Source: an optimization exercise on an open RTL-to-GDS flow (aim: small area, a short achievable clock period and few clock cycles per item). Production flows keep margins and buffers that such runs may drop.
At most, simulation tests tie the RTL to the original design; equivalence was not proved.
Not every run is shown, and edits may drop behaviour that the tests do not exercise.
Function not checked in run 4: the RTL went through the layout flow alone.

==> design/flow/design.v <==
`timescale 1ns / 1ps
module signed_floating_point_multiplier(
  input wire [15:0] operand_a,
  input wire [15:0] operand_b,
  input clk,
  input rst,
  output reg [15:0] result
);
  wire sign_a;
  wire sign_b;
  wire sign;
  wire [4:0] exponent_a;
  wire [4:0] exponent_b;
  wire [9:0] fraction_a;
  wire [9:0] fraction_b;
  assign sign_a = operand_a[15];
  assign sign_b = operand_b[15];
  assign sign = sign_a ^ sign_b;
  assign exponent_a = operand_a[14:10];
  assign exponent_b = operand_b[14:10];
  assign fraction_a = operand_a[9:0];
  assign fraction_b = operand_b[9:0];
  reg [4:0] adjusted_exponent;
  reg [9:0] shifted_fraction;
  reg [21:0] multiplied_fraction;
  reg flag;
  always@(posedge clk)begin
    multiplied_fraction = {1'b1, fraction_a} * {1'b1, fraction_b};
    if(multiplied_fraction[21] == 0)
        flag = 0;
    else 
        flag = 1;
    adjusted_exponent = flag ? (exponent_a + exponent_b - 5'b01111 + 1'b1) : (exponent_a + exponent_b - 5'b01111);
    shifted_fraction = flag ? (multiplied_fraction[20:11]) : (multiplied_fraction[19:10]);
    if(operand_a == 16'b0000000000000000 || operand_b == 16'b0000000000000000)begin
        result = 16'b0000000000000000;
    end
    else begin
        result = {sign, adjusted_exponent, shifted_fraction};
    end
    end
endmodule
`timescale 1ns / 1ps
module signed_floating_point_adder(
  input wire [15:0] operand_a,
  input wire [15:0] operand_b,
  input clk,
  input rst,
  output reg [15:0] result
);
    wire sign_a;
    wire sign_b;
    reg sign;
    wire flag;
    wire [4:0] exponent_a;
    wire [4:0] exponent_b;
    wire [9:0] fraction_a;
    wire [9:0] fraction_b;
    assign sign_a = operand_a[15];
    assign sign_b = operand_b[15];
    assign flag = sign_a ^ sign_b;
    assign exponent_a = operand_a[14:10];
    assign exponent_b = operand_b[14:10];
    assign fraction_a = operand_a[9:0];
    assign fraction_b = operand_b[9:0];
    reg [4:0] adjusted_exponent;
    wire [10:0] normalized_fraction_a;
    wire [10:0] normalized_fraction_b;
    assign normalized_fraction_a = {1'b1, fraction_a};
    assign normalized_fraction_b = {1'b1, fraction_b};
    reg [11:0] sum_fraction;
    reg [10:0] shifted_fraction_a;
    reg [10:0] shifted_fraction_b;
    reg [9:0] normalized_sum_fraction;
    reg [3:0] nomal;
    reg [1:0] state;
    always@(posedge clk)begin
        if(rst)begin
            state = 0;
        end
        else begin
        case(state)
        1'b0: begin
            shifted_fraction_a = (exponent_a > exponent_b) ? normalized_fraction_a : normalized_fraction_a >> (exponent_b - exponent_a);
            shifted_fraction_b = (exponent_a > exponent_b) ? normalized_fraction_b >> (exponent_a - exponent_b) : normalized_fraction_b;
            if(flag)begin  
                if(shifted_fraction_a > shifted_fraction_b) begin  
                    sum_fraction = shifted_fraction_a - shifted_fraction_b;
                    sign = sign_a;
                end
                else begin   
                    sum_fraction = shifted_fraction_b - shifted_fraction_a;
                    sign = sign_b;
                end
            end
            else begin  
                sum_fraction = shifted_fraction_a + shifted_fraction_b;
                sign = sign_a;
            end
            state = 1;
        end
        1'b1: begin
            casex(sum_fraction)
                12'b1xxxxxxxxxxx: begin nomal = 4'b1011; end 
                12'b01xxxxxxxxxx: begin nomal = 4'b1010; end 
                12'b001xxxxxxxxx: begin nomal = 4'b1001; end 
                12'b0001xxxxxxxx: begin nomal = 4'b1000; end 
                12'b00001xxxxxxx: begin nomal = 4'b0111; end 
                12'b000001xxxxxx: begin nomal = 4'b0110; end 
                12'b0000001xxxxx: begin nomal = 4'b0101; end 
                12'b00000001xxxx: begin nomal = 4'b0100; end 
                12'b000000001xxx: begin nomal = 4'b0011; end 
                12'b0000000001xx: begin nomal = 4'b0010; end 
                12'b00000000001x: begin nomal = 4'b0001; end 
                12'b000000000001: begin nomal = 4'b0000; end 
                12'b000000000000: begin nomal = 4'b1111; end 
            endcase
            adjusted_exponent = (exponent_a > exponent_b) ? exponent_a : exponent_b;
            case(nomal)
                4'b1011: begin adjusted_exponent = adjusted_exponent + 1; 
                        normalized_sum_fraction = sum_fraction[10:1]; end 
                4'b1010: begin adjusted_exponent = adjusted_exponent; 
                        normalized_sum_fraction = sum_fraction[9:0]; end 
                4'b1001: begin adjusted_exponent = adjusted_exponent - 1; 
                        normalized_sum_fraction = {sum_fraction[8:0], 1'b0}; end 
                4'b1000: begin adjusted_exponent = adjusted_exponent - 2; 
                        normalized_sum_fraction = {sum_fraction[7:0], 2'b00}; end
                4'b0111: begin adjusted_exponent = adjusted_exponent - 3; 
                        normalized_sum_fraction = {sum_fraction[6:0], 3'b000}; end
                4'b0110: begin adjusted_exponent = adjusted_exponent - 4; 
                        normalized_sum_fraction = {sum_fraction[5:0], 4'b0000}; end
                4'b0101: begin adjusted_exponent = adjusted_exponent - 5; 
                        normalized_sum_fraction = {sum_fraction[4:0], 5'b00000}; end
                4'b0100: begin adjusted_exponent = adjusted_exponent - 6; 
                        normalized_sum_fraction = {sum_fraction[3:0], 6'b000000}; end
                4'b0011: begin adjusted_exponent = adjusted_exponent - 7; 
                        normalized_sum_fraction = {sum_fraction[2:0], 7'b0000000}; end
                4'b0010: begin adjusted_exponent = adjusted_exponent - 8; 
                        normalized_sum_fraction = {sum_fraction[1:0], 8'b00000000}; end
                4'b0001: begin adjusted_exponent = adjusted_exponent - 9; 
                        normalized_sum_fraction = {sum_fraction[0:0], 9'b000000000}; end
                4'b0000: begin adjusted_exponent = adjusted_exponent - 10; 
                        normalized_sum_fraction = {10'b0000000000}; end
                4'b1111: begin adjusted_exponent = 0;  
                        normalized_sum_fraction = {10'b0000000000}; end
            endcase
            if(operand_a == 16'b0000000000000000)
                result = operand_b;
            else if(operand_b == 16'b0000000000000000)
                result = operand_a;
            else if(operand_a == 16'b0000000000000000 && operand_b == 16'b0000000000000000)
                result = 16'b0000000000000000;
            else
                result = {sign, adjusted_exponent, normalized_sum_fraction};
            state = 0;
        end
        endcase
        end
    end
endmodule
`timescale 1ns / 1ps
module attention_score(
    input             clk,
    input             rst,
    input             wr_en,
    input             wr_sel,       
    input      [2:0]  wr_row,
    input      [2:0]  wr_col,
    input      [15:0] wr_data,
    input             start,
    input      [2:0]  rd_row,
    input      [2:0]  rd_col,
    output     [15:0] rd_data,
    output reg        done
    );
    reg [15:0] query [0:63];
    reg [15:0] key   [0:63];
    reg [15:0] QK    [0:63];
    localparam [15:0] scale_dk = 16'b0011010000000000;  
    localparam IDLE  = 4'd0,
               MUL   = 4'd1,
               MWAIT = 4'd2,
               ADD0  = 4'd3,
               ADD1  = 4'd4,
               ADD2  = 4'd5,
               ADD3  = 4'd6,
               ADD4  = 4'd7,
               SCALE = 4'd8,
               SWAIT = 4'd9,
               STORE = 4'd10;
    reg [3:0]  state;
    reg [2:0]  i, j, k;
    reg [15:0] acc;
    reg [15:0] m1_data, m2_data, m3_data, m4_data;
    wire [15:0] mul_num, sum_num;
    always @(posedge clk) begin
        if (wr_en) begin
            if (wr_sel)
                key[{wr_row, wr_col}] <= wr_data;
            else
                query[{wr_row, wr_col}] <= wr_data;
        end
    end
    always @(posedge clk) begin
        if (rst) begin
            state <= IDLE;
            done  <= 1'b0;
            i <= 3'd0;
            j <= 3'd0;
            k <= 3'd0;
            acc <= 16'd0;
            m1_data <= 16'd0;
            m2_data <= 16'd0;
            m3_data <= 16'd0;
            m4_data <= 16'd0;
        end
        else begin
            done <= 1'b0;
            case (state)
                IDLE: begin
                    if (start) begin
                        i <= 3'd0;
                        j <= 3'd0;
                        k <= 3'd0;
                        acc <= 16'd0;
                        state <= MUL;
                    end
                end
                MUL: begin
                    m1_data <= query[{i, j}];
                    m2_data <= key[{k, j}];
                    state <= MWAIT;
                end
                MWAIT: begin
                    state <= ADD0;
                end
                ADD0: begin
                    m3_data <= acc;
                    m4_data <= mul_num;
                    state <= ADD1;
                end
                ADD1: state <= ADD2;
                ADD2: state <= ADD3;
                ADD3: state <= ADD4;
                ADD4: begin
                    acc <= sum_num;
                    j <= j + 3'd1;
                    if (j == 3'd7)
                        state <= SCALE;
                    else
                        state <= MUL;
                end
                SCALE: begin
                    m1_data <= acc;
                    m2_data <= scale_dk;
                    state <= SWAIT;
                end
                SWAIT: begin
                    state <= STORE;
                end
                STORE: begin
                    QK[{i, k}] <= mul_num;
                    acc <= 16'd0;
                    k <= k + 3'd1;
                    if (k == 3'd7) begin
                        i <= i + 3'd1;
                        if (i == 3'd7) begin
                            done <= 1'b1;
                            state <= IDLE;
                        end
                        else
                            state <= MUL;
                    end
                    else
                        state <= MUL;
                end
                default: state <= IDLE;
            endcase
        end
    end
    assign rd_data = QK[{rd_row, rd_col}];
    signed_floating_point_multiplier SFPM(
        .operand_a(m1_data),
        .operand_b(m2_data),
        .clk(clk),
        .rst(rst),
        .result(mul_num)
    );
    signed_floating_point_adder SFPA(
        .operand_a(m3_data),
        .operand_b(m4_data),
        .clk(clk),
        .rst(rst),
        .result(sum_num)
    );
endmodule
==> design/flow/run.sh <==
#!/bin/bash
# synth_recipe.tcl (not shown) runs the flow's synth.tcl, then flattens the netlist and writes it again
# the make line also repeats each setting of config.mk as NAME=value (left out here)
make -C /OpenROAD-flow-scripts/flow DESIGN_CONFIG=/design/flow/config.mk WORK_HOME=/design/flow/orfs CLKGATE_MAP_FILE= SYNTH_SCRIPT=/design/flow/synth_recipe.tcl finish
==> design/flow/config.mk <==
export PLATFORM = sky130hd
export DESIGN_NAME = attention_score
export DESIGN_NICKNAME = attention_score
export VERILOG_FILES = /design/flow/design.v
export SDC_FILE = /design/flow/constraint.sdc
export NUM_CORES = 4
export LEC_CHECK = 0
export CAP_MARGIN = 20
export CORE_MARGIN = 2
export CORE_UTILIZATION = 40
export PLACE_DENSITY = 0.6
export SLEW_MARGIN = 20
==> design/flow/constraint.sdc <==
create_clock -name core_clock -period 10.0 [get_ports {clk}]
set_input_delay 2.0000 -clock core_clock [delete_from_list [all_inputs] [get_ports {clk}]]
set_output_delay 2.0000 -clock core_clock [all_outputs]
set_load 0.01 [all_outputs]
==> run summary, run 1 <==
- Status: timing/DRC/antenna clean
- Routed Antenna Nets: 0
- Worst r2r path cells: 20
- Worst flop-to-flop path startpoint: m1_data[8]
- EDFF count, synth: 3,101
- Setup TNS: 0 ns
- Sink Count: 3,212
- Library cells used by synthesis: 86
- Post-route cell area: 148,000 µm²
- Multi-input logic area: 33,300 µm²
- Synth cell count leaders: 3,101 x edfxtp_1, 928 x mux4_2, 352 x nor2_1
- Chip Width: 576 µm
- Hold Path Depth: 1
- Post-CTS Hold Buffers: 0
- Crit path kind: in -> out
- Largest net degree at the start of global routing: 110
- Pins over their slew limit: 0
- Multi-input logic portion of the cell area: 0.225
- DRC: 0
- Setup WS pre-CTS: 2.57 ns
- Die area: 331,000 µm²
- Worst slew pin tran: 1.20 ns
- Worst Setup SP: rd_col[0]
- Final GP Congestion: 0.835
- Slowest cell on crit path: mux4_2
- R2R Path End: SFPM.result[8]
- Routed WL per cell: 28.3 µm
- Bufs w/o clock: 319
- Seq cells: 3,212
- Top cells by area, synth: edfxtp_1 71%, mux4_2 16%, dfxtp_1 1.7%
- Area delta synth->final: 13.5%
- Initial Util: 0.403
- Clock-pin slew on the worst setup and hold paths: 0.05 ns
- Count leader, synth: edfxtp_1
- Setup-failing EPs final: 0
- Worst relative slew slack: 0.196
- Syn_nets: 6,663
- CP bufs+invs: 3
- Register-to-register setup slack: 3.30 ns
- Number of max-cap violations: 0
- Post-layout min period: 7.37 ns
- CTS-repair resized insts: 0
- Fillcell total: 27.1k
- Clk Latency, worst-skew pair: 0.94 ns
- Asr flop ratio synth: 0
- Yosys top cell area share: 0.712
- Final #Nets: 6,964
- ANT cells: 5
- Iteration-0 DRC count of the detailed router: 7,196
- Final Hold Fails: 0
- Register area: 95,400 µm²
- HP Start: SFPA.state[0]
- Crit path capture: rd_data[0]
- Synth area leader: edfxtp_1
- Critical path depth: 6
- Hpwl dp: 185,000 µm
- Util after Layout: 0.457
- Hold crit path type: reg -> reg
- Total routed wirelength: 321,000 µm
- WP data arrival: 5.37 ns
- Row cnt: 209
- Avg Synthesized Cell Area: 20.3 µm²
- Synth Instances: 6,427
- Total GRT Usage: 0.191
- Invs w/o clock: 192
- Share of cells above drive strength 1: 0.257
- Critical path's most frequent cell: mux4_2
- TritonCTS clock tree: built
- Dominant kind of cell by area: flip-flops and latches
- Placed Area: 137,000 µm²
- Cell family with the largest share of critical-path delay: multiplexers
- Setup ws final: 2.63 ns
- I/O pins: 50
- Top_reg_cell synth: edfxtp_1
- CTS Buf Count: 336
- Post-Synthesis Cell Area: 131,000 µm²
- Fin Clk Skew: 0.107 ns
- Via count: 64.2k
- CLK BUF: 423
- Die H: 576 µm
Testbench counts for the RTL of run 1, summed over its fixed seeds: cycles 124,992, jobs 32.
-- run 1: cell families (layout without fill, tap and decap cells) --
logic type / Yosys count / in the layout / share of synthesized area
simple gates: 866 / 866 / 0.0303
flops: 3212 / 3212 / 0.729
other cells: 0 / 5 / 0
xor+xnor: 42 / 42 / 0.00281
buf+inv: 548 / 1124 / 0.0175
fa+ha+maj: 203 / 203 / 0.0244
compound gates: 460 / 460 / 0.0229
mux: 1096 / 1096 / 0.173
-- run 1: worst register-to-register path, stage by stage (launching register included) --
cell and delay, ns:
dfxtp_1 0.65, nand2_1 0.17, fa_1 0.57, inv_1 0.06, fa_1 0.52, inv_1 0.06
fa_1 0.53, inv_1 0.05, fa_1 0.47, inv_1 0.05, fa_1 0.48, inv_1 0.05
ha_1 0.31, nand2_1 0.10, nor3_1 0.05, a221o_1 0.41, nor4_1 0.41, nor3_1 0.17
nor2_1 0.76, a21oi_1 0.08, a2111oi_1 0.50
-- run 1: state kept, by name, summed over array words and instances (netlist names) --
register,count
state,4
k,3
j,3
acc,16
m2_data,16
query,1024
key,1024
SFPM.result,16
m1_data,16
SFPA.sum_fraction,12
i,3
SFPA.state,1
SFPA.result,16
done,1
SFPA.sign,1
m3_data,16
QK,1024
m4_data,16
-- run 1: cells in the final DEF, fill, tap and decap left out, drive strengths merged, types with 44 or more instances in the layout --
cell | netlist | layout
edfxtp | 3101 | 3101
mux4 | 928 | 928
clkbuf | 198 | 423
nor2 | 352 | 352
buf | 157 | 293
nand2 | 218 | 218
inv | 191 | 203
mux2i | 161 | 161
a21oi | 150 | 150
clkinv | 1 | 144
ha | 116 | 116
dfxtp | 111 | 111
fa | 87 | 87
o22ai | 72 | 72
o21ai | 57 | 57
and2 | 55 | 55
nor3 | 44 | 44
-- run 1: per-layer routing --
| metal | routed length [µm] | track usage |
|---|---|---|
| met5 | 61 | 0 |
| met4 | 8750 | 0.0537 |
| met3 | 19900 | 0.0260 |
| met2 | 157000 | 0.312 |
| met1 | 135000 | 0.268 |
run_1/class_map.png
(1 px per µm) Fill, decap, tap and diode cells in grey.
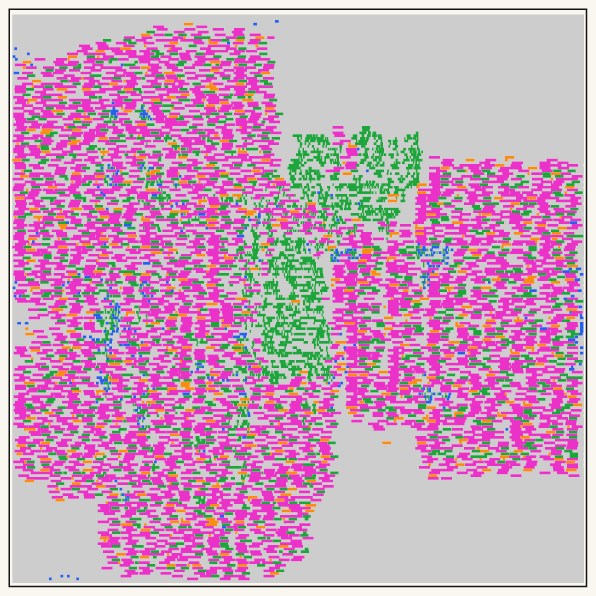
- clock drivers and dummy loads: orange (cells 613)
- registers: magenta (cells 3,212)
- remaining buffers and delay cells: blue (cells 319)
- remaining logic cells: green (cells 2,859)

run_1/placed.png
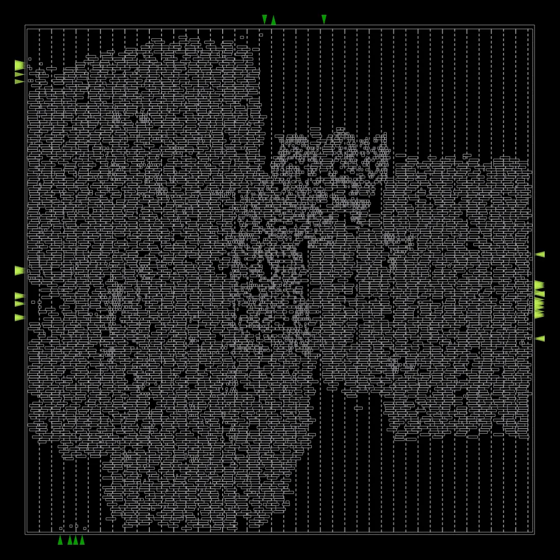
Seq area share: 0.643
Finished Layout Cells: 11.3k
tap cell instance count: 4,325

run_1/util_map.png
(0.5 px per µm) The die is cut into 29 by 29 equal tiles; white is low, dark blue is high, 0 to 100% covered.
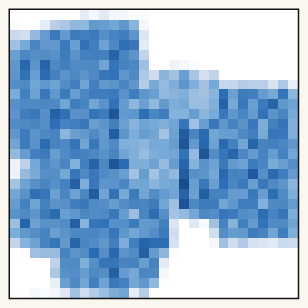
- emptiest ninth of the die: north-east
- tiles over 75% full: 5.7%
- nearly empty tiles: 23%
- mean over tiles: 43%
- fullest tile: 89%

==> run 2: a larger rewrite; changed files in full <==
==> design/flow/design.v <==
`timescale 1ns / 1ps
module signed_floating_point_multiplier(
    input  wire [15:0] operand_a,
    input  wire [15:0] operand_b,
    output wire [15:0] result
);
    wire [11:0] m;
    fmul_core CORE(.fa(operand_a[9:0]), .fb(operand_b[9:0]), .m(m));
    wire [4:0]  es = operand_a[14:10] + operand_b[14:10] - 5'd15;
    wire [4:0]  e  = m[11] ? es + 5'd1 : es;
    wire [9:0]  f  = m[11] ? m[10:1] : m[9:0];
    wire        z  = (operand_a == 16'd0) || (operand_b == 16'd0);
    assign result = z ? 16'd0 : {operand_a[15] ^ operand_b[15], e, f};
endmodule
module fmul_core(
    input  wire [9:0]  fa,
    input  wire [9:0]  fb,
    output wire [11:0] m
    );
    wire pp0_0 = fa[0] & fb[0];
    wire pp0_1 = fa[1] & fb[0];
    wire pp0_2 = fa[2] & fb[0];
    wire pp0_3 = fa[3] & fb[0];
    wire pp0_4 = fa[4] & fb[0];
    wire pp0_5 = fa[5] & fb[0];
    wire pp0_6 = fa[6] & fb[0];
    wire pp0_7 = fa[7] & fb[0];
    wire pp0_8 = fa[8] & fb[0];
    wire pp0_9 = fa[9] & fb[0];
    wire pp1_0 = fa[0] & fb[1];
    wire pp1_1 = fa[1] & fb[1];
    wire pp1_2 = fa[2] & fb[1];
    wire pp1_3 = fa[3] & fb[1];
    wire pp1_4 = fa[4] & fb[1];
    wire pp1_5 = fa[5] & fb[1];
    wire pp1_6 = fa[6] & fb[1];
    wire pp1_7 = fa[7] & fb[1];
    wire pp1_8 = fa[8] & fb[1];
    wire pp1_9 = fa[9] & fb[1];
    wire pp2_0 = fa[0] & fb[2];
    wire pp2_1 = fa[1] & fb[2];
    wire pp2_2 = fa[2] & fb[2];
    wire pp2_3 = fa[3] & fb[2];
    wire pp2_4 = fa[4] & fb[2];
    wire pp2_5 = fa[5] & fb[2];
    wire pp2_6 = fa[6] & fb[2];
    wire pp2_7 = fa[7] & fb[2];
    wire pp2_8 = fa[8] & fb[2];
    wire pp2_9 = fa[9] & fb[2];
    wire pp3_0 = fa[0] & fb[3];
    wire pp3_1 = fa[1] & fb[3];
    wire pp3_2 = fa[2] & fb[3];
    wire pp3_3 = fa[3] & fb[3];
    wire pp3_4 = fa[4] & fb[3];
    wire pp3_5 = fa[5] & fb[3];
    wire pp3_6 = fa[6] & fb[3];
    wire pp3_7 = fa[7] & fb[3];
    wire pp3_8 = fa[8] & fb[3];
    wire pp3_9 = fa[9] & fb[3];
    wire pp4_0 = fa[0] & fb[4];
    wire pp4_1 = fa[1] & fb[4];
    wire pp4_2 = fa[2] & fb[4];
    wire pp4_3 = fa[3] & fb[4];
    wire pp4_4 = fa[4] & fb[4];
    wire pp4_5 = fa[5] & fb[4];
    wire pp4_6 = fa[6] & fb[4];
    wire pp4_7 = fa[7] & fb[4];
    wire pp4_8 = fa[8] & fb[4];
    wire pp4_9 = fa[9] & fb[4];
    wire pp5_0 = fa[0] & fb[5];
    wire pp5_1 = fa[1] & fb[5];
    wire pp5_2 = fa[2] & fb[5];
    wire pp5_3 = fa[3] & fb[5];
    wire pp5_4 = fa[4] & fb[5];
    wire pp5_5 = fa[5] & fb[5];
    wire pp5_6 = fa[6] & fb[5];
    wire pp5_7 = fa[7] & fb[5];
    wire pp5_8 = fa[8] & fb[5];
    wire pp5_9 = fa[9] & fb[5];
    wire pp6_0 = fa[0] & fb[6];
    wire pp6_1 = fa[1] & fb[6];
    wire pp6_2 = fa[2] & fb[6];
    wire pp6_3 = fa[3] & fb[6];
    wire pp6_4 = fa[4] & fb[6];
    wire pp6_5 = fa[5] & fb[6];
    wire pp6_6 = fa[6] & fb[6];
    wire pp6_7 = fa[7] & fb[6];
    wire pp6_8 = fa[8] & fb[6];
    wire pp6_9 = fa[9] & fb[6];
    wire pp7_0 = fa[0] & fb[7];
    wire pp7_1 = fa[1] & fb[7];
    wire pp7_2 = fa[2] & fb[7];
    wire pp7_3 = fa[3] & fb[7];
    wire pp7_4 = fa[4] & fb[7];
    wire pp7_5 = fa[5] & fb[7];
    wire pp7_6 = fa[6] & fb[7];
    wire pp7_7 = fa[7] & fb[7];
    wire pp7_8 = fa[8] & fb[7];
    wire pp7_9 = fa[9] & fb[7];
    wire pp8_0 = fa[0] & fb[8];
    wire pp8_1 = fa[1] & fb[8];
    wire pp8_2 = fa[2] & fb[8];
    wire pp8_3 = fa[3] & fb[8];
    wire pp8_4 = fa[4] & fb[8];
    wire pp8_5 = fa[5] & fb[8];
    wire pp8_6 = fa[6] & fb[8];
    wire pp8_7 = fa[7] & fb[8];
    wire pp8_8 = fa[8] & fb[8];
    wire pp8_9 = fa[9] & fb[8];
    wire pp9_0 = fa[0] & fb[9];
    wire pp9_1 = fa[1] & fb[9];
    wire pp9_2 = fa[2] & fb[9];
    wire pp9_3 = fa[3] & fb[9];
    wire pp9_4 = fa[4] & fb[9];
    wire pp9_5 = fa[5] & fb[9];
    wire pp9_6 = fa[6] & fb[9];
    wire pp9_7 = fa[7] & fb[9];
    wire pp9_8 = fa[8] & fb[9];
    wire pp9_9 = fa[9] & fb[9];
    wire hs0 = pp0_9 ^ pp1_8;
    wire hc0 = pp0_9 & pp1_8;
    wire fs1 = pp1_9 ^ pp2_8 ^ pp3_7;
    wire fc1 = (pp1_9 & pp2_8) | (pp1_9 & pp3_7) | (pp2_8 & pp3_7);
    wire hs2 = pp4_6 ^ pp5_5;
    wire hc2 = pp4_6 & pp5_5;
    wire fs3 = pp2_9 ^ pp3_8 ^ pp4_7;
    wire fc3 = (pp2_9 & pp3_8) | (pp2_9 & pp4_7) | (pp3_8 & pp4_7);
    wire hs4 = pp5_6 ^ pp6_5;
    wire hc4 = pp5_6 & pp6_5;
    wire fs5 = pp3_9 ^ pp4_8 ^ pp5_7;
    wire fc5 = (pp3_9 & pp4_8) | (pp3_9 & pp5_7) | (pp4_8 & pp5_7);
    wire hs6 = pp0_6 ^ pp1_5;
    wire hc6 = pp0_6 & pp1_5;
    wire fs7 = pp0_7 ^ pp1_6 ^ pp2_5;
    wire fc7 = (pp0_7 & pp1_6) | (pp0_7 & pp2_5) | (pp1_6 & pp2_5);
    wire hs8 = pp3_4 ^ pp4_3;
    wire hc8 = pp3_4 & pp4_3;
    wire fs9 = pp0_8 ^ pp1_7 ^ pp2_6;
    wire fc9 = (pp0_8 & pp1_7) | (pp0_8 & pp2_6) | (pp1_7 & pp2_6);
    wire fs10 = pp3_5 ^ pp4_4 ^ pp5_3;
    wire fc10 = (pp3_5 & pp4_4) | (pp3_5 & pp5_3) | (pp4_4 & pp5_3);
    wire hs11 = pp6_2 ^ pp7_1;
    wire hc11 = pp6_2 & pp7_1;
    wire fs12 = hs0 ^ pp2_7 ^ pp3_6;
    wire fc12 = (hs0 & pp2_7) | (hs0 & pp3_6) | (pp2_7 & pp3_6);
    wire fs13 = pp4_5 ^ pp5_4 ^ pp6_3;
    wire fc13 = (pp4_5 & pp5_4) | (pp4_5 & pp6_3) | (pp5_4 & pp6_3);
    wire fs14 = pp7_2 ^ pp8_1 ^ pp9_0;
    wire fc14 = (pp7_2 & pp8_1) | (pp7_2 & pp9_0) | (pp8_1 & pp9_0);
    wire fs15 = hc0 ^ fs1 ^ hs2;
    wire fc15 = (hc0 & fs1) | (hc0 & hs2) | (fs1 & hs2);
    wire fs16 = pp6_4 ^ pp7_3 ^ pp8_2;
    wire fc16 = (pp6_4 & pp7_3) | (pp6_4 & pp8_2) | (pp7_3 & pp8_2);
    wire fs17 = pp9_1 ^ fa[0] ^ fb[0];
    wire fc17 = (pp9_1 & fa[0]) | (pp9_1 & fb[0]) | (fa[0] & fb[0]);
    wire fs18 = fc1 ^ hc2 ^ fs3;
    wire fc18 = (fc1 & hc2) | (fc1 & fs3) | (hc2 & fs3);
    wire fs19 = hs4 ^ pp7_4 ^ pp8_3;
    wire fc19 = (hs4 & pp7_4) | (hs4 & pp8_3) | (pp7_4 & pp8_3);
    wire fs20 = pp9_2 ^ fa[1] ^ fb[1];
    wire fc20 = (pp9_2 & fa[1]) | (pp9_2 & fb[1]) | (fa[1] & fb[1]);
    wire fs21 = fc3 ^ hc4 ^ fs5;
    wire fc21 = (fc3 & hc4) | (fc3 & fs5) | (hc4 & fs5);
    wire fs22 = pp6_6 ^ pp7_5 ^ pp8_4;
    wire fc22 = (pp6_6 & pp7_5) | (pp6_6 & pp8_4) | (pp7_5 & pp8_4);
    wire fs23 = pp9_3 ^ fa[2] ^ fb[2];
    wire fc23 = (pp9_3 & fa[2]) | (pp9_3 & fb[2]) | (fa[2] & fb[2]);
    wire fs24 = fc5 ^ pp4_9 ^ pp5_8;
    wire fc24 = (fc5 & pp4_9) | (fc5 & pp5_8) | (pp4_9 & pp5_8);
    wire fs25 = pp6_7 ^ pp7_6 ^ pp8_5;
    wire fc25 = (pp6_7 & pp7_6) | (pp6_7 & pp8_5) | (pp7_6 & pp8_5);
    wire fs26 = pp9_4 ^ fa[3] ^ fb[3];
    wire fc26 = (pp9_4 & fa[3]) | (pp9_4 & fb[3]) | (fa[3] & fb[3]);
    wire fs27 = pp5_9 ^ pp6_8 ^ pp7_7;
    wire fc27 = (pp5_9 & pp6_8) | (pp5_9 & pp7_7) | (pp6_8 & pp7_7);
    wire fs28 = pp8_6 ^ pp9_5 ^ fa[4];
    wire fc28 = (pp8_6 & pp9_5) | (pp8_6 & fa[4]) | (pp9_5 & fa[4]);
    wire fs29 = pp6_9 ^ pp7_8 ^ pp8_7;
    wire fc29 = (pp6_9 & pp7_8) | (pp6_9 & pp8_7) | (pp7_8 & pp8_7);
    wire hs30 = pp0_4 ^ pp1_3;
    wire hc30 = pp0_4 & pp1_3;
    wire fs31 = pp0_5 ^ pp1_4 ^ pp2_3;
    wire fc31 = (pp0_5 & pp1_4) | (pp0_5 & pp2_3) | (pp1_4 & pp2_3);
    wire hs32 = pp3_2 ^ pp4_1;
    wire hc32 = pp3_2 & pp4_1;
    wire fs33 = hs6 ^ pp2_4 ^ pp3_3;
    wire fc33 = (hs6 & pp2_4) | (hs6 & pp3_3) | (pp2_4 & pp3_3);
    wire fs34 = pp4_2 ^ pp5_1 ^ pp6_0;
    wire fc34 = (pp4_2 & pp5_1) | (pp4_2 & pp6_0) | (pp5_1 & pp6_0);
    wire fs35 = hc6 ^ fs7 ^ hs8;
    wire fc35 = (hc6 & fs7) | (hc6 & hs8) | (fs7 & hs8);
    wire fs36 = pp5_2 ^ pp6_1 ^ pp7_0;
    wire fc36 = (pp5_2 & pp6_1) | (pp5_2 & pp7_0) | (pp6_1 & pp7_0);
    wire fs37 = fc7 ^ hc8 ^ fs9;
    wire fc37 = (fc7 & hc8) | (fc7 & fs9) | (hc8 & fs9);
    wire fs38 = fs10 ^ hs11 ^ pp8_0;
    wire fc38 = (fs10 & hs11) | (fs10 & pp8_0) | (hs11 & pp8_0);
    wire fs39 = fc9 ^ fc10 ^ hc11;
    wire fc39 = (fc9 & fc10) | (fc9 & hc11) | (fc10 & hc11);
    wire fs40 = fs12 ^ fs13 ^ fs14;
    wire fc40 = (fs12 & fs13) | (fs12 & fs14) | (fs13 & fs14);
    wire fs41 = fc12 ^ fc13 ^ fc14;
    wire fc41 = (fc12 & fc13) | (fc12 & fc14) | (fc13 & fc14);
    wire fs42 = fs15 ^ fs16 ^ fs17;
    wire fc42 = (fs15 & fs16) | (fs15 & fs17) | (fs16 & fs17);
    wire fs43 = fc15 ^ fc16 ^ fc17;
    wire fc43 = (fc15 & fc16) | (fc15 & fc17) | (fc16 & fc17);
    wire fs44 = fs18 ^ fs19 ^ fs20;
    wire fc44 = (fs18 & fs19) | (fs18 & fs20) | (fs19 & fs20);
    wire fs45 = fc18 ^ fc19 ^ fc20;
    wire fc45 = (fc18 & fc19) | (fc18 & fc20) | (fc19 & fc20);
    wire fs46 = fs21 ^ fs22 ^ fs23;
    wire fc46 = (fs21 & fs22) | (fs21 & fs23) | (fs22 & fs23);
    wire fs47 = fc21 ^ fc22 ^ fc23;
    wire fc47 = (fc21 & fc22) | (fc21 & fc23) | (fc22 & fc23);
    wire fs48 = fs24 ^ fs25 ^ fs26;
    wire fc48 = (fs24 & fs25) | (fs24 & fs26) | (fs25 & fs26);
    wire fs49 = fc24 ^ fc25 ^ fc26;
    wire fc49 = (fc24 & fc25) | (fc24 & fc26) | (fc25 & fc26);
    wire fs50 = fs27 ^ fs28 ^ fb[4];
    wire fc50 = (fs27 & fs28) | (fs27 & fb[4]) | (fs28 & fb[4]);
    wire fs51 = fc27 ^ fc28 ^ fs29;
    wire fc51 = (fc27 & fc28) | (fc27 & fs29) | (fc28 & fs29);
    wire fs52 = pp9_6 ^ fa[5] ^ fb[5];
    wire fc52 = (pp9_6 & fa[5]) | (pp9_6 & fb[5]) | (fa[5] & fb[5]);
    wire fs53 = fc29 ^ pp7_9 ^ pp8_8;
    wire fc53 = (fc29 & pp7_9) | (fc29 & pp8_8) | (pp7_9 & pp8_8);
    wire fs54 = pp9_7 ^ fa[6] ^ fb[6];
    wire fc54 = (pp9_7 & fa[6]) | (pp9_7 & fb[6]) | (fa[6] & fb[6]);
    wire fs55 = pp8_9 ^ pp9_8 ^ fa[7];
    wire fc55 = (pp8_9 & pp9_8) | (pp8_9 & fa[7]) | (pp9_8 & fa[7]);
    wire hs56 = pp0_3 ^ pp1_2;
    wire hc56 = pp0_3 & pp1_2;
    wire fs57 = hs30 ^ pp2_2 ^ pp3_1;
    wire fc57 = (hs30 & pp2_2) | (hs30 & pp3_1) | (pp2_2 & pp3_1);
    wire fs58 = hc30 ^ fs31 ^ hs32;
    wire fc58 = (hc30 & fs31) | (hc30 & hs32) | (fs31 & hs32);
    wire fs59 = fc31 ^ hc32 ^ fs33;
    wire fc59 = (fc31 & hc32) | (fc31 & fs33) | (hc32 & fs33);
    wire fs60 = fc33 ^ fc34 ^ fs35;
    wire fc60 = (fc33 & fc34) | (fc33 & fs35) | (fc34 & fs35);
    wire fs61 = fc35 ^ fc36 ^ fs37;
    wire fc61 = (fc35 & fc36) | (fc35 & fs37) | (fc36 & fs37);
    wire fs62 = fc37 ^ fc38 ^ fs39;
    wire fc62 = (fc37 & fc38) | (fc37 & fs39) | (fc38 & fs39);
    wire fs63 = fc39 ^ fc40 ^ fs41;
    wire fc63 = (fc39 & fc40) | (fc39 & fs41) | (fc40 & fs41);
    wire fs64 = fc41 ^ fc42 ^ fs43;
    wire fc64 = (fc41 & fc42) | (fc41 & fs43) | (fc42 & fs43);
    wire fs65 = fc43 ^ fc44 ^ fs45;
    wire fc65 = (fc43 & fc44) | (fc43 & fs45) | (fc44 & fs45);
    wire fs66 = fc45 ^ fc46 ^ fs47;
    wire fc66 = (fc45 & fc46) | (fc45 & fs47) | (fc46 & fs47);
    wire fs67 = fc47 ^ fc48 ^ fs49;
    wire fc67 = (fc47 & fc48) | (fc47 & fs49) | (fc48 & fs49);
    wire fs68 = fc49 ^ fc50 ^ fs51;
    wire fc68 = (fc49 & fc50) | (fc49 & fs51) | (fc50 & fs51);
    wire fs69 = fc51 ^ fc52 ^ fs53;
    wire fc69 = (fc51 & fc52) | (fc51 & fs53) | (fc52 & fs53);
    wire fs70 = fc53 ^ fc54 ^ fs55;
    wire fc70 = (fc53 & fc54) | (fc53 & fs55) | (fc54 & fs55);
    wire fs71 = fc55 ^ pp9_9 ^ fa[8];
    wire fc71 = (fc55 & pp9_9) | (fc55 & fa[8]) | (pp9_9 & fa[8]);
    wire hs72 = pp0_2 ^ pp1_1;
    wire hc72 = pp0_2 & pp1_1;
    wire fs73 = hs56 ^ pp2_1 ^ pp3_0;
    wire fc73 = (hs56 & pp2_1) | (hs56 & pp3_0) | (pp2_1 & pp3_0);
    wire fs74 = hc56 ^ fs57 ^ pp4_0;
    wire fc74 = (hc56 & fs57) | (hc56 & pp4_0) | (fs57 & pp4_0);
    wire fs75 = fc57 ^ fs58 ^ pp5_0;
    wire fc75 = (fc57 & fs58) | (fc57 & pp5_0) | (fs58 & pp5_0);
    wire fs76 = fc58 ^ fs59 ^ fs34;
    wire fc76 = (fc58 & fs59) | (fc58 & fs34) | (fs59 & fs34);
    wire fs77 = fc59 ^ fs60 ^ fs36;
    wire fc77 = (fc59 & fs60) | (fc59 & fs36) | (fs60 & fs36);
    wire fs78 = fc60 ^ fs61 ^ fs38;
    wire fc78 = (fc60 & fs61) | (fc60 & fs38) | (fs61 & fs38);
    wire fs79 = fc61 ^ fs62 ^ fs40;
    wire fc79 = (fc61 & fs62) | (fc61 & fs40) | (fs62 & fs40);
    wire fs80 = fc62 ^ fs63 ^ fs42;
    wire fc80 = (fc62 & fs63) | (fc62 & fs42) | (fs63 & fs42);
    wire fs81 = fc63 ^ fs64 ^ fs44;
    wire fc81 = (fc63 & fs64) | (fc63 & fs44) | (fs64 & fs44);
    wire fs82 = fc64 ^ fs65 ^ fs46;
    wire fc82 = (fc64 & fs65) | (fc64 & fs46) | (fs65 & fs46);
    wire fs83 = fc65 ^ fs66 ^ fs48;
    wire fc83 = (fc65 & fs66) | (fc65 & fs48) | (fs66 & fs48);
    wire fs84 = fc66 ^ fs67 ^ fs50;
    wire fc84 = (fc66 & fs67) | (fc66 & fs50) | (fs67 & fs50);
    wire fs85 = fc67 ^ fs68 ^ fs52;
    wire fc85 = (fc67 & fs68) | (fc67 & fs52) | (fs68 & fs52);
    wire fs86 = fc68 ^ fs69 ^ fs54;
    wire fc86 = (fc68 & fs69) | (fc68 & fs54) | (fs69 & fs54);
    wire fs87 = fc69 ^ fs70 ^ fb[7];
    wire fc87 = (fc69 & fs70) | (fc69 & fb[7]) | (fs70 & fb[7]);
    wire fs88 = fc70 ^ fs71 ^ fb[8];
    wire fc88 = (fc70 & fs71) | (fc70 & fb[8]) | (fs71 & fb[8]);
    wire fs89 = fc71 ^ fa[9] ^ fb[9];
    wire fc89 = (fc71 & fa[9]) | (fc71 & fb[9]) | (fa[9] & fb[9]);
    wire [21:0] ra = {1'b0, fc89, fc88, fc87, fc86, fc85, fc84, fc83, fc82, fc81, fc80, fc79, fc78, fc77, fc76, fc75, fc74, fc73, hc72, hs72, pp0_1, pp0_0};
    wire [21:0] rb = {1'b0, 1'b1, fs89, fs88, fs87, fs86, fs85, fs84, fs83, fs82, fs81, fs80, fs79, fs78, fs77, fs76, fs75, fs74, fs73, pp2_0, pp1_0, 1'b0};
    wire [21:0] s = ra + rb;
    assign m = s[21:10];
endmodule
`timescale 1ns / 1ps
module fadd_align(
    input  wire [15:0] operand_a,
    input  wire [15:0] operand_b,
    input  wire        a_zero,       
    output reg  [11:0] s,
    output reg  [4:0]  e,
    output reg         sg
);
    wire        sa = operand_a[15];
    wire        sb = operand_b[15];
    wire [4:0]  ea = operand_a[14:10];
    wire [4:0]  eb = operand_b[14:10];
    wire [10:0] na = {1'b1, operand_a[9:0]};
    wire [10:0] nb = {1'b1, operand_b[9:0]};
    wire        za = a_zero | (operand_a == 16'd0);
    wire        zb = (operand_b == 16'd0);
    wire [5:0]  dab  = {1'b0, ea} - {1'b0, eb};
    wire        a_gt = ~dab[5] & (dab[4:0] != 5'd0);
    wire [4:0]  d    = a_gt ? dab[4:0] : eb - ea;
    wire [4:0]  emax = a_gt ? ea : eb;
    wire [10:0] x    = a_gt ? na : nb;           
    wire [10:0] ys   = a_gt ? nb : na;
    wire [10:0] y    = ys >> d;                  
    wire [11:0] sum  = {1'b0, x} + {1'b0, y};
    wire [11:0] dxy  = {1'b0, x} - {1'b0, y};
    wire [11:0] dyx  = {1'b0, y} - {1'b0, x};
    wire        y_gt = dxy[11];                  
    always @* begin
        if (za) begin
            s  = {1'b0, nb};
            e  = eb;
            sg = sb;
        end else if (zb) begin
            s  = {1'b0, na};
            e  = ea;
            sg = sa;
        end else if (sa == sb) begin
            s  = sum;
            e  = emax;
            sg = sa;
        end else if (y_gt) begin
            s  = dyx;
            e  = emax;
            sg = sa;
        end else begin
            s  = dxy;
            e  = emax;
            sg = a_gt ? sa : sb;
        end
    end
endmodule
module fadd_norm(
    input  wire [11:0] s,
    input  wire [4:0]  e,
    input  wire        sg,
    output wire [15:0] result
);
    reg [3:0] lz;
    integer t;
    always @* begin
        lz = 4'd12;
        for (t = 0; t < 12; t = t + 1)
            if (s[t]) lz = 4'd11 - t[3:0];
    end
    wire [11:0] nrm = s << lz;
    wire [4:0]  en  = e + 5'd1 - {1'b0, lz};
    assign result = (s == 12'd0) ? {sg, 15'd0} : {sg, en, nrm[10:1]};
endmodule
module signed_floating_point_adder(
    input  wire [15:0] operand_a,
    input  wire [15:0] operand_b,
    output wire [15:0] result
);
    wire [11:0] s;
    wire [4:0]  e;
    wire        sg;
    fadd_align AL(.operand_a(operand_a), .operand_b(operand_b), .a_zero(1'b0),
                  .s(s), .e(e), .sg(sg));
    fadd_norm  NO(.s(s), .e(e), .sg(sg), .result(result));
endmodule
`timescale 1ns / 1ps
module attention_score(
    input             clk,
    input             rst,
    input             wr_en,
    input             wr_sel,       
    input      [2:0]  wr_row,
    input      [2:0]  wr_col,
    input      [15:0] wr_data,
    input             start,
    input      [2:0]  rd_row,
    input      [2:0]  rd_col,
    output     [15:0] rd_data,
    output reg        done
    );
    reg [15:0] query [0:63];
    reg [15:0] key   [0:63];
    reg [15:0] QK    [0:63];
    always @(posedge clk) begin
        if (wr_en) begin
            if (wr_sel)
                key[{wr_row, wr_col}] <= wr_data;
            else
                query[{wr_row, wr_col}] <= wr_data;
        end
    end
    reg        busy;
    reg [5:0]  step;       
    wire go = start | busy;
    wire [2:0] s_i = {step[5:4], step[0]};
    wire [2:0] s_j = step[3:1];
    reg        op_v,   prod_v,   mid_v;
    reg        op_f,   prod_f;
    reg        op_l,   prod_l,   mid_l;
    reg [2:0]  op_i,   prod_i,   mid_i;
    always @(posedge clk) begin
        if (rst) begin
            busy   <= 1'b0;
            step   <= 6'd0;
            op_v   <= 1'b0;
            prod_v <= 1'b0;
            mid_v  <= 1'b0;
            done   <= 1'b0;
        end else begin
            if (go) begin
                step <= step + 6'd1;
                busy <= (step != 6'd63);
            end
            op_v   <= go;
            prod_v <= op_v;
            mid_v  <= prod_v;
            done   <= mid_v & mid_l & (mid_i == 3'd7);
        end
    end
    always @(posedge clk) begin
        op_f   <= (s_j == 3'd0);
        op_l   <= (s_j == 3'd7);
        op_i   <= s_i;
        prod_f <= op_f;
        prod_l <= op_l;
        prod_i <= op_i;
        mid_l  <= prod_l;
        mid_i  <= prod_i;
    end
    reg [15:0] q_op;
    always @(posedge clk)
        q_op <= query[{s_i, s_j}];
    wire store = mid_v & mid_l;
    genvar g;
    generate
        for (g = 0; g < 8; g = g + 1) begin : lane
            reg  [15:0] k_op;
            reg  [15:0] prod;
            reg  [11:0] mid_s;
            reg  [4:0]  mid_e;
            reg         mid_sg;
            reg  [15:0] acc;
            wire [15:0] p_w;
            wire [11:0] s_w;
            wire [4:0]  e_w;
            wire        sg_w;
            wire [15:0] sum;
            always @(posedge clk)
                k_op <= key[{g[2:0], s_j}];
            signed_floating_point_multiplier MUL(
                .operand_a(q_op), .operand_b(k_op), .result(p_w));
            fadd_align AL(
                .operand_a(acc), .operand_b(prod), .a_zero(prod_f),
                .s(s_w), .e(e_w), .sg(sg_w));
            fadd_norm NO(
                .s(mid_s), .e(mid_e), .sg(mid_sg), .result(sum));
            wire [15:0] scaled = (sum == 16'd0) ? 16'd0 :
                                 {sum[15], sum[14:10] - 5'd2, sum[9:0]};
            always @(posedge clk) begin
                prod   <= p_w;
                mid_s  <= s_w;
                mid_e  <= e_w;
                mid_sg <= sg_w;
                acc    <= sum;
            end
            integer r;
            always @(posedge clk) begin
                for (r = 0; r < 8; r = r + 1)
                    if (store && mid_i == r)
                        QK[8*r+g] <= scaled;
            end
        end
    endgenerate
    assign rd_data = QK[{rd_row, rd_col}];
endmodule
run_2/util_map.png
(0.5 px per µm) The die is cut into 34 by 34 equal tiles; white is low, dark blue is high, 0 to 100% covered.
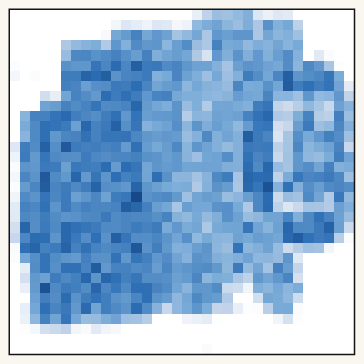
- fullest tile: 90%
- densest ninth of the die: west
- mean over tiles: 42%
- emptiest ninth of the die: south-east
- nearly empty tiles: 22%
- tiles over 75% full: 4.8%

run_2/placed.png
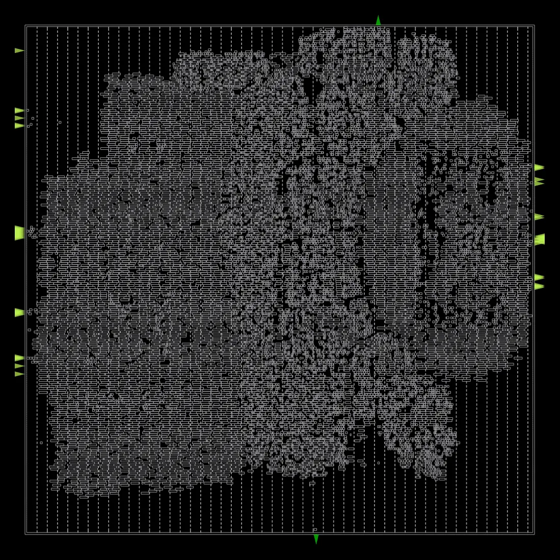
Util after Layout: 0.447
tap cell instance count: 6,198
Core ar.: 466,000 µm²
Seq area share: 0.498
fillcell total: 41.4k

==> run 2 against run 1 <==
Net effect:
- still clean
- via count up 81%
- critical endpoint is now rd_data[4]
- die area grew 43%
- highest routed layer unchanged
- first-iteration DRC count increased by 70%
==> run summary, run 2 <==
- Most frequent cells in the layout: 3,072 x edfxtp_1, 1,316 x inv_1, 825 x nand2_1, 696 x fa_1, 666 x nor2_1 (was 3,101 x edfxtp_1, 928 x mux4_2, 347 x clkbuf_16, 309 x nor2_1, 267 x buf_4)
- Clk Latency, worst-skew pair: 0.99 ns (was 0.94 ns)
- Clock-pin slew on the worst setup and hold paths: 0.06 ns (was 0.05 ns)
- Setup WS pre-CTS: 1.76 ns (was 2.57 ns)
- Setup-failing EPs final: 0 (unchanged)
- Sink Count: 3,641 (was 3,212)
- EDFF count, synth: 3,072 (was 3,101)
- Total GRT Usage: 0.228 (was 0.191)
- Final #Nets: 15.3k (was 6,964)
- CTS Buf Count: 365 (was 336)
- Via count: 117k (was 64.2k)
- Cell family with the largest share of critical-path delay: simple AND/OR/NAND/NOR gates (was multiplexers)
- Synth Instances: 13.8k (was 6,427)
- Ys Warns: 4 (was 3)
- Largest family of logic cells by synthesized area: adder cells (was multiplexers)
- Root Buffer: clkbuf_16 (unchanged)
- HP Start: op_i[0] (was SFPA.state[0])
- Pins over their slew limit: 0 (unchanged)
- Routed Antenna Nets: 0 (unchanged)
- Final GP Congestion: 0.943 (was 0.835)
- Count leader, synth: edfxtp_1 (unchanged)
- Fin Clk Skew: 0.0838 ns (was 0.107 ns)
- Row cnt: 251 (was 209)
- Worst relative slew slack: 0.195 (was 0.196)
- Post-synthesis compound-gate area fraction: 0.0817 (was 0.0229)
- Largest net degree at the start of global routing: 164 (was 110)
- Synth Area in Adders: 0.118 (was 0.0244)
- Worst slew pin tran: 1.21 ns (was 1.20 ns)
- Synth area leader: edfxtp_1 (unchanged)
- WP data arrival: 6.44 ns (was 5.37 ns)
- Setup ws final: 1.56 ns (was 2.63 ns)
- Library cells used by synthesis: 109 (was 86)
- Worst flop-to-flop path startpoint: lane[7].prod[10] (was m1_data[8])
- Slowest cell on crit path: nor2_2 (was mux4_2)
- Post-Synth XOR/XNOR Area: 0.0105 (was 0.00281)
- Die H: 688 µm (was 576 µm)
- Total routed wirelength: 548,000 µm (was 321,000 µm)
- Share of cells above drive strength 1: 0.142 (was 0.257)
- CP bufs+invs: 3 (unchanged)
- Top flop regs: QK (1024), key (1024), query (1024) (unchanged)
- Syn_nets: 15.2k (was 6,663)
- CTS-repair resized insts: 0 (unchanged)
- Post-layout min period: 8.44 ns (was 7.37 ns)
- Number of max-cap violations: 0 (unchanged)
- I/O pins: 50 (unchanged)
- Final Hold Fails: 0 (unchanged)
- Hpwl dp: 370,000 µm (was 185,000 µm)
- Post-CTS Hold Buffers: 0 (unchanged)
- Routed WL per cell: 26.8 µm (was 28.3 µm)
- Worst Setup SP: rd_col[0] (unchanged)
- Setup TNS: 0 ns (unchanged)
- Synth cell count leaders: 3,072 x edfxtp_1, 1,316 x inv_1, 826 x nand2_1 (was 3,101 x edfxtp_1, 928 x mux4_2, 352 x nor2_1)
- Commonest non-fill, non-tap cell in the layout: edfxtp_1 (unchanged)
- Hold crit path type: reg -> reg (unchanged)
- TritonCTS clock tree: built (unchanged)
- Chip Width: 688 µm (was 576 µm)
- Post-route cell area: 208,000 µm² (was 148,000 µm²)
- Top cells by area, synth: edfxtp_1 49%, mux4_2 7.6%, fa_1 7.5% (was edfxtp_1 71%, mux4_2 16%, dfxtp_1 1.7%)
- Critical path's most frequent cell: clkdlybuf4s50_1 (was mux4_2)
- Status: timing/DRC/antenna clean (unchanged)
- Post-Synthesis Cell Area: 187,000 µm² (was 131,000 µm²)
- Post-Synth Simple-Gate Area: 0.0849 (was 0.0303)
- Asr flop ratio synth: 0 (unchanged)
- Area delta synth->final: 11.4% (was 13.5%)
- Crit path kind: in -> out (unchanged)
- Die area: 473,000 µm² (was 331,000 µm²)
Testbench counts for the RTL of run 2, summed over its fixed seeds: cycles 6,272, jobs 32.
run_2/class_map.png
(1 px per µm) Fill, decap, tap and diode cells in grey.
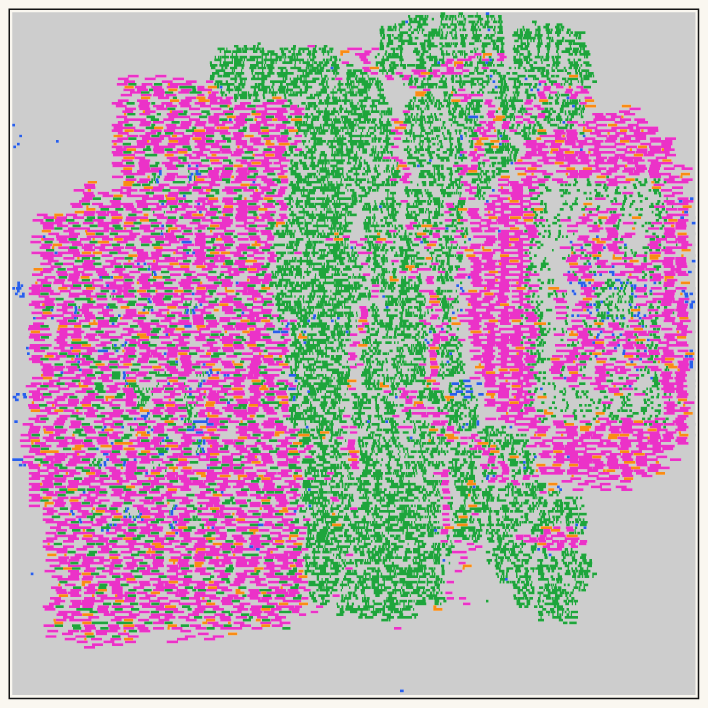
- remaining buffers and delay cells: blue (cells 402)
- remaining logic cells: green (cells 9,504)
- registers: magenta (cells 3,641)
- clock drivers and dummy loads: orange (cells 667)

-- run 2: worst paths after layout --
kind,endpoint,slack [ns],cells after the start
worst max-delay path,rd_data[4],1.56,10
worst min-delay path,prod_i[0],0.33,0
worst max register to register,lane[7].mid_s[10],2.64,26
worst min register to register,prod_i[0],0.33,0
-- run 2: metal layers --
metal	wire length [µm]	vias up	GRT usage
met5	54	-	0
met4	22500	8	0.0800
met3	43800	975	0.0345
met2	248000	5018	0.356
met1	234000	59300	0.324
li1	-	51300	-
-- run 2: cell type report --
type	count	area (µm²)
repair buffers	402	3410
inverters	1321	4960
clock inverters	172	2050
well taps	6198	7750
multi-input cells	8183	76300
diodes	10	25.0
clock buffers	495	10000
flip-flops and latches	3641	104000
fillers	41400	258000
-- run 2: kinds of logic after synthesis --
logic type / count (synthesis)
AND/OR/NAND/NOR: 3212
buffers and inverters: 1963
flip-flops: 3641
XOR/XNOR: 225
multiplexers: 1239
AO/OA/AOI/OAI: 2154
adder cells (fa/ha/maj): 1353
-- run 2: worst register-to-register path: cells and delay by family (launching register included) --
family / cells / cell delay (ns)
XOR/XNOR: 1 / 0.20
AO/OA/AOI/OAI: 13 / 3.62
adder cells (fa/ha/maj): 3 / 0.99
flip-flops: 1 / 0.40
AND/OR/NAND/NOR: 1 / 0.33
buffers and inverters: 2 / 0.42
multiplexers: 6 / 1.31
-- run 2: metrics by stage --
| step | std cells | hold WS, ns |
|---|---|---|
| after floorplan | 13800 | 0.310 |
| after global placement | 19700 | 0.311 |
| after detailed placement | 19700 | 0.313 |
| after CTS | 20400 | 0.327 |
| after global routing | 20400 | 0.332 |
| final | 20400 | 0.328 |
==> run 3, diff against run 2 <==
--- a/design/flow/config.mk
+++ b/design/flow/config.mk
@@ -11,2 +11,3 @@
 export PLACE_DENSITY = 0.6
+export SETUP_SLACK_MARGIN = 3.5
 export SLEW_MARGIN = 20
run_3/class_map.png
(1 px per µm) Fill, decap, tap and diode cells in grey.
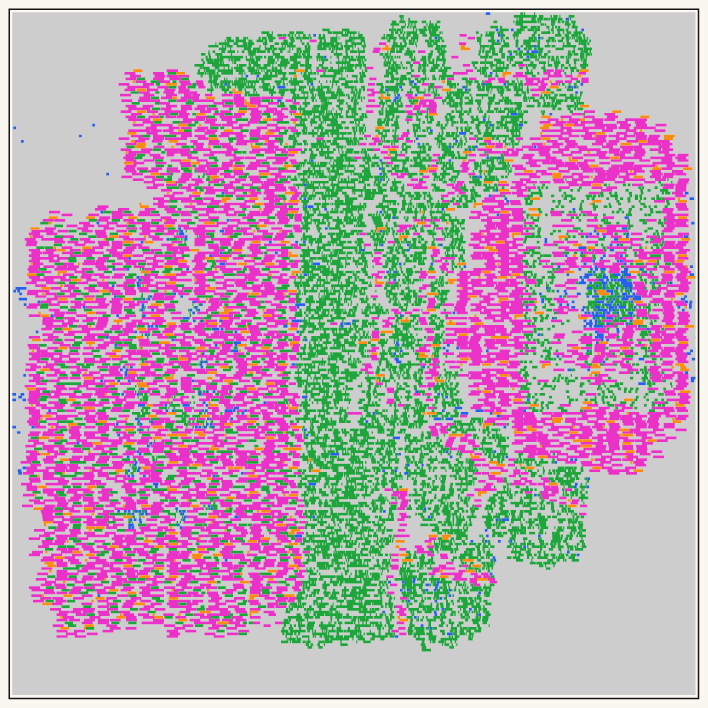
- clock drivers and dummy loads: orange (cells 675)
- remaining buffers and delay cells: blue (cells 613)
- registers: magenta (cells 3,641)
- remaining logic cells: green (cells 9,507)

run_3/placed.png
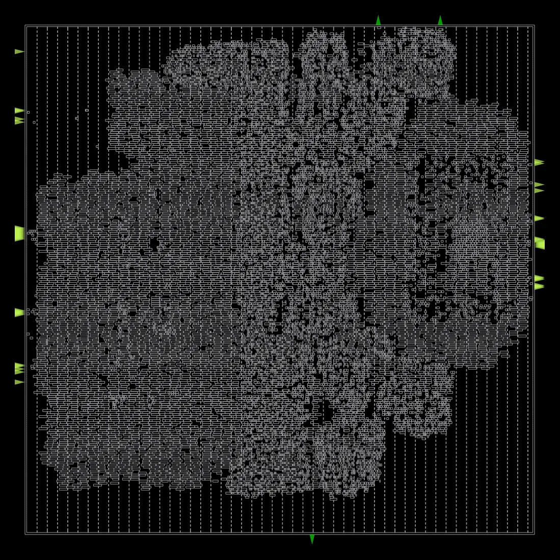
Finished Layout Cells: 20.6k
Seq cells: 3,641
Seq area share: 0.490
row cnt: 251

==> run 3 against run 2 <==
Net effect:
- still clean
- via count rose by 1.2%
- flip-flop and latch count did not move
- fmax rose by 28%
- critical path type unchanged
==> run summary, run 3 <==
- Largest net degree at the start of global routing: 130 (was 164)
- Placed Cells: 19.8k (was 19.7k)
- Setup ws final: 3.42 ns (was 1.56 ns)
- Count leader, synth: edfxtp_1 (unchanged)
- HP Start: prod_l (was op_i[0])
- Hpwl dp: 374,000 µm (was 370,000 µm)
- Total routed wirelength: 558,000 µm (was 548,000 µm)
- Slowest cell on crit path: dlygate4sd2_1 (was nor2_2)
- Synth area leader: edfxtp_1 (unchanged)
- Number of global-route vias before repair: 116k (was 114k)
- Hold crit path type: reg -> reg (unchanged)
- Area delta synth->final: 13.3% (was 11.4%)
- Number of max-cap violations: 0 (unchanged)
- Largest stage delay on the critical path: 0.35 ns (was 1.00 ns)
- Worst slew pin tran: 1.24 ns (was 1.21 ns)
- CP bufs+invs: 4 (was 3)
- Most frequent cells in the layout: 3,072 x edfxtp_1, 1,315 x inv_1, 805 x nand2_1, 689 x fa_1, 645 x ha_1 (was 3,072 x edfxtp_1, 1,316 x inv_1, 825 x nand2_1, 696 x fa_1, 666 x nor2_1)
- Top_reg_cell synth: edfxtp_1 (unchanged)
- Worst r2r path cells: 28 (was 26)
- Util after Layout: 0.454 (was 0.447)
- EDFF count, synth: 3,072 (unchanged)
- Top cells by area, synth: edfxtp_1 49%, mux4_2 7.6%, fa_1 7.5% (unchanged)
- Cell family with the largest share of critical-path delay: buffers and inverters (was simple AND/OR/NAND/NOR gates)
- Worst relative slew slack: 0.172 (was 0.195)
- TritonRoute pass-1 iters: 9 (was 6)
- Clk Latency, worst-skew pair: 1.00 ns (was 0.99 ns)
- Ys Warns: 4 (unchanged)
- Setup WS pre-CTS: 1.71 ns (was 1.76 ns)
- Core ar.: 466,000 µm² (unchanged)
- CTS Buf Count: 366 (was 365)
- Hold Path Depth: 0 (unchanged)
- Initial Util: 0.401 (unchanged)
- Worst Setup SP: rd_row[2] (was rd_col[0])
- Largest family of logic cells by synthesized area: adder cells (unchanged)
- Placed Area: 196,000 µm² (about the same)
- Routed Antenna Nets: 0 (unchanged)
- Via density: 5.71 (about the same)
- Post-layout min period: 6.58 ns (was 8.44 ns)
- Die area: 473,000 µm² (unchanged)
- Final GP Congestion: 0.966 (was 0.943)
- Avg Synthesized Cell Area: 13.6 µm² (unchanged)
- Multi-input logic area: 78,200 µm² (was 76,300 µm²)
- CP endpoint kind: primary output (unchanged)
- I/O pins: 50 (unchanged)
- Sink Count: 3,641 (unchanged)
- Final Hold Fails: 0 (unchanged)
- DRC: 0 (unchanged)
- Synth cell count leaders: 3,072 x edfxtp_1, 1,316 x inv_1, 826 x nand2_1 (unchanged)
- Post-Synthesis Cell Area: 187,000 µm² (unchanged)
- Clock Tree Buf Depth: 4 (unchanged)
- Status: timing/DRC/antenna clean (unchanged)
- Asr flop ratio synth: 0 (unchanged)
- Die H: 688 µm (unchanged)
- Chip Width: 688 µm (unchanged)
- Root Buffer: clkbuf_16 (unchanged)
- Fin Clk Skew: 0.0886 ns (was 0.0838 ns)
- Setup-failing EPs final: 0 (unchanged)
- Post-Synth Simple-Gate Area: 0.0849 (unchanged)
- Total GRT Usage: 0.231 (was 0.228)
- Routed WL per cell: 27.0 µm (was 26.8 µm)
- Cell Chain, Critical Path: clkbuf_4 > nand2b_4 > buf_12 > nor2_2 > buf_4 > a22o_1 > a221oi_1 > nand4_1 > nor3_2 > a31oi_4 > dlygate4sd2_1 (was clkdlybuf4s50_1 > nor2b_1 > nand3_1 > nor2_2 > buf_4 > a22oi_1 > nand4_1 > nor3_1 > a31oi_1 > clkdlybuf4s50_1)
- Post-CTS Hold Buffers: 0 (unchanged)
- Initial antenna violation count: 23 (was 25)
- Seq cells post-synth: 3,641 (unchanged)
- Final #Nets: 15.5k (was 15.3k)
- Critical path depth: 11 (was 10)
- Fillcell total: 41.2k (was 41.4k)
- Synth Area in Adders: 0.118 (unchanged)
- Crit path kind: in -> out (unchanged)
- WP data arrival: 4.58 ns (was 6.44 ns)
- Post-Synth XOR/XNOR Area: 0.0105 (unchanged)
- Post-synthesis compound-gate area fraction: 0.0817 (unchanged)
- Pins over their slew limit: 0 (unchanged)
- First-pass GRT wire length: 809,000 µm (was 799,000 µm)
- TritonCTS clock tree: built (unchanged)
- Clock-pin slew on the worst setup and hold paths: 0.06 ns (about the same)
- Post-route cell area: 212,000 µm² (was 208,000 µm²)
- Worst flop-to-flop path startpoint: lane[3].acc[10] (was lane[7].prod[10])
- Syn_nets: 15.2k (unchanged)
- Synth Instances: 13.8k (unchanged)
- Setup TNS: 0 ns (unchanged)
- Top flop regs: QK (1024), key (1024), query (1024) (unchanged)
- Iteration-0 DRC count of the detailed router: 12.6k (was 12.2k)
- CTS HTree Levels: 5 (unchanged)
- Final hold slack: 0.328 ns (about the same)
- Via count: 118k (was 117k)
- Mux share of post-synthesis cell area: 0.110 (unchanged)
- Share of cells above drive strength 1: 0.172 (was 0.142)
- Library cells used by synthesis: 109 (unchanged)
- Yosys top cell area share: 0.493 (unchanged)
- Commonest non-fill, non-tap cell in the layout: edfxtp_1 (unchanged)
- Register area: 104,000 µm² (about the same)
run_3/util_map.png
(0.5 px per µm) The die is cut into 34 by 34 equal tiles; white is low, dark blue is high, 0 to 100% covered.
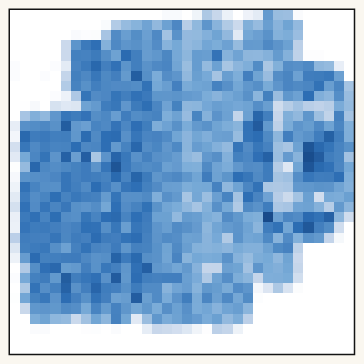
- fullest tile: 89%
- nearly empty tiles: 22%
- mean over tiles: 43%
- tiles over 75% full: 4.4%

## run 3: worst reg2reg max path, delay by kind of cell (launching register included)
family	cells	cell delay (ns)
buffers and inverters	4	0.38
AND/OR/NAND/NOR	7	1.48
multiplexers	1	0.28
flip-flops	1	0.34
XOR/XNOR	1	0.14
AO/OA/AOI/OAI	12	2.63
adder cells (fa/ha/maj)	3	0.90
## run 3: routing by layer
metal,up-vias,part of all wire,global-route usage,routed length (µm)
met5,-,0.000023,0,13
met4,2,0.052,0.0983,28800
met3,1220,0.079,0.0413,43900
met2,5129,0.46,0.365,254000
met1,59900,0.41,0.314,231000
li1,51700,-,-,-
## run 3: timing repair
item                                    in CTS  in global routing
buffers inserted                           131                 68
pin swaps                                   68                 64
resized for setup                          258                251
endpoints found under the hold margin        0                  0
gates cloned                                 2                  4
endpoints found under the setup margin     193                174
## run 3: logic make-up (layout without fill, tap and decap cells)
family / Yosys count / after routing
buffers and inverters: 1963 / 2609
flip-flops: 3641 / 3641
AO/OA/AOI/OAI: 2154 / 2156
XOR/XNOR: 225 / 225
multiplexers: 1239 / 1239
adder cells (fa/ha/maj): 1353 / 1353
other: 0 / 9
AND/OR/NAND/NOR: 3212 / 3213
## run 3: area by class of cell
type | instances | area share
Antenna cell | 9 | 0.000106
Clock buffer | 473 | 0.0464
Clock inverter | 202 | 0.00929
Inverter | 1321 | 0.0234
Multi-Input combinational cell | 8186 | 0.369
Sequential cell | 3641 | 0.490
Tap cell | 6198 | 0.0366
Timing Repair Buffer | 613 | 0.0253
## run 3: worst paths after layout
path              slack (ns)                to
hold reg to reg         0.33             mid_l
setup reg to reg        3.72  lane[3].mid_s[8]
setup / recovery        3.42        rd_data[8]
hold / removal          0.33             mid_l
==> run 4, diff against run 3 <==
--- a/design/flow/design.v
+++ b/design/flow/design.v
@@ -493,3 +493,13 @@
     endgenerate
-    assign rd_data = QK[{rd_row, rd_col}];
+    wire [7:0]  rd_rs = 8'd1 << rd_row;
+    wire [7:0]  rd_cs = 8'd1 << rd_col;
+    reg  [15:0] rd_w;
+    integer x, y;
+    always @* begin
+        rd_w = 16'd0;
+        for (x = 0; x < 8; x = x + 1)
+            for (y = 0; y < 8; y = y + 1)
+                rd_w = rd_w | (QK[8*x+y] & {16{rd_rs[x] & rd_cs[y]}});
+    end
+    assign rd_data = rd_w;
 endmodule
--- a/design/flow/config.mk
+++ b/design/flow/config.mk
@@ -11,3 +11,3 @@
 export PLACE_DENSITY = 0.6
-export SETUP_SLACK_MARGIN = 3.5
+export SETUP_SLACK_MARGIN = 4.0
 export SLEW_MARGIN = 20
run_4/class_map.png
(1 px per µm) Fill, decap, tap and diode cells in grey.
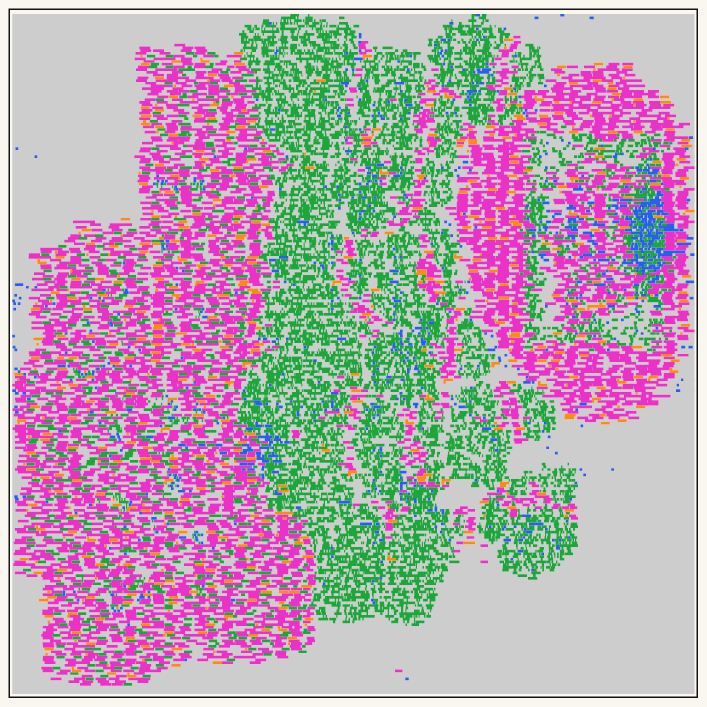
- registers: magenta (cells 3,641)
- clock drivers and dummy loads: orange (cells 680)
- remaining buffers and delay cells: blue (cells 913)
- remaining logic cells: green (cells 9,433)

run_4/util_map.png
(0.5 px per µm) The die is cut into 34 by 34 equal tiles; white is low, dark blue is high, 0 to 100% covered.
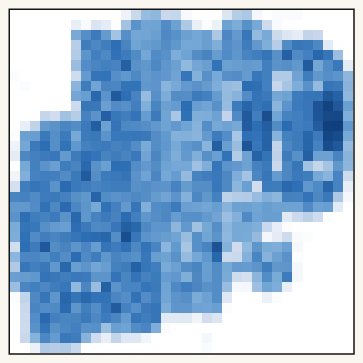
- emptiest ninth of the die: south-east
- tiles over 75% full: 6.2%
- nearly empty tiles: 21%
- fullest tile: 94%

run_4/placed.png
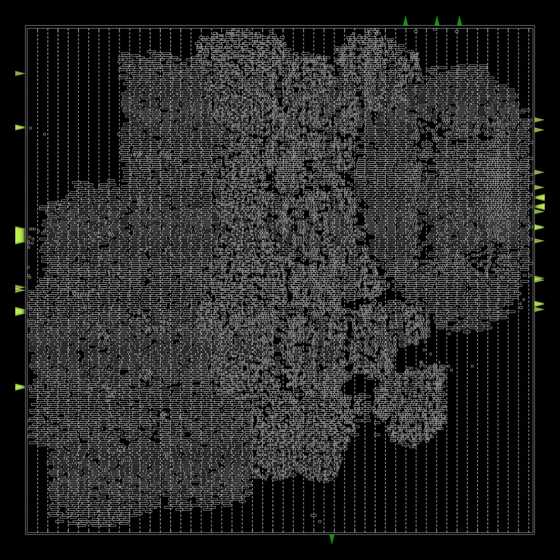
Seq area share: 0.477
fillcell total: 40.3k
tap cell instance count: 6,174

==> run 4 against run 3 <==
Net effect:
- flip-flop and latch count unchanged
- via count rose by 0.70%
- largest cell class unchanged
- die area is 0.31% lower
- final cell count up 1.0%
- non-clock buffer count increased by 300
- still clean
- global-route usage is 0.24 points higher
- setup slack better by 0.22 ns
- synthesized cell count down 0.58%
- utilization is 1.5 points higher
- wire length rose by 1.9%
==> run summary, run 4 <==
- DRC: 0 (unchanged)
- Top_reg_cell synth: edfxtp_1 (unchanged)
- Final hold slack: 0.329 ns (was 0.328 ns)
- First-pass GRT wire length: 814,000 µm (was 809,000 µm)
- Post-layout min period: 6.35 ns (was 6.58 ns)
- Critical path startpoint category: input pin (unchanged)
- Status: timing/DRC/antenna clean (unchanged)
- Count leader, synth: edfxtp_1 (unchanged)
- Gr ovfl total: 0 (unchanged)
- WP data arrival: 4.35 ns (was 4.58 ns)
- Largest net degree at the start of global routing: 130 (unchanged)
- Yosys top cell area share: 0.495 (was 0.493)
- I/O pins: 50 (unchanged)
- Iteration-0 DRC count of the detailed router: 12.8k (was 12.6k)
- Setup TNS: 0 ns (unchanged)
- Row cnt: 250 (was 251)
- Area delta synth->final: 16.8% (was 13.3%)
- Routed WL per cell: 27.3 µm (was 27.0 µm)
- Setup WS pre-CTS: 2.02 ns (was 1.71 ns)
- M2 GR Usage: 0.365 (about the same)
- Library cells used by synthesis: 119 (was 109)
- Commonest non-fill, non-tap cell in the layout: edfxtp_1 (unchanged)
- Setup ws final: 3.65 ns (was 3.42 ns)
- Clk Latency, worst-skew pair: 1.02 ns (was 1.00 ns)
- Synth Instances: 13.7k (was 13.8k)
- Post-synthesis compound-gate area fraction: 0.0811 (was 0.0817)
- Routed Antenna Nets: 0 (unchanged)
- Via density: 5.70 (was 5.71)
- Via count: 119k (was 118k)
- Ys Warns: 4 (unchanged)
- Hpwl dp: 365,000 µm (was 374,000 µm)
- Die H: 687 µm (was 688 µm)
- Core ar.: 464,000 µm² (was 466,000 µm²)
- Fin Clk Skew: 0.134 ns (was 0.0886 ns)
- Avg Synthesized Cell Area: 13.6 µm² (about the same)
- Hold crit path type: reg -> reg (unchanged)
- Total routed wirelength: 569,000 µm (was 558,000 µm)
- Post-Synth XOR/XNOR Area: 0.0117 (was 0.0105)
- Req. time, crit path: 8.00 ns (about the same)
- Asr flop ratio synth: 0 (unchanged)
- TritonCTS clock tree: built (unchanged)
- Max Fclk: 157 MHz (was 152 MHz)
- Final Hold Fails: 0 (unchanged)
- Total GRT Usage: 0.233 (was 0.231)
- Sink Count: 3,641 (unchanged)
- Top flop regs: QK (1024), key (1024), query (1024) (unchanged)
- Initial antenna violation count: 26 (was 23)
- Final #Nets: 15.8k (was 15.5k)
- Syn_nets: 15.1k (was 15.2k)
- Root Buffer: clkbuf_16 (unchanged)
- Number of global-route vias before repair: 116k (about the same)
- Number of max-cap violations: 0 (unchanged)
- Sequential share of the synthesized area: 0.556 (was 0.554)
- CTS Buf Count: 373 (was 366)
- Synth cell count leaders: 3,072 x edfxtp_1, 1,544 x inv_1, 746 x nor2_1 (was 3,072 x edfxtp_1, 1,316 x inv_1, 826 x nand2_1)
- Synth area leader: edfxtp_1 (unchanged)
- EDFF count, synth: 3,072 (unchanged)
- Top cells by area, synth: edfxtp_1 49%, fa_1 7.5%, mux4_2 7.3% (was edfxtp_1 49%, mux4_2 7.6%, fa_1 7.5%)
- Seq cells post-synth: 3,641 (unchanged)
- Pins over their slew limit: 0 (unchanged)
- Die area: 471,000 µm² (was 473,000 µm²)
- Worst relative slew slack: 0.181 (was 0.172)
- CTS HTree Levels: 5 (unchanged)
- Synth Area in Adders: 0.119 (was 0.118)
- Share of cells above drive strength 1: 0.219 (was 0.172)
- CP Max Fanout: 8 (was 10)
- Post-Synth Simple-Gate Area: 0.0799 (was 0.0849)
- Mux share of post-synthesis cell area: 0.107 (was 0.110)
- Worst slew pin tran: 1.23 ns (was 1.24 ns)
- Most frequent cells in the layout: 3,072 x edfxtp_1, 1,521 x inv_1, 695 x and2_1, 680 x fa_1, 647 x buf_4 (was 3,072 x edfxtp_1, 1,315 x inv_1, 805 x nand2_1, 689 x fa_1, 645 x ha_1)
- Initial Util: 0.402 (was 0.401)
- TritonRoute pass-1 iters: 8 (was 9)
- GR peak layer: met2 (unchanged)
- Met3 GRT Util: 0.0455 (was 0.0413)
- Post-Synthesis Cell Area: 186,000 µm² (was 187,000 µm²)
- IO Port Bufs: 49 (unchanged)
- Largest family of logic cells by synthesized area: adder cells (unchanged)
- Chip Width: 687 µm (was 688 µm)
- Placed Cells: 19.6k (was 19.8k)
- Setup-failing EPs final: 0 (unchanged)
- Clock-pin slew on the worst setup and hold paths: 0.06 ns (about the same)
- Finished Layout Cells: 20.9k (was 20.6k)
- Final Cycle Share: 0.635 (was 0.658)
- CP endpoint kind: primary output (unchanged)
- Unrepaired setup endpoints after global routing: true (unchanged)
- Crit path kind: in -> out (unchanged)
- Post-CTS Hold Buffers: 0 (unchanged)
- Clock Tree Buf Depth: 4 (unchanged)
- Met1 Use GR: 0.317 (was 0.314)
- Final GP Congestion: 0.956 (was 0.966)
## run 4: cell families (layout without fill, tap and decap cells)
family          count (synthesis)  in the layout
buf+inv                      2190           3143
compound gates               2128           2130
xor+xnor                      249            249
flops                        3641           3641
other cells                     0             15
simple gates                 2929           2934
fa+ha+maj                    1362           1362
mux                          1208           1208
## run 4: worst max-delay path: stages
cell and delay [ns]:
buf_12 0.12, or3b_4 0.33, buf_4 0.15, nor2_4 0.06, buf_6 0.15, a22o_1 0.25
a221oi_1 0.29, nand4_1 0.22, or4_4 0.61, buf_6 0.15
## run 4: stage by stage
stage,instance area [µm²],utilization
final,218000,0.470
after detailed placement,195000,0.421
after CTS,213000,0.459
after global placement,195000,0.421
after global routing,218000,0.469
after floorplan,186000,-
## run 4: final cells by class
cell class | count | area [µm²] | area share
antenna | 15 | 37.5 | 0.000172
inverter | 1550 | 5830 | 0.0268
timing repair buffer | 913 | 9130 | 0.0419
multi-input combinational | 7883 | 79400 | 0.365
tap | 6174 | 7720 | 0.0355
clock inverter | 206 | 1910 | 0.00879
sequential | 3641 | 104000 | 0.477
clock buffer | 474 | 9980 | 0.0458
## run 4: path summary, 6_finish.rpt
path | start | endpoint | cells after the start | slack [ns]
setup / recovery | rd_row[1] | rd_data[0] | 10 | 3.65
hold / removal | op_f | prod_f | 0 | 0.33
setup reg to reg | lane[0].acc[10] | lane[0].mid_s[4] | 26 | 4.01
hold reg to reg | op_f | prod_f | 0 | 0.33
## run 4: repair_timing
item,in CTS,in global routing
gates cloned,18,15
pin swaps,160,306
resized for setup,670,637
endpoints found under the setup margin,230,194
buffers inserted,295,210
## run 4: per-layer routing
| metal | share of wire | up-vias |
|---|---|---|
| li1 | - | 51600 |
| met4 | 0.055 | 8 |
| met3 | 0.086 | 1420 |
| met5 | 0.00016 | - |
| met1 | 0.41 | 60100 |
| met2 | 0.45 | 5691 |
--- run 5 (changed files replaced; the others as in run 4) ---
==> design/flow/design.v <==
`timescale 1ns / 1ps
module signed_floating_point_multiplier(
    input  wire [15:0] operand_a,
    input  wire [15:0] operand_b,
    output wire [15:0] result
);
    wire [11:0] m;
    fmul_core CORE(.fa(operand_a[9:0]), .fb(operand_b[9:0]), .m(m));
    wire [4:0]  es = operand_a[14:10] + operand_b[14:10] - 5'd15;
    wire [4:0]  e  = m[11] ? es + 5'd1 : es;
    wire [9:0]  f  = m[11] ? m[10:1] : m[9:0];
    wire        z  = (operand_a == 16'd0) || (operand_b == 16'd0);
    assign result = z ? 16'd0 : {operand_a[15] ^ operand_b[15], e, f};
endmodule
module fmul_core(
    input  wire [9:0]  fa,
    input  wire [9:0]  fb,
    output wire [11:0] m
    );
    wire pp0_0 = fa[0] & fb[0];
    wire pp0_1 = fa[1] & fb[0];
    wire pp0_2 = fa[2] & fb[0];
    wire pp0_3 = fa[3] & fb[0];
    wire pp0_4 = fa[4] & fb[0];
    wire pp0_5 = fa[5] & fb[0];
    wire pp0_6 = fa[6] & fb[0];
    wire pp0_7 = fa[7] & fb[0];
    wire pp0_8 = fa[8] & fb[0];
    wire pp0_9 = fa[9] & fb[0];
    wire pp1_0 = fa[0] & fb[1];
    wire pp1_1 = fa[1] & fb[1];
    wire pp1_2 = fa[2] & fb[1];
    wire pp1_3 = fa[3] & fb[1];
    wire pp1_4 = fa[4] & fb[1];
    wire pp1_5 = fa[5] & fb[1];
    wire pp1_6 = fa[6] & fb[1];
    wire pp1_7 = fa[7] & fb[1];
    wire pp1_8 = fa[8] & fb[1];
    wire pp1_9 = fa[9] & fb[1];
    wire pp2_0 = fa[0] & fb[2];
    wire pp2_1 = fa[1] & fb[2];
    wire pp2_2 = fa[2] & fb[2];
    wire pp2_3 = fa[3] & fb[2];
    wire pp2_4 = fa[4] & fb[2];
    wire pp2_5 = fa[5] & fb[2];
    wire pp2_6 = fa[6] & fb[2];
    wire pp2_7 = fa[7] & fb[2];
    wire pp2_8 = fa[8] & fb[2];
    wire pp2_9 = fa[9] & fb[2];
    wire pp3_0 = fa[0] & fb[3];
    wire pp3_1 = fa[1] & fb[3];
    wire pp3_2 = fa[2] & fb[3];
    wire pp3_3 = fa[3] & fb[3];
    wire pp3_4 = fa[4] & fb[3];
    wire pp3_5 = fa[5] & fb[3];
    wire pp3_6 = fa[6] & fb[3];
    wire pp3_7 = fa[7] & fb[3];
    wire pp3_8 = fa[8] & fb[3];
    wire pp3_9 = fa[9] & fb[3];
    wire pp4_0 = fa[0] & fb[4];
    wire pp4_1 = fa[1] & fb[4];
    wire pp4_2 = fa[2] & fb[4];
    wire pp4_3 = fa[3] & fb[4];
    wire pp4_4 = fa[4] & fb[4];
    wire pp4_5 = fa[5] & fb[4];
    wire pp4_6 = fa[6] & fb[4];
    wire pp4_7 = fa[7] & fb[4];
    wire pp4_8 = fa[8] & fb[4];
    wire pp4_9 = fa[9] & fb[4];
    wire pp5_0 = fa[0] & fb[5];
    wire pp5_1 = fa[1] & fb[5];
    wire pp5_2 = fa[2] & fb[5];
    wire pp5_3 = fa[3] & fb[5];
    wire pp5_4 = fa[4] & fb[5];
    wire pp5_5 = fa[5] & fb[5];
    wire pp5_6 = fa[6] & fb[5];
    wire pp5_7 = fa[7] & fb[5];
    wire pp5_8 = fa[8] & fb[5];
    wire pp5_9 = fa[9] & fb[5];
    wire pp6_0 = fa[0] & fb[6];
    wire pp6_1 = fa[1] & fb[6];
    wire pp6_2 = fa[2] & fb[6];
    wire pp6_3 = fa[3] & fb[6];
    wire pp6_4 = fa[4] & fb[6];
    wire pp6_5 = fa[5] & fb[6];
    wire pp6_6 = fa[6] & fb[6];
    wire pp6_7 = fa[7] & fb[6];
    wire pp6_8 = fa[8] & fb[6];
    wire pp6_9 = fa[9] & fb[6];
    wire pp7_0 = fa[0] & fb[7];
    wire pp7_1 = fa[1] & fb[7];
    wire pp7_2 = fa[2] & fb[7];
    wire pp7_3 = fa[3] & fb[7];
    wire pp7_4 = fa[4] & fb[7];
    wire pp7_5 = fa[5] & fb[7];
    wire pp7_6 = fa[6] & fb[7];
    wire pp7_7 = fa[7] & fb[7];
    wire pp7_8 = fa[8] & fb[7];
    wire pp7_9 = fa[9] & fb[7];
    wire pp8_0 = fa[0] & fb[8];
    wire pp8_1 = fa[1] & fb[8];
    wire pp8_2 = fa[2] & fb[8];
    wire pp8_3 = fa[3] & fb[8];
    wire pp8_4 = fa[4] & fb[8];
    wire pp8_5 = fa[5] & fb[8];
    wire pp8_6 = fa[6] & fb[8];
    wire pp8_7 = fa[7] & fb[8];
    wire pp8_8 = fa[8] & fb[8];
    wire pp8_9 = fa[9] & fb[8];
    wire pp9_0 = fa[0] & fb[9];
    wire pp9_1 = fa[1] & fb[9];
    wire pp9_2 = fa[2] & fb[9];
    wire pp9_3 = fa[3] & fb[9];
    wire pp9_4 = fa[4] & fb[9];
    wire pp9_5 = fa[5] & fb[9];
    wire pp9_6 = fa[6] & fb[9];
    wire pp9_7 = fa[7] & fb[9];
    wire pp9_8 = fa[8] & fb[9];
    wire pp9_9 = fa[9] & fb[9];
    wire hs0, hc0;
    assign {hc0, hs0} = pp0_9 + pp1_8;
    wire fs1, fc1;
    assign {fc1, fs1} = pp1_9 + pp2_8 + pp3_7;
    wire hs2, hc2;
    assign {hc2, hs2} = pp4_6 + pp5_5;
    wire fs3, fc3;
    assign {fc3, fs3} = pp2_9 + pp3_8 + pp4_7;
    wire hs4, hc4;
    assign {hc4, hs4} = pp5_6 + pp6_5;
    wire fs5, fc5;
    assign {fc5, fs5} = pp3_9 + pp4_8 + pp5_7;
    wire hs6, hc6;
    assign {hc6, hs6} = pp0_6 + pp1_5;
    wire fs7, fc7;
    assign {fc7, fs7} = pp0_7 + pp1_6 + pp2_5;
    wire hs8, hc8;
    assign {hc8, hs8} = pp3_4 + pp4_3;
    wire fs9, fc9;
    assign {fc9, fs9} = pp0_8 + pp1_7 + pp2_6;
    wire fs10, fc10;
    assign {fc10, fs10} = pp3_5 + pp4_4 + pp5_3;
    wire hs11, hc11;
    assign {hc11, hs11} = pp6_2 + pp7_1;
    wire fs12, fc12;
    assign {fc12, fs12} = hs0 + pp2_7 + pp3_6;
    wire fs13, fc13;
    assign {fc13, fs13} = pp4_5 + pp5_4 + pp6_3;
    wire fs14, fc14;
    assign {fc14, fs14} = pp7_2 + pp8_1 + pp9_0;
    wire fs15, fc15;
    assign {fc15, fs15} = hc0 + fs1 + hs2;
    wire fs16, fc16;
    assign {fc16, fs16} = pp6_4 + pp7_3 + pp8_2;
    wire fs17, fc17;
    assign {fc17, fs17} = pp9_1 + fa[0] + fb[0];
    wire fs18, fc18;
    assign {fc18, fs18} = fc1 + hc2 + fs3;
    wire fs19, fc19;
    assign {fc19, fs19} = hs4 + pp7_4 + pp8_3;
    wire fs20, fc20;
    assign {fc20, fs20} = pp9_2 + fa[1] + fb[1];
    wire fs21, fc21;
    assign {fc21, fs21} = fc3 + hc4 + fs5;
    wire fs22, fc22;
    assign {fc22, fs22} = pp6_6 + pp7_5 + pp8_4;
    wire fs23, fc23;
    assign {fc23, fs23} = pp9_3 + fa[2] + fb[2];
    wire fs24, fc24;
    assign {fc24, fs24} = fc5 + pp4_9 + pp5_8;
    wire fs25, fc25;
    assign {fc25, fs25} = pp6_7 + pp7_6 + pp8_5;
    wire fs26, fc26;
    assign {fc26, fs26} = pp9_4 + fa[3] + fb[3];
    wire fs27, fc27;
    assign {fc27, fs27} = pp5_9 + pp6_8 + pp7_7;
    wire fs28, fc28;
    assign {fc28, fs28} = pp8_6 + pp9_5 + fa[4];
    wire fs29, fc29;
    assign {fc29, fs29} = pp6_9 + pp7_8 + pp8_7;
    wire hs30, hc30;
    assign {hc30, hs30} = pp0_4 + pp1_3;
    wire fs31, fc31;
    assign {fc31, fs31} = pp0_5 + pp1_4 + pp2_3;
    wire hs32, hc32;
    assign {hc32, hs32} = pp3_2 + pp4_1;
    wire fs33, fc33;
    assign {fc33, fs33} = hs6 + pp2_4 + pp3_3;
    wire fs34, fc34;
    assign {fc34, fs34} = pp4_2 + pp5_1 + pp6_0;
    wire fs35, fc35;
    assign {fc35, fs35} = hc6 + fs7 + hs8;
    wire fs36, fc36;
    assign {fc36, fs36} = pp5_2 + pp6_1 + pp7_0;
    wire fs37, fc37;
    assign {fc37, fs37} = fc7 + hc8 + fs9;
    wire fs38, fc38;
    assign {fc38, fs38} = fs10 + hs11 + pp8_0;
    wire fs39, fc39;
    assign {fc39, fs39} = fc9 + fc10 + hc11;
    wire fs40, fc40;
    assign {fc40, fs40} = fs12 + fs13 + fs14;
    wire fs41, fc41;
    assign {fc41, fs41} = fc12 + fc13 + fc14;
    wire fs42, fc42;
    assign {fc42, fs42} = fs15 + fs16 + fs17;
    wire fs43, fc43;
    assign {fc43, fs43} = fc15 + fc16 + fc17;
    wire fs44, fc44;
    assign {fc44, fs44} = fs18 + fs19 + fs20;
    wire fs45, fc45;
    assign {fc45, fs45} = fc18 + fc19 + fc20;
    wire fs46, fc46;
    assign {fc46, fs46} = fs21 + fs22 + fs23;
    wire fs47, fc47;
    assign {fc47, fs47} = fc21 + fc22 + fc23;
    wire fs48, fc48;
    assign {fc48, fs48} = fs24 + fs25 + fs26;
    wire fs49, fc49;
    assign {fc49, fs49} = fc24 + fc25 + fc26;
    wire fs50, fc50;
    assign {fc50, fs50} = fs27 + fs28 + fb[4];
    wire fs51, fc51;
    assign {fc51, fs51} = fc27 + fc28 + fs29;
    wire fs52, fc52;
    assign {fc52, fs52} = pp9_6 + fa[5] + fb[5];
    wire fs53, fc53;
    assign {fc53, fs53} = fc29 + pp7_9 + pp8_8;
    wire fs54, fc54;
    assign {fc54, fs54} = pp9_7 + fa[6] + fb[6];
    wire fs55, fc55;
    assign {fc55, fs55} = pp8_9 + pp9_8 + fa[7];
    wire hs56, hc56;
    assign {hc56, hs56} = pp0_3 + pp1_2;
    wire fs57, fc57;
    assign {fc57, fs57} = hs30 + pp2_2 + pp3_1;
    wire fs58, fc58;
    assign {fc58, fs58} = hc30 + fs31 + hs32;
    wire fs59, fc59;
    assign {fc59, fs59} = fc31 + hc32 + fs33;
    wire fs60, fc60;
    assign {fc60, fs60} = fc33 + fc34 + fs35;
    wire fs61, fc61;
    assign {fc61, fs61} = fc35 + fc36 + fs37;
    wire fs62, fc62;
    assign {fc62, fs62} = fc37 + fc38 + fs39;
    wire fs63, fc63;
    assign {fc63, fs63} = fc39 + fc40 + fs41;
    wire fs64, fc64;
    assign {fc64, fs64} = fc41 + fc42 + fs43;
    wire fs65, fc65;
    assign {fc65, fs65} = fc43 + fc44 + fs45;
    wire fs66, fc66;
    assign {fc66, fs66} = fc45 + fc46 + fs47;
    wire fs67, fc67;
    assign {fc67, fs67} = fc47 + fc48 + fs49;
    wire fs68, fc68;
    assign {fc68, fs68} = fc49 + fc50 + fs51;
    wire fs69, fc69;
    assign {fc69, fs69} = fc51 + fc52 + fs53;
    wire fs70, fc70;
    assign {fc70, fs70} = fc53 + fc54 + fs55;
    wire fs71, fc71;
    assign {fc71, fs71} = fc55 + pp9_9 + fa[8];
    wire hs72, hc72;
    assign {hc72, hs72} = pp0_2 + pp1_1;
    wire fs73, fc73;
    assign {fc73, fs73} = hs56 + pp2_1 + pp3_0;
    wire fs74, fc74;
    assign {fc74, fs74} = hc56 + fs57 + pp4_0;
    wire fs75, fc75;
    assign {fc75, fs75} = fc57 + fs58 + pp5_0;
    wire fs76, fc76;
    assign {fc76, fs76} = fc58 + fs59 + fs34;
    wire fs77, fc77;
    assign {fc77, fs77} = fc59 + fs60 + fs36;
    wire fs78, fc78;
    assign {fc78, fs78} = fc60 + fs61 + fs38;
    wire fs79, fc79;
    assign {fc79, fs79} = fc61 + fs62 + fs40;
    wire fs80, fc80;
    assign {fc80, fs80} = fc62 + fs63 + fs42;
    wire fs81, fc81;
    assign {fc81, fs81} = fc63 + fs64 + fs44;
    wire fs82, fc82;
    assign {fc82, fs82} = fc64 + fs65 + fs46;
    wire fs83, fc83;
    assign {fc83, fs83} = fc65 + fs66 + fs48;
    wire fs84, fc84;
    assign {fc84, fs84} = fc66 + fs67 + fs50;
    wire fs85, fc85;
    assign {fc85, fs85} = fc67 + fs68 + fs52;
    wire fs86, fc86;
    assign {fc86, fs86} = fc68 + fs69 + fs54;
    wire fs87, fc87;
    assign {fc87, fs87} = fc69 + fs70 + fb[7];
    wire fs88, fc88;
    assign {fc88, fs88} = fc70 + fs71 + fb[8];
    wire fs89, fc89;
    assign {fc89, fs89} = fc71 + fa[9] + fb[9];
    wire [21:0] ra = {1'b0, fc89, fc88, fc87, fc86, fc85, fc84, fc83, fc82, fc81, fc80, fc79, fc78, fc77, fc76, fc75, fc74, fc73, hc72, hs72, pp0_1, pp0_0};
    wire [21:0] rb = {1'b0, 1'b1, fs89, fs88, fs87, fs86, fs85, fs84, fs83, fs82, fs81, fs80, fs79, fs78, fs77, fs76, fs75, fs74, fs73, pp2_0, pp1_0, 1'b0};
    wire [21:0] s = ra + rb;
    assign m = s[21:10];
endmodule
`timescale 1ns / 1ps
module fadd_align(
    input  wire [15:0] operand_a,
    input  wire [15:0] operand_b,
    input  wire        a_zero,       
    output reg  [11:0] s,
    output reg  [4:0]  e,
    output reg         sg
);
    wire        sa = operand_a[15];
    wire        sb = operand_b[15];
    wire [4:0]  ea = operand_a[14:10];
    wire [4:0]  eb = operand_b[14:10];
    wire [10:0] na = {1'b1, operand_a[9:0]};
    wire [10:0] nb = {1'b1, operand_b[9:0]};
    wire        za = a_zero | (operand_a == 16'd0);
    wire        zb = (operand_b == 16'd0);
    wire        a_gt  = ea > eb;
    wire        e_eq  = ea == eb;
    wire        a_big = a_gt | (e_eq & (operand_a[9:0] > operand_b[9:0]));
    wire [4:0]  d     = a_gt ? ea - eb : eb - ea;
    wire [4:0]  emax  = a_gt ? ea : eb;
    wire [10:0] x     = a_big ? na : nb;         
    wire [10:0] ys    = a_big ? nb : na;
    wire [10:0] y     = ys >> d;                 
    wire        sub   = sa ^ sb;
    wire [11:0] xy    = {1'b0, x} + ({1'b0, y} ^ {12{sub}}) + {11'd0, sub};
    always @* begin
        if (za) begin
            s  = {1'b0, nb};
            e  = eb;
            sg = sb;
        end else if (zb) begin
            s  = {1'b0, na};
            e  = ea;
            sg = sa;
        end else begin
            s  = xy;
            e  = emax;
            sg = a_big ? sa : sb;
        end
    end
endmodule
module fadd_norm(
    input  wire [11:0] s,
    input  wire [4:0]  e,
    input  wire        sg,
    output wire [15:0] result
);
    reg [3:0] lz;
    integer t;
    always @* begin
        lz = 4'd12;
        for (t = 0; t < 12; t = t + 1)
            if (s[t]) lz = 4'd11 - t[3:0];
    end
    wire [11:0] nrm = s << lz;
    wire [4:0]  en  = e + 5'd1 - {1'b0, lz};
    assign result = (s == 12'd0) ? {sg, 15'd0} : {sg, en, nrm[10:1]};
endmodule
module signed_floating_point_adder(
    input  wire [15:0] operand_a,
    input  wire [15:0] operand_b,
    output wire [15:0] result
);
    wire [11:0] s;
    wire [4:0]  e;
    wire        sg;
    fadd_align AL(.operand_a(operand_a), .operand_b(operand_b), .a_zero(1'b0),
                  .s(s), .e(e), .sg(sg));
    fadd_norm  NO(.s(s), .e(e), .sg(sg), .result(result));
endmodule
`timescale 1ns / 1ps
module attention_score(
    input             clk,
    input             rst,
    input             wr_en,
    input             wr_sel,       
    input      [2:0]  wr_row,
    input      [2:0]  wr_col,
    input      [15:0] wr_data,
    input             start,
    input      [2:0]  rd_row,
    input      [2:0]  rd_col,
    output     [15:0] rd_data,
    output reg        done
    );
    reg [15:0] query [0:63];
    reg [15:0] key   [0:63];
    reg [15:0] QK    [0:63];
    always @(posedge clk) begin
        if (wr_en) begin
            if (wr_sel)
                key[{wr_row, wr_col}] <= wr_data;
            else
                query[{wr_row, wr_col}] <= wr_data;
        end
    end
    reg        busy;
    reg [5:0]  step;       
    wire go = start | busy;
    wire [2:0] s_i = {step[5:4], step[0]};
    wire [2:0] s_j = step[3:1];
    reg        op_v,   prod_v,   mid_v;
    reg        op_f,   prod_f;
    reg        op_l,   prod_l,   mid_l;
    reg [2:0]  op_i,   prod_i,   mid_i;
    always @(posedge clk) begin
        if (rst) begin
            busy   <= 1'b0;
            step   <= 6'd0;
            op_v   <= 1'b0;
            prod_v <= 1'b0;
            mid_v  <= 1'b0;
            done   <= 1'b0;
        end else begin
            if (go) begin
                step <= step + 6'd1;
                busy <= (step != 6'd63);
            end
            op_v   <= go;
            prod_v <= op_v;
            mid_v  <= prod_v;
            done   <= mid_v & mid_l & (mid_i == 3'd7);
        end
    end
    always @(posedge clk) begin
        op_f   <= (s_j == 3'd0);
        op_l   <= (s_j == 3'd7);
        op_i   <= s_i;
        prod_f <= op_f;
        prod_l <= op_l;
        prod_i <= op_i;
        mid_l  <= prod_l;
        mid_i  <= prod_i;
    end
    reg [15:0] q_op;
    always @(posedge clk)
        q_op <= query[{s_i, s_j}];
    wire store = mid_v & mid_l;
    genvar g;
    generate
        for (g = 0; g < 8; g = g + 1) begin : lane
            reg  [15:0] k_op;
            reg  [15:0] prod;
            reg  [11:0] mid_s;
            reg  [4:0]  mid_e;
            reg         mid_sg;
            reg  [15:0] acc;
            wire [15:0] p_w;
            wire [11:0] s_w;
            wire [4:0]  e_w;
            wire        sg_w;
            wire [15:0] sum;
            always @(posedge clk)
                k_op <= key[{g[2:0], s_j}];
            signed_floating_point_multiplier MUL(
                .operand_a(q_op), .operand_b(k_op), .result(p_w));
            fadd_align AL(
                .operand_a(acc), .operand_b(prod), .a_zero(prod_f),
                .s(s_w), .e(e_w), .sg(sg_w));
            fadd_norm NO(
                .s(mid_s), .e(mid_e), .sg(mid_sg), .result(sum));
            wire [15:0] scaled = (sum == 16'd0) ? 16'd0 :
                                 {sum[15], sum[14:10] - 5'd2, sum[9:0]};
            always @(posedge clk) begin
                prod   <= p_w;
                mid_s  <= s_w;
                mid_e  <= e_w;
                mid_sg <= sg_w;
                acc    <= sum;
            end
            integer r;
            always @(posedge clk) begin
                for (r = 0; r < 8; r = r + 1)
                    if (store && mid_i == r)
                        QK[8*r+g] <= scaled;
            end
        end
    endgenerate
    wire [3:0]  rd_lo = 4'd1 << rd_col[1:0];
    wire [15:0] rd_hi = 16'd1 << {rd_row, rd_col[2]};
    reg  [15:0] rd_w, rd_g;
    integer x, y;
    always @* begin
        rd_w = 16'd0;
        for (x = 0; x < 16; x = x + 1) begin
            rd_g = 16'd0;
            for (y = 0; y < 4; y = y + 1)
                rd_g = rd_g | (QK[4*x+y] & {16{rd_lo[y]}});
            rd_w = rd_w | (rd_g & {16{rd_hi[x]}});
        end
    end
    assign rd_data = rd_w;
endmodule
==> design/flow/config.mk <==
export PLATFORM = sky130hd
export DESIGN_NAME = attention_score
export DESIGN_NICKNAME = attention_score
export VERILOG_FILES = /design/flow/design.v
export SDC_FILE = /design/flow/constraint.sdc
export NUM_CORES = 4
export LEC_CHECK = 0
export CAP_MARGIN = 20
export CORE_MARGIN = 2
export CORE_UTILIZATION = 40
export CTS_CLUSTER_DIAMETER = 145
export CTS_CLUSTER_SIZE = 20
export PLACE_DENSITY = 0.6
export SETUP_SLACK_MARGIN = 4.0
export SLEW_MARGIN = 20
run_5/placed.png
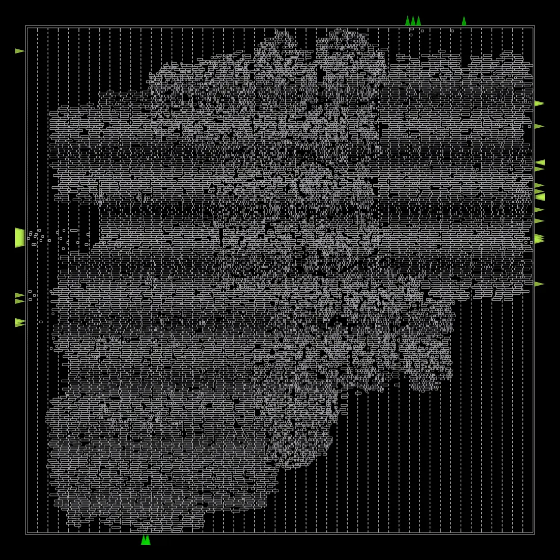
Core ar.: 456,000 µm²
row cnt: 248
Util after Layout: 0.440

run_5/util_map.png
(0.5 px per µm) The die is cut into 34 by 34 equal tiles; white is low, dark blue is high, 0 to 100% covered.
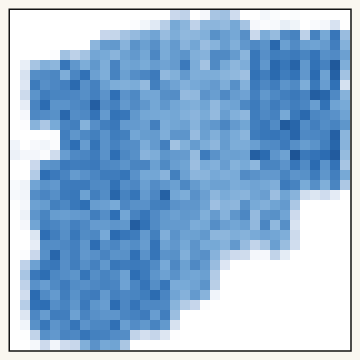
- emptiest ninth of the die: south-east
- nearly empty tiles: 24%
- densest ninth of the die: centre

run_5/class_map.png
(1 px per µm) Fill, decap, tap and diode cells in grey.
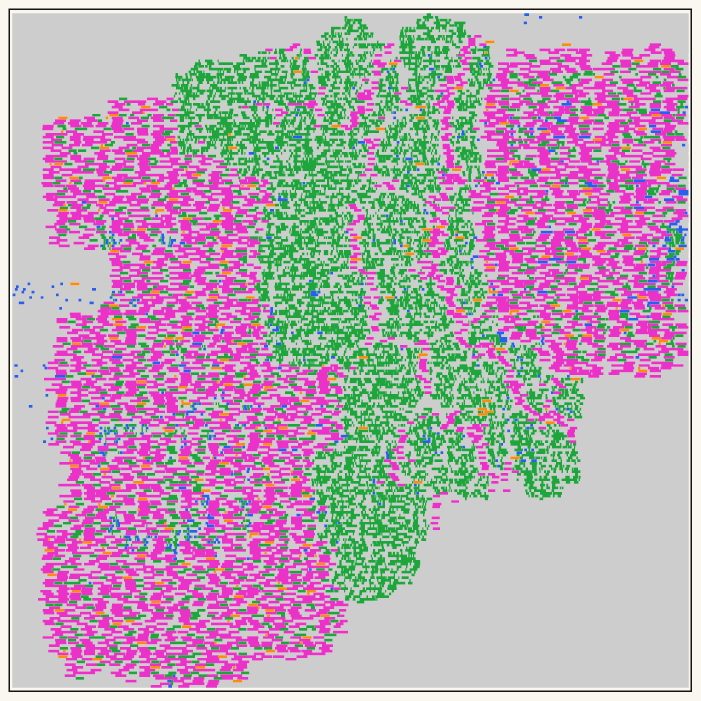
- clock drivers and dummy loads: orange (cells 319)
- remaining buffers and delay cells: blue (cells 489)
- registers: magenta (cells 3,641)
- remaining logic cells: green (cells 8,502)

==> run 5 against run 4 <==
Net effect:
- largest cell class unchanged
- critical endpoint is now rd_data[12]
- via count decreased by 12%
- register-to-register slack improved by 0.24 ns
- sequential share of layout area increased by 4.1 points
- final area decreased by 7.9%
==> run summary, run 5 <==
- Worst slew pin tran: 1.21 ns (was 1.23 ns)
- Number of global-route vias before repair: 105k (was 116k)
- Yosys top cell area share: 0.504 (was 0.495)
- TritonCTS clock tree: built (unchanged)
- TritonRoute pass-1 iters: 6 (was 8)
- EDFF count, synth: 3,072 (unchanged)
- Most frequent cells in the layout: 3,072 x edfxtp_1, 1,184 x inv_1, 876 x mux4_2, 747 x nand2_1, 696 x and2_1 (was 3,072 x edfxtp_1, 1,521 x inv_1, 695 x and2_1, 680 x fa_1, 647 x buf_4)
- Synth area leader: edfxtp_1 (unchanged)
- Req. time, crit path: 8.00 ns (about the same)
- Cell family with the largest share of critical-path delay: buffers and inverters (was simple AND/OR/NAND/NOR gates)
- Ys Warns: 4 (unchanged)
- Finished Layout Cells: 19.0k (was 20.9k)
- Via count: 105k (was 119k)
- Critical path's most frequent cell: buf_16 (was buf_6)
- R2R Path End: lane[2].prod[6] (was lane[0].mid_s[4])
- Max Fclk: 167 MHz (was 157 MHz)
- First-pass GRT wire length: 703,000 µm (was 814,000 µm)
- Hold worst-path end: prod_l (was prod_f)
- Die area: 463,000 µm² (was 471,000 µm²)
- Worst r2r path cells: 19 (was 26)
- CTS Buf Count: 205 (was 373)
- Number of max-cap violations: 0 (unchanged)
- Routed Antenna Nets: 0 (unchanged)
- Hpwl dp: 306,000 µm (was 365,000 µm)
- Final #Nets: 14.1k (was 15.8k)
- Clock Tree Buf Depth: 4 (unchanged)
- Top cells by area, synth: edfxtp_1 50%, mux4_2 11%, fa_1 7.4% (was edfxtp_1 49%, fa_1 7.5%, mux4_2 7.3%)
- Final Hold Fails: 0 (unchanged)
- Largest stage delay on the critical path: 0.49 ns (was 0.61 ns)
- Commonest non-fill, non-tap cell in the layout: edfxtp_1 (unchanged)
- Avg Synthesized Cell Area: 14.4 µm² (was 13.6 µm²)
- Cell Chain, Critical Path: buf_16 > buf_12 > buf_16 > mux4_2 > a22oi_1 > nand4_1 > or2_2 > dlygate4sd2_1 (was buf_12 > or3b_4 > buf_4 > nor2_4 > buf_6 > a22o_1 > a221oi_1 > nand4_1 > or4_4 > buf_6)
- CP Max Fanout: 9 (was 8)
- Status: timing/DRC/antenna clean (unchanged)
- Placed Area: 192,000 µm² (was 195,000 µm²)
- Total routed wirelength: 474,000 µm (was 569,000 µm)
- Initial antenna violation count: 23 (was 26)
- Synth Instances: 12.7k (was 13.7k)
- DRC: 0 (unchanged)
- Sequential share of the synthesized area: 0.566 (was 0.556)
- Unrepaired setup endpoints after global routing: true (unchanged)
- Via density: 5.54 (was 5.70)
- Root Buffer: clkbuf_16 (unchanged)
- Final hold slack: 0.332 ns (was 0.329 ns)
- Final Cycle Share: 0.597 (was 0.635)
- Slowest cell on crit path: mux4_2 (was or4_4)
- Share of cells above drive strength 1: 0.160 (was 0.219)
- Placed Cells: 18.5k (was 19.6k)
- Die H: 681 µm (was 687 µm)
- Setup TNS: 0 ns (unchanged)
- Clock-pin slew on the worst setup and hold paths: 0.08 ns (was 0.06 ns)
- I/O pins: 50 (unchanged)
- Area delta synth->final: 9.51% (was 16.8%)
- CP bufs+invs: 4 (unchanged)
- Largest net degree at the start of global routing: 135 (was 130)
- Crit path kind: in -> out (unchanged)
- Count leader, synth: edfxtp_1 (unchanged)
Testbench counts for the RTL of run 5, summed over its fixed seeds: cycles 6,272, jobs 32.
-- run 5: changes by cell type after synthesis, moves of 67 or more --
cell	delta
mux2i_1	-106
a221oi_1	-258
nor2_1	-75
a22o_1	-238
mux4_2	+272
mux2_2	-67
inv_1	-360
nand2_1	+111
ha_1	-88
a22oi_1	+112
a21oi_1	-93
-- run 5: timing repair --
| action | CTS | global route |
|---|---|---|
| gates cloned | 19 | 5 |
| setup endpoints to repair | 140 | 139 |
| gates resized for setup | 159 | 171 |
| pin swaps | 9 | 15 |
| setup buffers | 51 | 39 |
-- run 5: layer usage --
| metal | vias to the layer above | track usage | wire [µm] |
|---|---|---|---|
| met5 | - | 0 | 32 |
| met4 | 6 | 0.0442 | 12000 |
| met3 | 503 | 0.0246 | 29400 |
| li1 | 47000 | - | - |
| met1 | 54400 | 0.292 | 210000 |
| met2 | 3155 | 0.328 | 223000 |
-- run 5: worst max path at each step --
stage                     cells past startpoint                 to  slack [ns]
after floorplan                               2          QK[48][0]        3.52
after global placement                        8        rd_data[10]        2.69
after detailed placement                      7        rd_data[12]        2.77
after CTS                                     8        rd_data[11]        3.84
after global routing                         23  lane[3].mid_s[10]        3.90
final                                         8        rd_data[12]        4.03
-- run 5: layout make-up --
type,count,area [µm²]
fill,40400,256000
timing repair buffer,489,5040
sequential,3641,104000
clock buffer,304,5540
tap,6000,7510
multi-input combinational,7313,73900
inverter,1189,4460
antenna,8,20.0
clock inverter,15,284
-- run 5: cell families (layout without fill, tap and decap cells) --
| kind of cell | count (synthesis) | after routing | share of synthesized area |
|---|---|---|---|
| other | 0 | 8 | 0 |
| AND/OR/NAND/NOR | 2895 | 2895 | 0.0789 |
| multiplexers | 1313 | 1313 | 0.133 |
| XOR/XNOR | 324 | 324 | 0.0156 |
| buffers and inverters | 1779 | 1997 | 0.0368 |
| flip-flops | 3641 | 3641 | 0.566 |
| adder cells (fa/ha/maj) | 1257 | 1257 | 0.114 |
| AO/OA/AOI/OAI | 1522 | 1524 | 0.0557 |
-- run 5: stage by stage --
stage	setup slack (ns)
floorplan	3.52
global placement	2.69
detailed placement	2.77
CTS	3.84
global route	3.90
finish	4.03
==> run 6, diff against run 5 <==
--- a/design/flow/config.mk
+++ b/design/flow/config.mk
@@ -13,3 +13,3 @@
 export PLACE_DENSITY = 0.6
-export SETUP_SLACK_MARGIN = 4.0
+export SETUP_SLACK_MARGIN = 4.2
 export SLEW_MARGIN = 20
run_6/placed.png
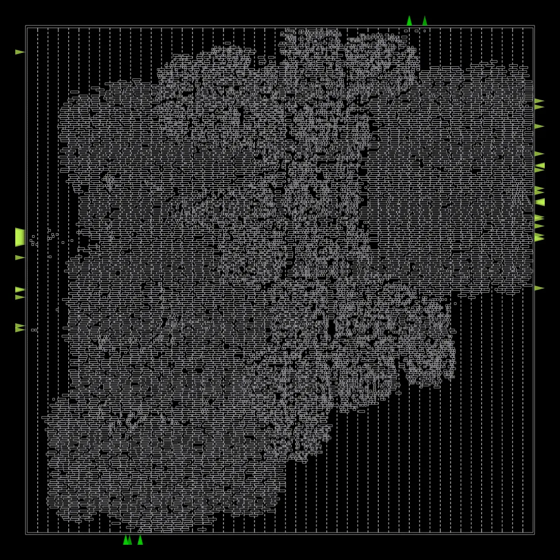
Finished Layout Cells: 19.1k
fillcell total: 40.2k

run_6/util_map.png
(0.5 px per µm) The die is cut into 34 by 34 equal tiles; white is low, dark blue is high, 0 to 100% covered.
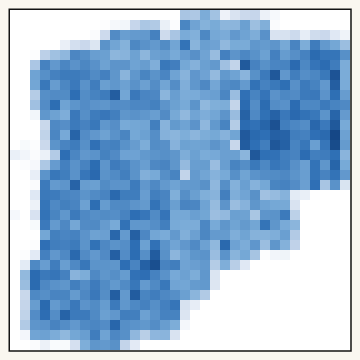
- mean over tiles: 42%
- nearly empty tiles: 24%
- tiles over 75% full: 5.0%

run_6/class_map.png
(1 px per µm) Fill, decap, tap and diode cells in grey.
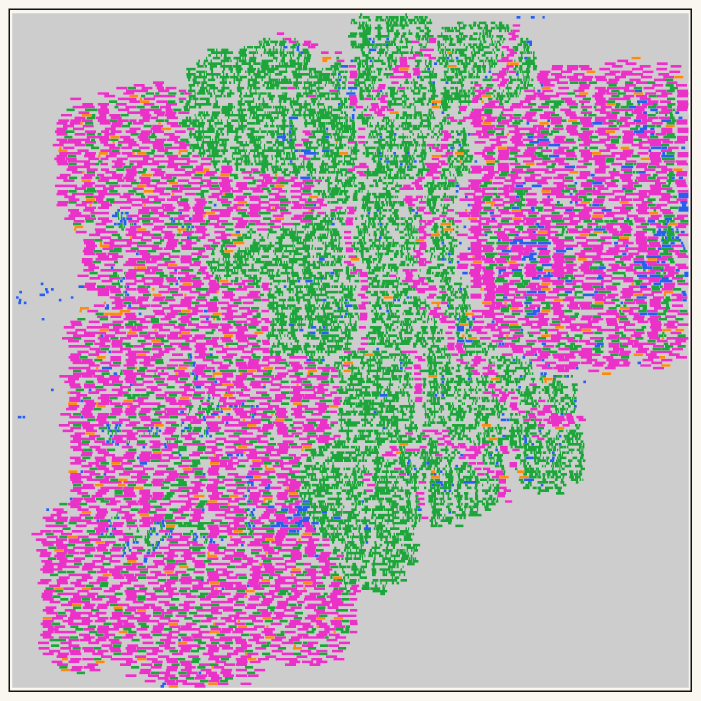
- remaining logic cells: green (cells 8,507)
- remaining buffers and delay cells: blue (cells 610)
- clock drivers and dummy loads: orange (cells 326)
- registers: magenta (cells 3,641)

==> run 6 against run 5 <==
Net effect:
- global-route usage rose by 0.26 points
- non-clock buffer count is 121 higher
- clock skew rose by 0.027 ns
- setup slack better by 0.10 ns
- critical path type unchanged
==> run summary, run 6 <==
- Status: timing/DRC/antenna clean (unchanged)
- TritonRoute pass-1 iters: 7 (was 6)
- Asr flop ratio synth: 0 (unchanged)
- Hold crit path type: reg -> reg (unchanged)
- Commonest non-fill, non-tap cell in the layout: edfxtp_1 (unchanged)
- Avg Synthesized Cell Area: 14.4 µm² (unchanged)
- CP Max Fanout: 6 (was 9)
- Die area: 463,000 µm² (unchanged)
- DRC: 0 (unchanged)
- Core ar.: 456,000 µm² (unchanged)
- Final GP Congestion: 0.867 (was 0.875)
- Clock-pin slew on the worst setup and hold paths: 0.08 ns (about the same)
- CP bufs+invs: 6 (was 4)
- Post-Synthesis Cell Area: 183,000 µm² (unchanged)
- Routed Antenna Nets: 0 (unchanged)
- Placed Area: 192,000 µm² (about the same)
- Cell family with the largest share of critical-path delay: buffers and inverters (unchanged)
- Max Fclk: 170 MHz (was 167 MHz)
- Count leader, synth: edfxtp_1 (unchanged)
- Largest stage delay on the critical path: 0.49 ns (about the same)
- Root Buffer: clkbuf_16 (unchanged)
- Crit path kind: in -> out (unchanged)
- Initial Util: 0.401 (unchanged)
- Final Hold Fails: 0 (unchanged)
- Via count: 106k (was 105k)
- Die H: 681 µm (unchanged)
- WP data arrival: 3.87 ns (was 3.97 ns)
- First-pass GRT wire length: 710,000 µm (was 703,000 µm)
- Library cells used by synthesis: 104 (unchanged)
- Unrepaired setup endpoints after global routing: true (unchanged)
- Slowest cell on crit path: mux4_2 (unchanged)
- Fin Clk Skew: 0.151 ns (was 0.123 ns)
- Row cnt: 248 (unchanged)
- Initial antenna violation count: 27 (was 23)
- I/O pins: 50 (unchanged)
- Post-layout min period: 5.87 ns (was 5.97 ns)
- Seq cells post-synth: 3,641 (unchanged)
- Post-CTS Hold Buffers: 0 (unchanged)
- Setup TNS: 0 ns (unchanged)
- Chip Width: 681 µm (unchanged)
- Via density: 5.54 (about the same)
- Final Cycle Share: 0.587 (was 0.597)
- Syn_nets: 14.0k (unchanged)
- Setup WS pre-CTS: 2.59 ns (was 2.77 ns)
- Share of cells above drive strength 1: 0.181 (was 0.160)
- Iteration-0 DRC count of the detailed router: 10.3k (was 10.5k)
- Total routed wirelength: 482,000 µm (was 474,000 µm)
- TritonCTS clock tree: built (unchanged)
- Pins over their slew limit: 0 (unchanged)
- Final #Nets: 14.3k (was 14.1k)
- Clk Latency, worst-skew pair: 0.97 ns (about the same)
- Top flop regs: QK (1024), key (1024), query (1024) (unchanged)
- Placed Cells: 18.5k (about the same)
- Util after Layout: 0.446 (was 0.440)
- Hpwl dp: 305,000 µm (was 306,000 µm)
- Largest net degree at the start of global routing: 129 (was 135)
- Setup-failing EPs final: 0 (unchanged)
- Synth Instances: 12.7k (unchanged)
- Ys Warns: 4 (unchanged)
- Gr ovfl total: 0 (unchanged)
- Sequential share of the synthesized area: 0.566 (unchanged)
- EDFF count, synth: 3,072 (unchanged)
- IO Port Bufs: 49 (unchanged)
- Worst relative slew slack: 0.235 (was 0.193)
- Sink Count: 3,641 (unchanged)
- Area delta synth->final: 11.0% (was 9.51%)
- CTS Buf Count: 208 (was 205)
- Top cells by area, synth: edfxtp_1 50%, mux4_2 11%, fa_1 7.4% (unchanged)
- Req. time, crit path: 8.00 ns (about the same)
- Setup ws final: 4.13 ns (was 4.03 ns)
- CTS HTree Levels: 4 (unchanged)
- Clock Tree Buf Depth: 4 (unchanged)
- Top_reg_cell synth: edfxtp_1 (unchanged)
- Critical path startpoint category: input pin (unchanged)
- Yosys top cell area share: 0.504 (unchanged)
- Number of max-cap violations: 0 (unchanged)
- Synth cell count leaders: 3,072 x edfxtp_1, 1,184 x inv_1, 876 x mux4_2 (unchanged)
- Cell Chain, Critical Path: buf_16 > buf_12 > buf_12 > buf_16 > buf_6 > mux4_2 > a22oi_2 > nand4_1 > or2_4 > buf_6 (was buf_16 > buf_12 > buf_16 > mux4_2 > a22oi_1 > nand4_1 > or2_2 > dlygate4sd2_1)
- Routed WL per cell: 25.3 µm (was 25.0 µm)
- Number of global-route vias before repair: 106k (was 105k)
- Synth area leader: edfxtp_1 (unchanged)
- Worst slew pin tran: 1.14 ns (was 1.21 ns)
- Post-route cell area: 203,000 µm² (was 201,000 µm²)
- Most frequent cells in the layout: 3,072 x edfxtp_1, 1,183 x inv_1, 876 x mux4_2, 746 x nand2_1, 694 x and2_1 (was 3,072 x edfxtp_1, 1,184 x inv_1, 876 x mux4_2, 747 x nand2_1, 696 x and2_1)
- CP endpoint kind: primary output (unchanged)
- Total GRT Usage: 0.205 (was 0.202)
-- run 6: cell counts after synthesis --
Identical to the previous run, type by type.
-- run 6: final timing paths --
kind | slack [ns] | endpoint | startpoint | depth (start not counted)
worst max register to register | 4.34 | lane[3].prod[3] | q_op[9] | 23
worst min-delay path | 0.33 | prod_l | op_l | 0
worst max-delay path | 4.13 | rd_data[7] | rd_col[0] | 10
worst min register to register | 0.33 | prod_l | op_l | 0
-- run 6: per-stage QoR --
step,hold slack [ns]
final,0.333
after global routing,0.341
after CTS,0.332
after detailed placement,0.313
after global placement,0.311
after floorplan,0.310
-- run 6: timing repair --
item	CTS	global route
buffers inserted	127	73
pin swaps	70	102
endpoints found under the hold margin	0	0
cloned	36	9
setup endpoints to repair	163	143
gates resized for setup	372	266
-- run 6: routing by layer --
layer / track usage / part of all wire / wire (µm)
met5: 0 / 0.00018 / 87
met4: 0.0453 / 0.025 / 11900
met3: 0.0259 / 0.063 / 30500
met1: 0.293 / 0.44 / 213000
met2: 0.335 / 0.47 / 227000
-- run 6: area by class of cell --
cell class / count / area, µm²
Clock inverter: 15 / 322
Fill cell: 40200 / 253000
Multi-Input combinational cell: 7318 / 74800
Sequential cell: 3641 / 104000
Clock buffer: 311 / 5650
Inverter: 1189 / 4460
Timing Repair Buffer: 610 / 6770
Antenna cell: 10 / 25.0
Tap cell: 6000 / 7510
-- run 6: kinds of logic (layout without fill, tap and decap cells) --
kind of cell / count (synthesis) / after routing / share of synthesized area
multiplexers: 1313 / 1314 / 0.133
XOR/XNOR: 324 / 324 / 0.0156
flip-flops: 3641 / 3641 / 0.566
other: 0 / 10 / 0
AO/OA/AOI/OAI: 1522 / 1527 / 0.0557
AND/OR/NAND/NOR: 2895 / 2896 / 0.0789
buffers and inverters: 1779 / 2125 / 0.0368
adder cells (fa/ha/maj): 1257 / 1257 / 0.114
==> run 7, diff against run 6 <==
--- a/design/flow/config.mk
+++ b/design/flow/config.mk
@@ -13,3 +13,3 @@
 export PLACE_DENSITY = 0.6
-export SETUP_SLACK_MARGIN = 4.2
+export SETUP_SLACK_MARGIN = 4.4
 export SLEW_MARGIN = 20
run_7/class_map.png
(1 px per µm) Fill, decap, tap and diode cells in grey.
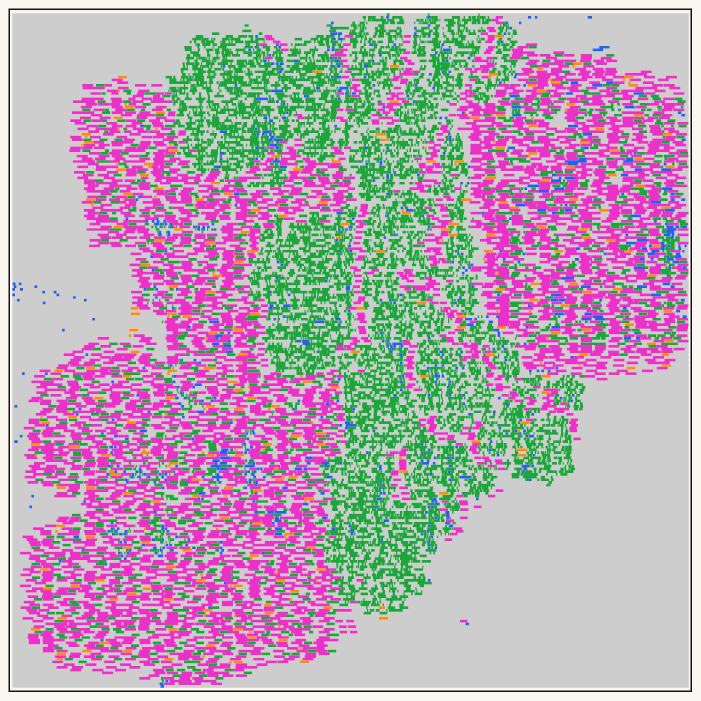
- remaining logic cells: green (cells 8,506)
- remaining buffers and delay cells: blue (cells 705)
- registers: magenta (cells 3,641)
- clock drivers and dummy loads: orange (cells 325)

run_7/util_map.png
(0.5 px per µm) The die is cut into 34 by 34 equal tiles; white is low, dark blue is high, 0 to 100% covered.
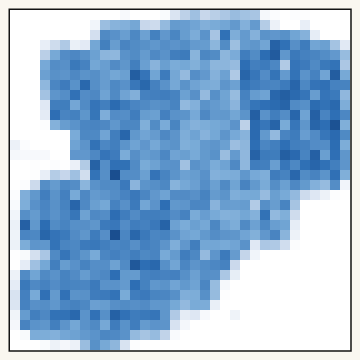
- emptiest ninth of the die: south-east
- mean over tiles: 43%
- nearly empty tiles: 23%

==> run 7 against run 6 <==
Net effect:
- wire length is 1.9% higher
- critical path depth stayed put
- final cell count is 0.54% higher
- fmax is 0.92% lower
- critical endpoint is now rd_data[0]
- clock skew is 0.0042 ns higher
- hold slack worse by 0.014 ns
- critical path type unchanged
- global-route usage is 0.27 points higher
- synthesized cell count stayed put
- count of clock-buffer cells in the layout is 4 lower
==> run summary, run 7 <==
- Syn_nets: 14.0k (unchanged)
- Share of cells above drive strength 1: 0.207 (was 0.181)
- Post-Synthesis Cell Area: 183,000 µm² (unchanged)
- Initial Util: 0.401 (unchanged)
- Asr flop ratio synth: 0 (unchanged)
- Crit path kind: in -> out (unchanged)
- WP data arrival: 3.92 ns (was 3.87 ns)
- Synth Instances: 12.7k (unchanged)
- TritonCTS clock tree: built (unchanged)
- Critical path's most frequent cell: buf_16
- Initial antenna violation count: 30 (was 27)
- Seq cells post-synth: 3,641 (unchanged)
- Top flop regs: QK (1024), key (1024), query (1024) (unchanged)
- Iteration-0 DRC count of the detailed router: 10.4k (was 10.3k)
- Placed Area: 192,000 µm² (about the same)
- Most frequent cells in the layout: 3,072 x edfxtp_1, 1,160 x inv_1, 876 x mux4_2, 738 x nand2_1, 682 x and2_1 (was 3,072 x edfxtp_1, 1,183 x inv_1, 876 x mux4_2, 746 x nand2_1, 694 x and2_1)
- Routed Antenna Nets: 0 (unchanged)
- Placed Cells: 18.5k (about the same)
- Synth cell count leaders: 3,072 x edfxtp_1, 1,184 x inv_1, 876 x mux4_2 (unchanged)
- Hold worst-path end: mid_i[1] (was prod_l)
- Max Fclk: 169 MHz (was 170 MHz)
- Largest family of logic cells by synthesized area: multiplexers (unchanged)
- Finished Layout Cells: 19.2k (was 19.1k)
- Commonest non-fill, non-tap cell in the layout: edfxtp_1 (unchanged)
- Worst relative slew slack: 0.221 (was 0.235)
- Total GRT Usage: 0.207 (was 0.205)
- Routed WL per cell: 25.6 µm (was 25.3 µm)
- Slowest cell on crit path: mux4_2 (unchanged)
- Status: timing/DRC/antenna clean (unchanged)
- Hpwl dp: 309,000 µm (was 305,000 µm)
- Critical path startpoint category: input pin (unchanged)
- Post-layout min period: 5.92 ns (was 5.87 ns)
- Final GP Congestion: 0.872 (was 0.867)
- Pins over their slew limit: 0 (unchanged)
- Setup WS pre-CTS: 2.72 ns (was 2.59 ns)
- Fin Clk Skew: 0.155 ns (was 0.151 ns)
- Final hold slack: 0.319 ns (was 0.333 ns)
- Row cnt: 248 (unchanged)
- Cell Chain, Critical Path: buf_16 > buf_16 > buf_12 > buf_8 > buf_16 > mux4_2 > a22oi_2 > nand4_1 > or2_4 > buf_6 (was buf_16 > buf_12 > buf_12 > buf_16 > buf_6 > mux4_2 > a22oi_2 > nand4_1 > or2_4 > buf_6)
- Ys Warns: 4 (unchanged)
- Post-route cell area: 205,000 µm² (was 203,000 µm²)
- Unrepaired setup endpoints after global routing: true (unchanged)
- Area delta synth->final: 12.2% (was 11.0%)
- Hold crit path type: reg -> reg (unchanged)
- Number of max-cap violations: 0 (unchanged)
- Die area: 463,000 µm² (unchanged)
- Register-to-register setup slack: 4.25 ns (was 4.34 ns)
- First-pass GRT wire length: 721,000 µm (was 710,000 µm)
- Clk Latency, worst-skew pair: 1.00 ns (was 0.97 ns)
- Via count: 107k (was 106k)
- Avg Synthesized Cell Area: 14.4 µm² (unchanged)
- R2R Path End: lane[3].prod[5] (was lane[3].prod[3])
- Final Hold Fails: 0 (unchanged)
- Setup-failing EPs final: 0 (unchanged)
- Via density: 5.58 (was 5.54)
- DRC: 0 (unchanged)
- HP Start: prod_i[1] (was op_l)
- Final #Nets: 14.4k (was 14.3k)
- Total routed wirelength: 491,000 µm (was 482,000 µm)
- Count leader, synth: edfxtp_1 (unchanged)
- Number of global-route vias before repair: 107k (was 106k)
run_7/placed.png
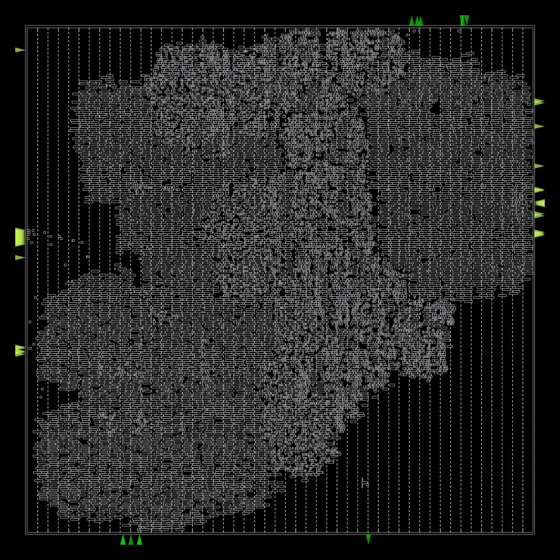
Seq area share: 0.506
tap cell instance count: 6,000
Util after Layout: 0.450
fillcell total: 40.1k

==> run 7: critical path: cells and delay by family <==
kind	cells	cell delay [ns]
buffers and inverters	6	0.78
multiplexers	1	0.52
AO/OA/AOI/OAI	1	0.23
AND/OR/NAND/NOR	2	0.36
==> run 7: how the worst max path moves through the flow <==
stage	endpoint	slack [ns]	depth (start not counted)
after detailed placement	rd_data[9]	2.72	8
final	rd_data[0]	4.08	10
after global routing	rd_data[1]	4.05	10
after global placement	rd_data[9]	2.75	8
after CTS	rd_data[1]	4.09	11
after floorplan	QK[48][0]	3.52	2
==> run 7: layout make-up <==
| type | count | share of cell area |
|---|---|---|
| multi-input cells | 7317 | 0.371 |
| inverters | 1189 | 0.0217 |
| diodes | 21 | 0.000256 |
| well taps | 6000 | 0.0366 |
| clock inverters | 18 | 0.00160 |
| flip-flops and latches | 3641 | 0.506 |
| repair buffers | 705 | 0.0360 |
| clock buffers | 307 | 0.0271 |
==> run 7: what timing repair did <==
| action | in CTS | in global routing |
|---|---|---|
| hold buffers | 0 | 0 |
| setup buffers | 150 | 137 |
| gates cloned | 33 | 12 |
| setup endpoints to repair | 183 | 187 |
| pin swaps | 117 | 286 |
| resized for setup | 469 | 545 |
==> run 7: cell families (layout without fill, tap and decap cells) <==
group | Yosys count | after routing
fa+ha+maj | 1257 | 1257
simple gates | 2895 | 2897
compound gates | 1522 | 1525
mux | 1313 | 1314
xor+xnor | 324 | 324
flops | 3641 | 3641
other cells | 0 | 21
buf+inv | 1779 | 2219
==> run 7: per-layer routing <==
metal | GRT usage | vias to the layer above | routed length (µm)
met3 | 0.0240 | 540 | 29500
met1 | 0.294 | 55700 | 214000
met2 | 0.344 | 3400 | 235000
met4 | 0.0458 | 12 | 12600
li1 | - | 47400 | -
met5 | 0 | - | 69

re-timing with driven ports:
Ports are ideal in the flow. The routed layouts listed here were re-timed in OpenROAD.
Step 1 sets driving cells, clkbuf_16 on the clock port and buf_2 on the other inputs (assumed; they add their load-dependent delay and slew).
Step 2 moves the port delays by t, midway between the first and last clock arrival at a register: inputs arrive t later, outputs are due t later. That takes back most of the time a late clock gives input paths.
a / b / c = ideal / step 1 / step 2; a / b = the first two.
run | t (ns) | slack for setup (ns) | hold slack, ns | worst register clock-pin slew, ns
run 1 | 0.989 | 2.631 / 2.581 / 2.581 | 0.427 / 0.427 / 0.427 | 0.07 / 0.07
run 2 | 1.064 | 1.556 / 1.531 / 1.531 | 0.328 / 0.328 / 0.328 | 0.07 / 0.07
run 3 | 1.067 | 3.425 / 3.398 / 3.398 | 0.328 / 0.328 / 0.328 | 0.08 / 0.08
run 4 | 1.069 | 3.648 / 3.598 / 3.598 | 0.329 / 0.329 / 0.329 | 0.08 / 0.08
run 5 | 1.023 | 4.028 / 3.557 / 3.557 | 0.332 / 0.332 / 0.332 | 0.10 / 0.10
run 6 | 1.014 | 4.131 / 3.799 / 3.799 | 0.333 / 0.333 / 0.333 | 0.11 / 0.11
run 7 | 1.042 | 4.077 / 3.731 / 3.731 | 0.319 / 0.319 / 0.319 | 0.10 / 0.10
After both steps setup and hold are still met in every run listed. The setup slack of run 5, which loses most, moves by -0.471 ns with the drivers and by -0.471 ns with both steps.
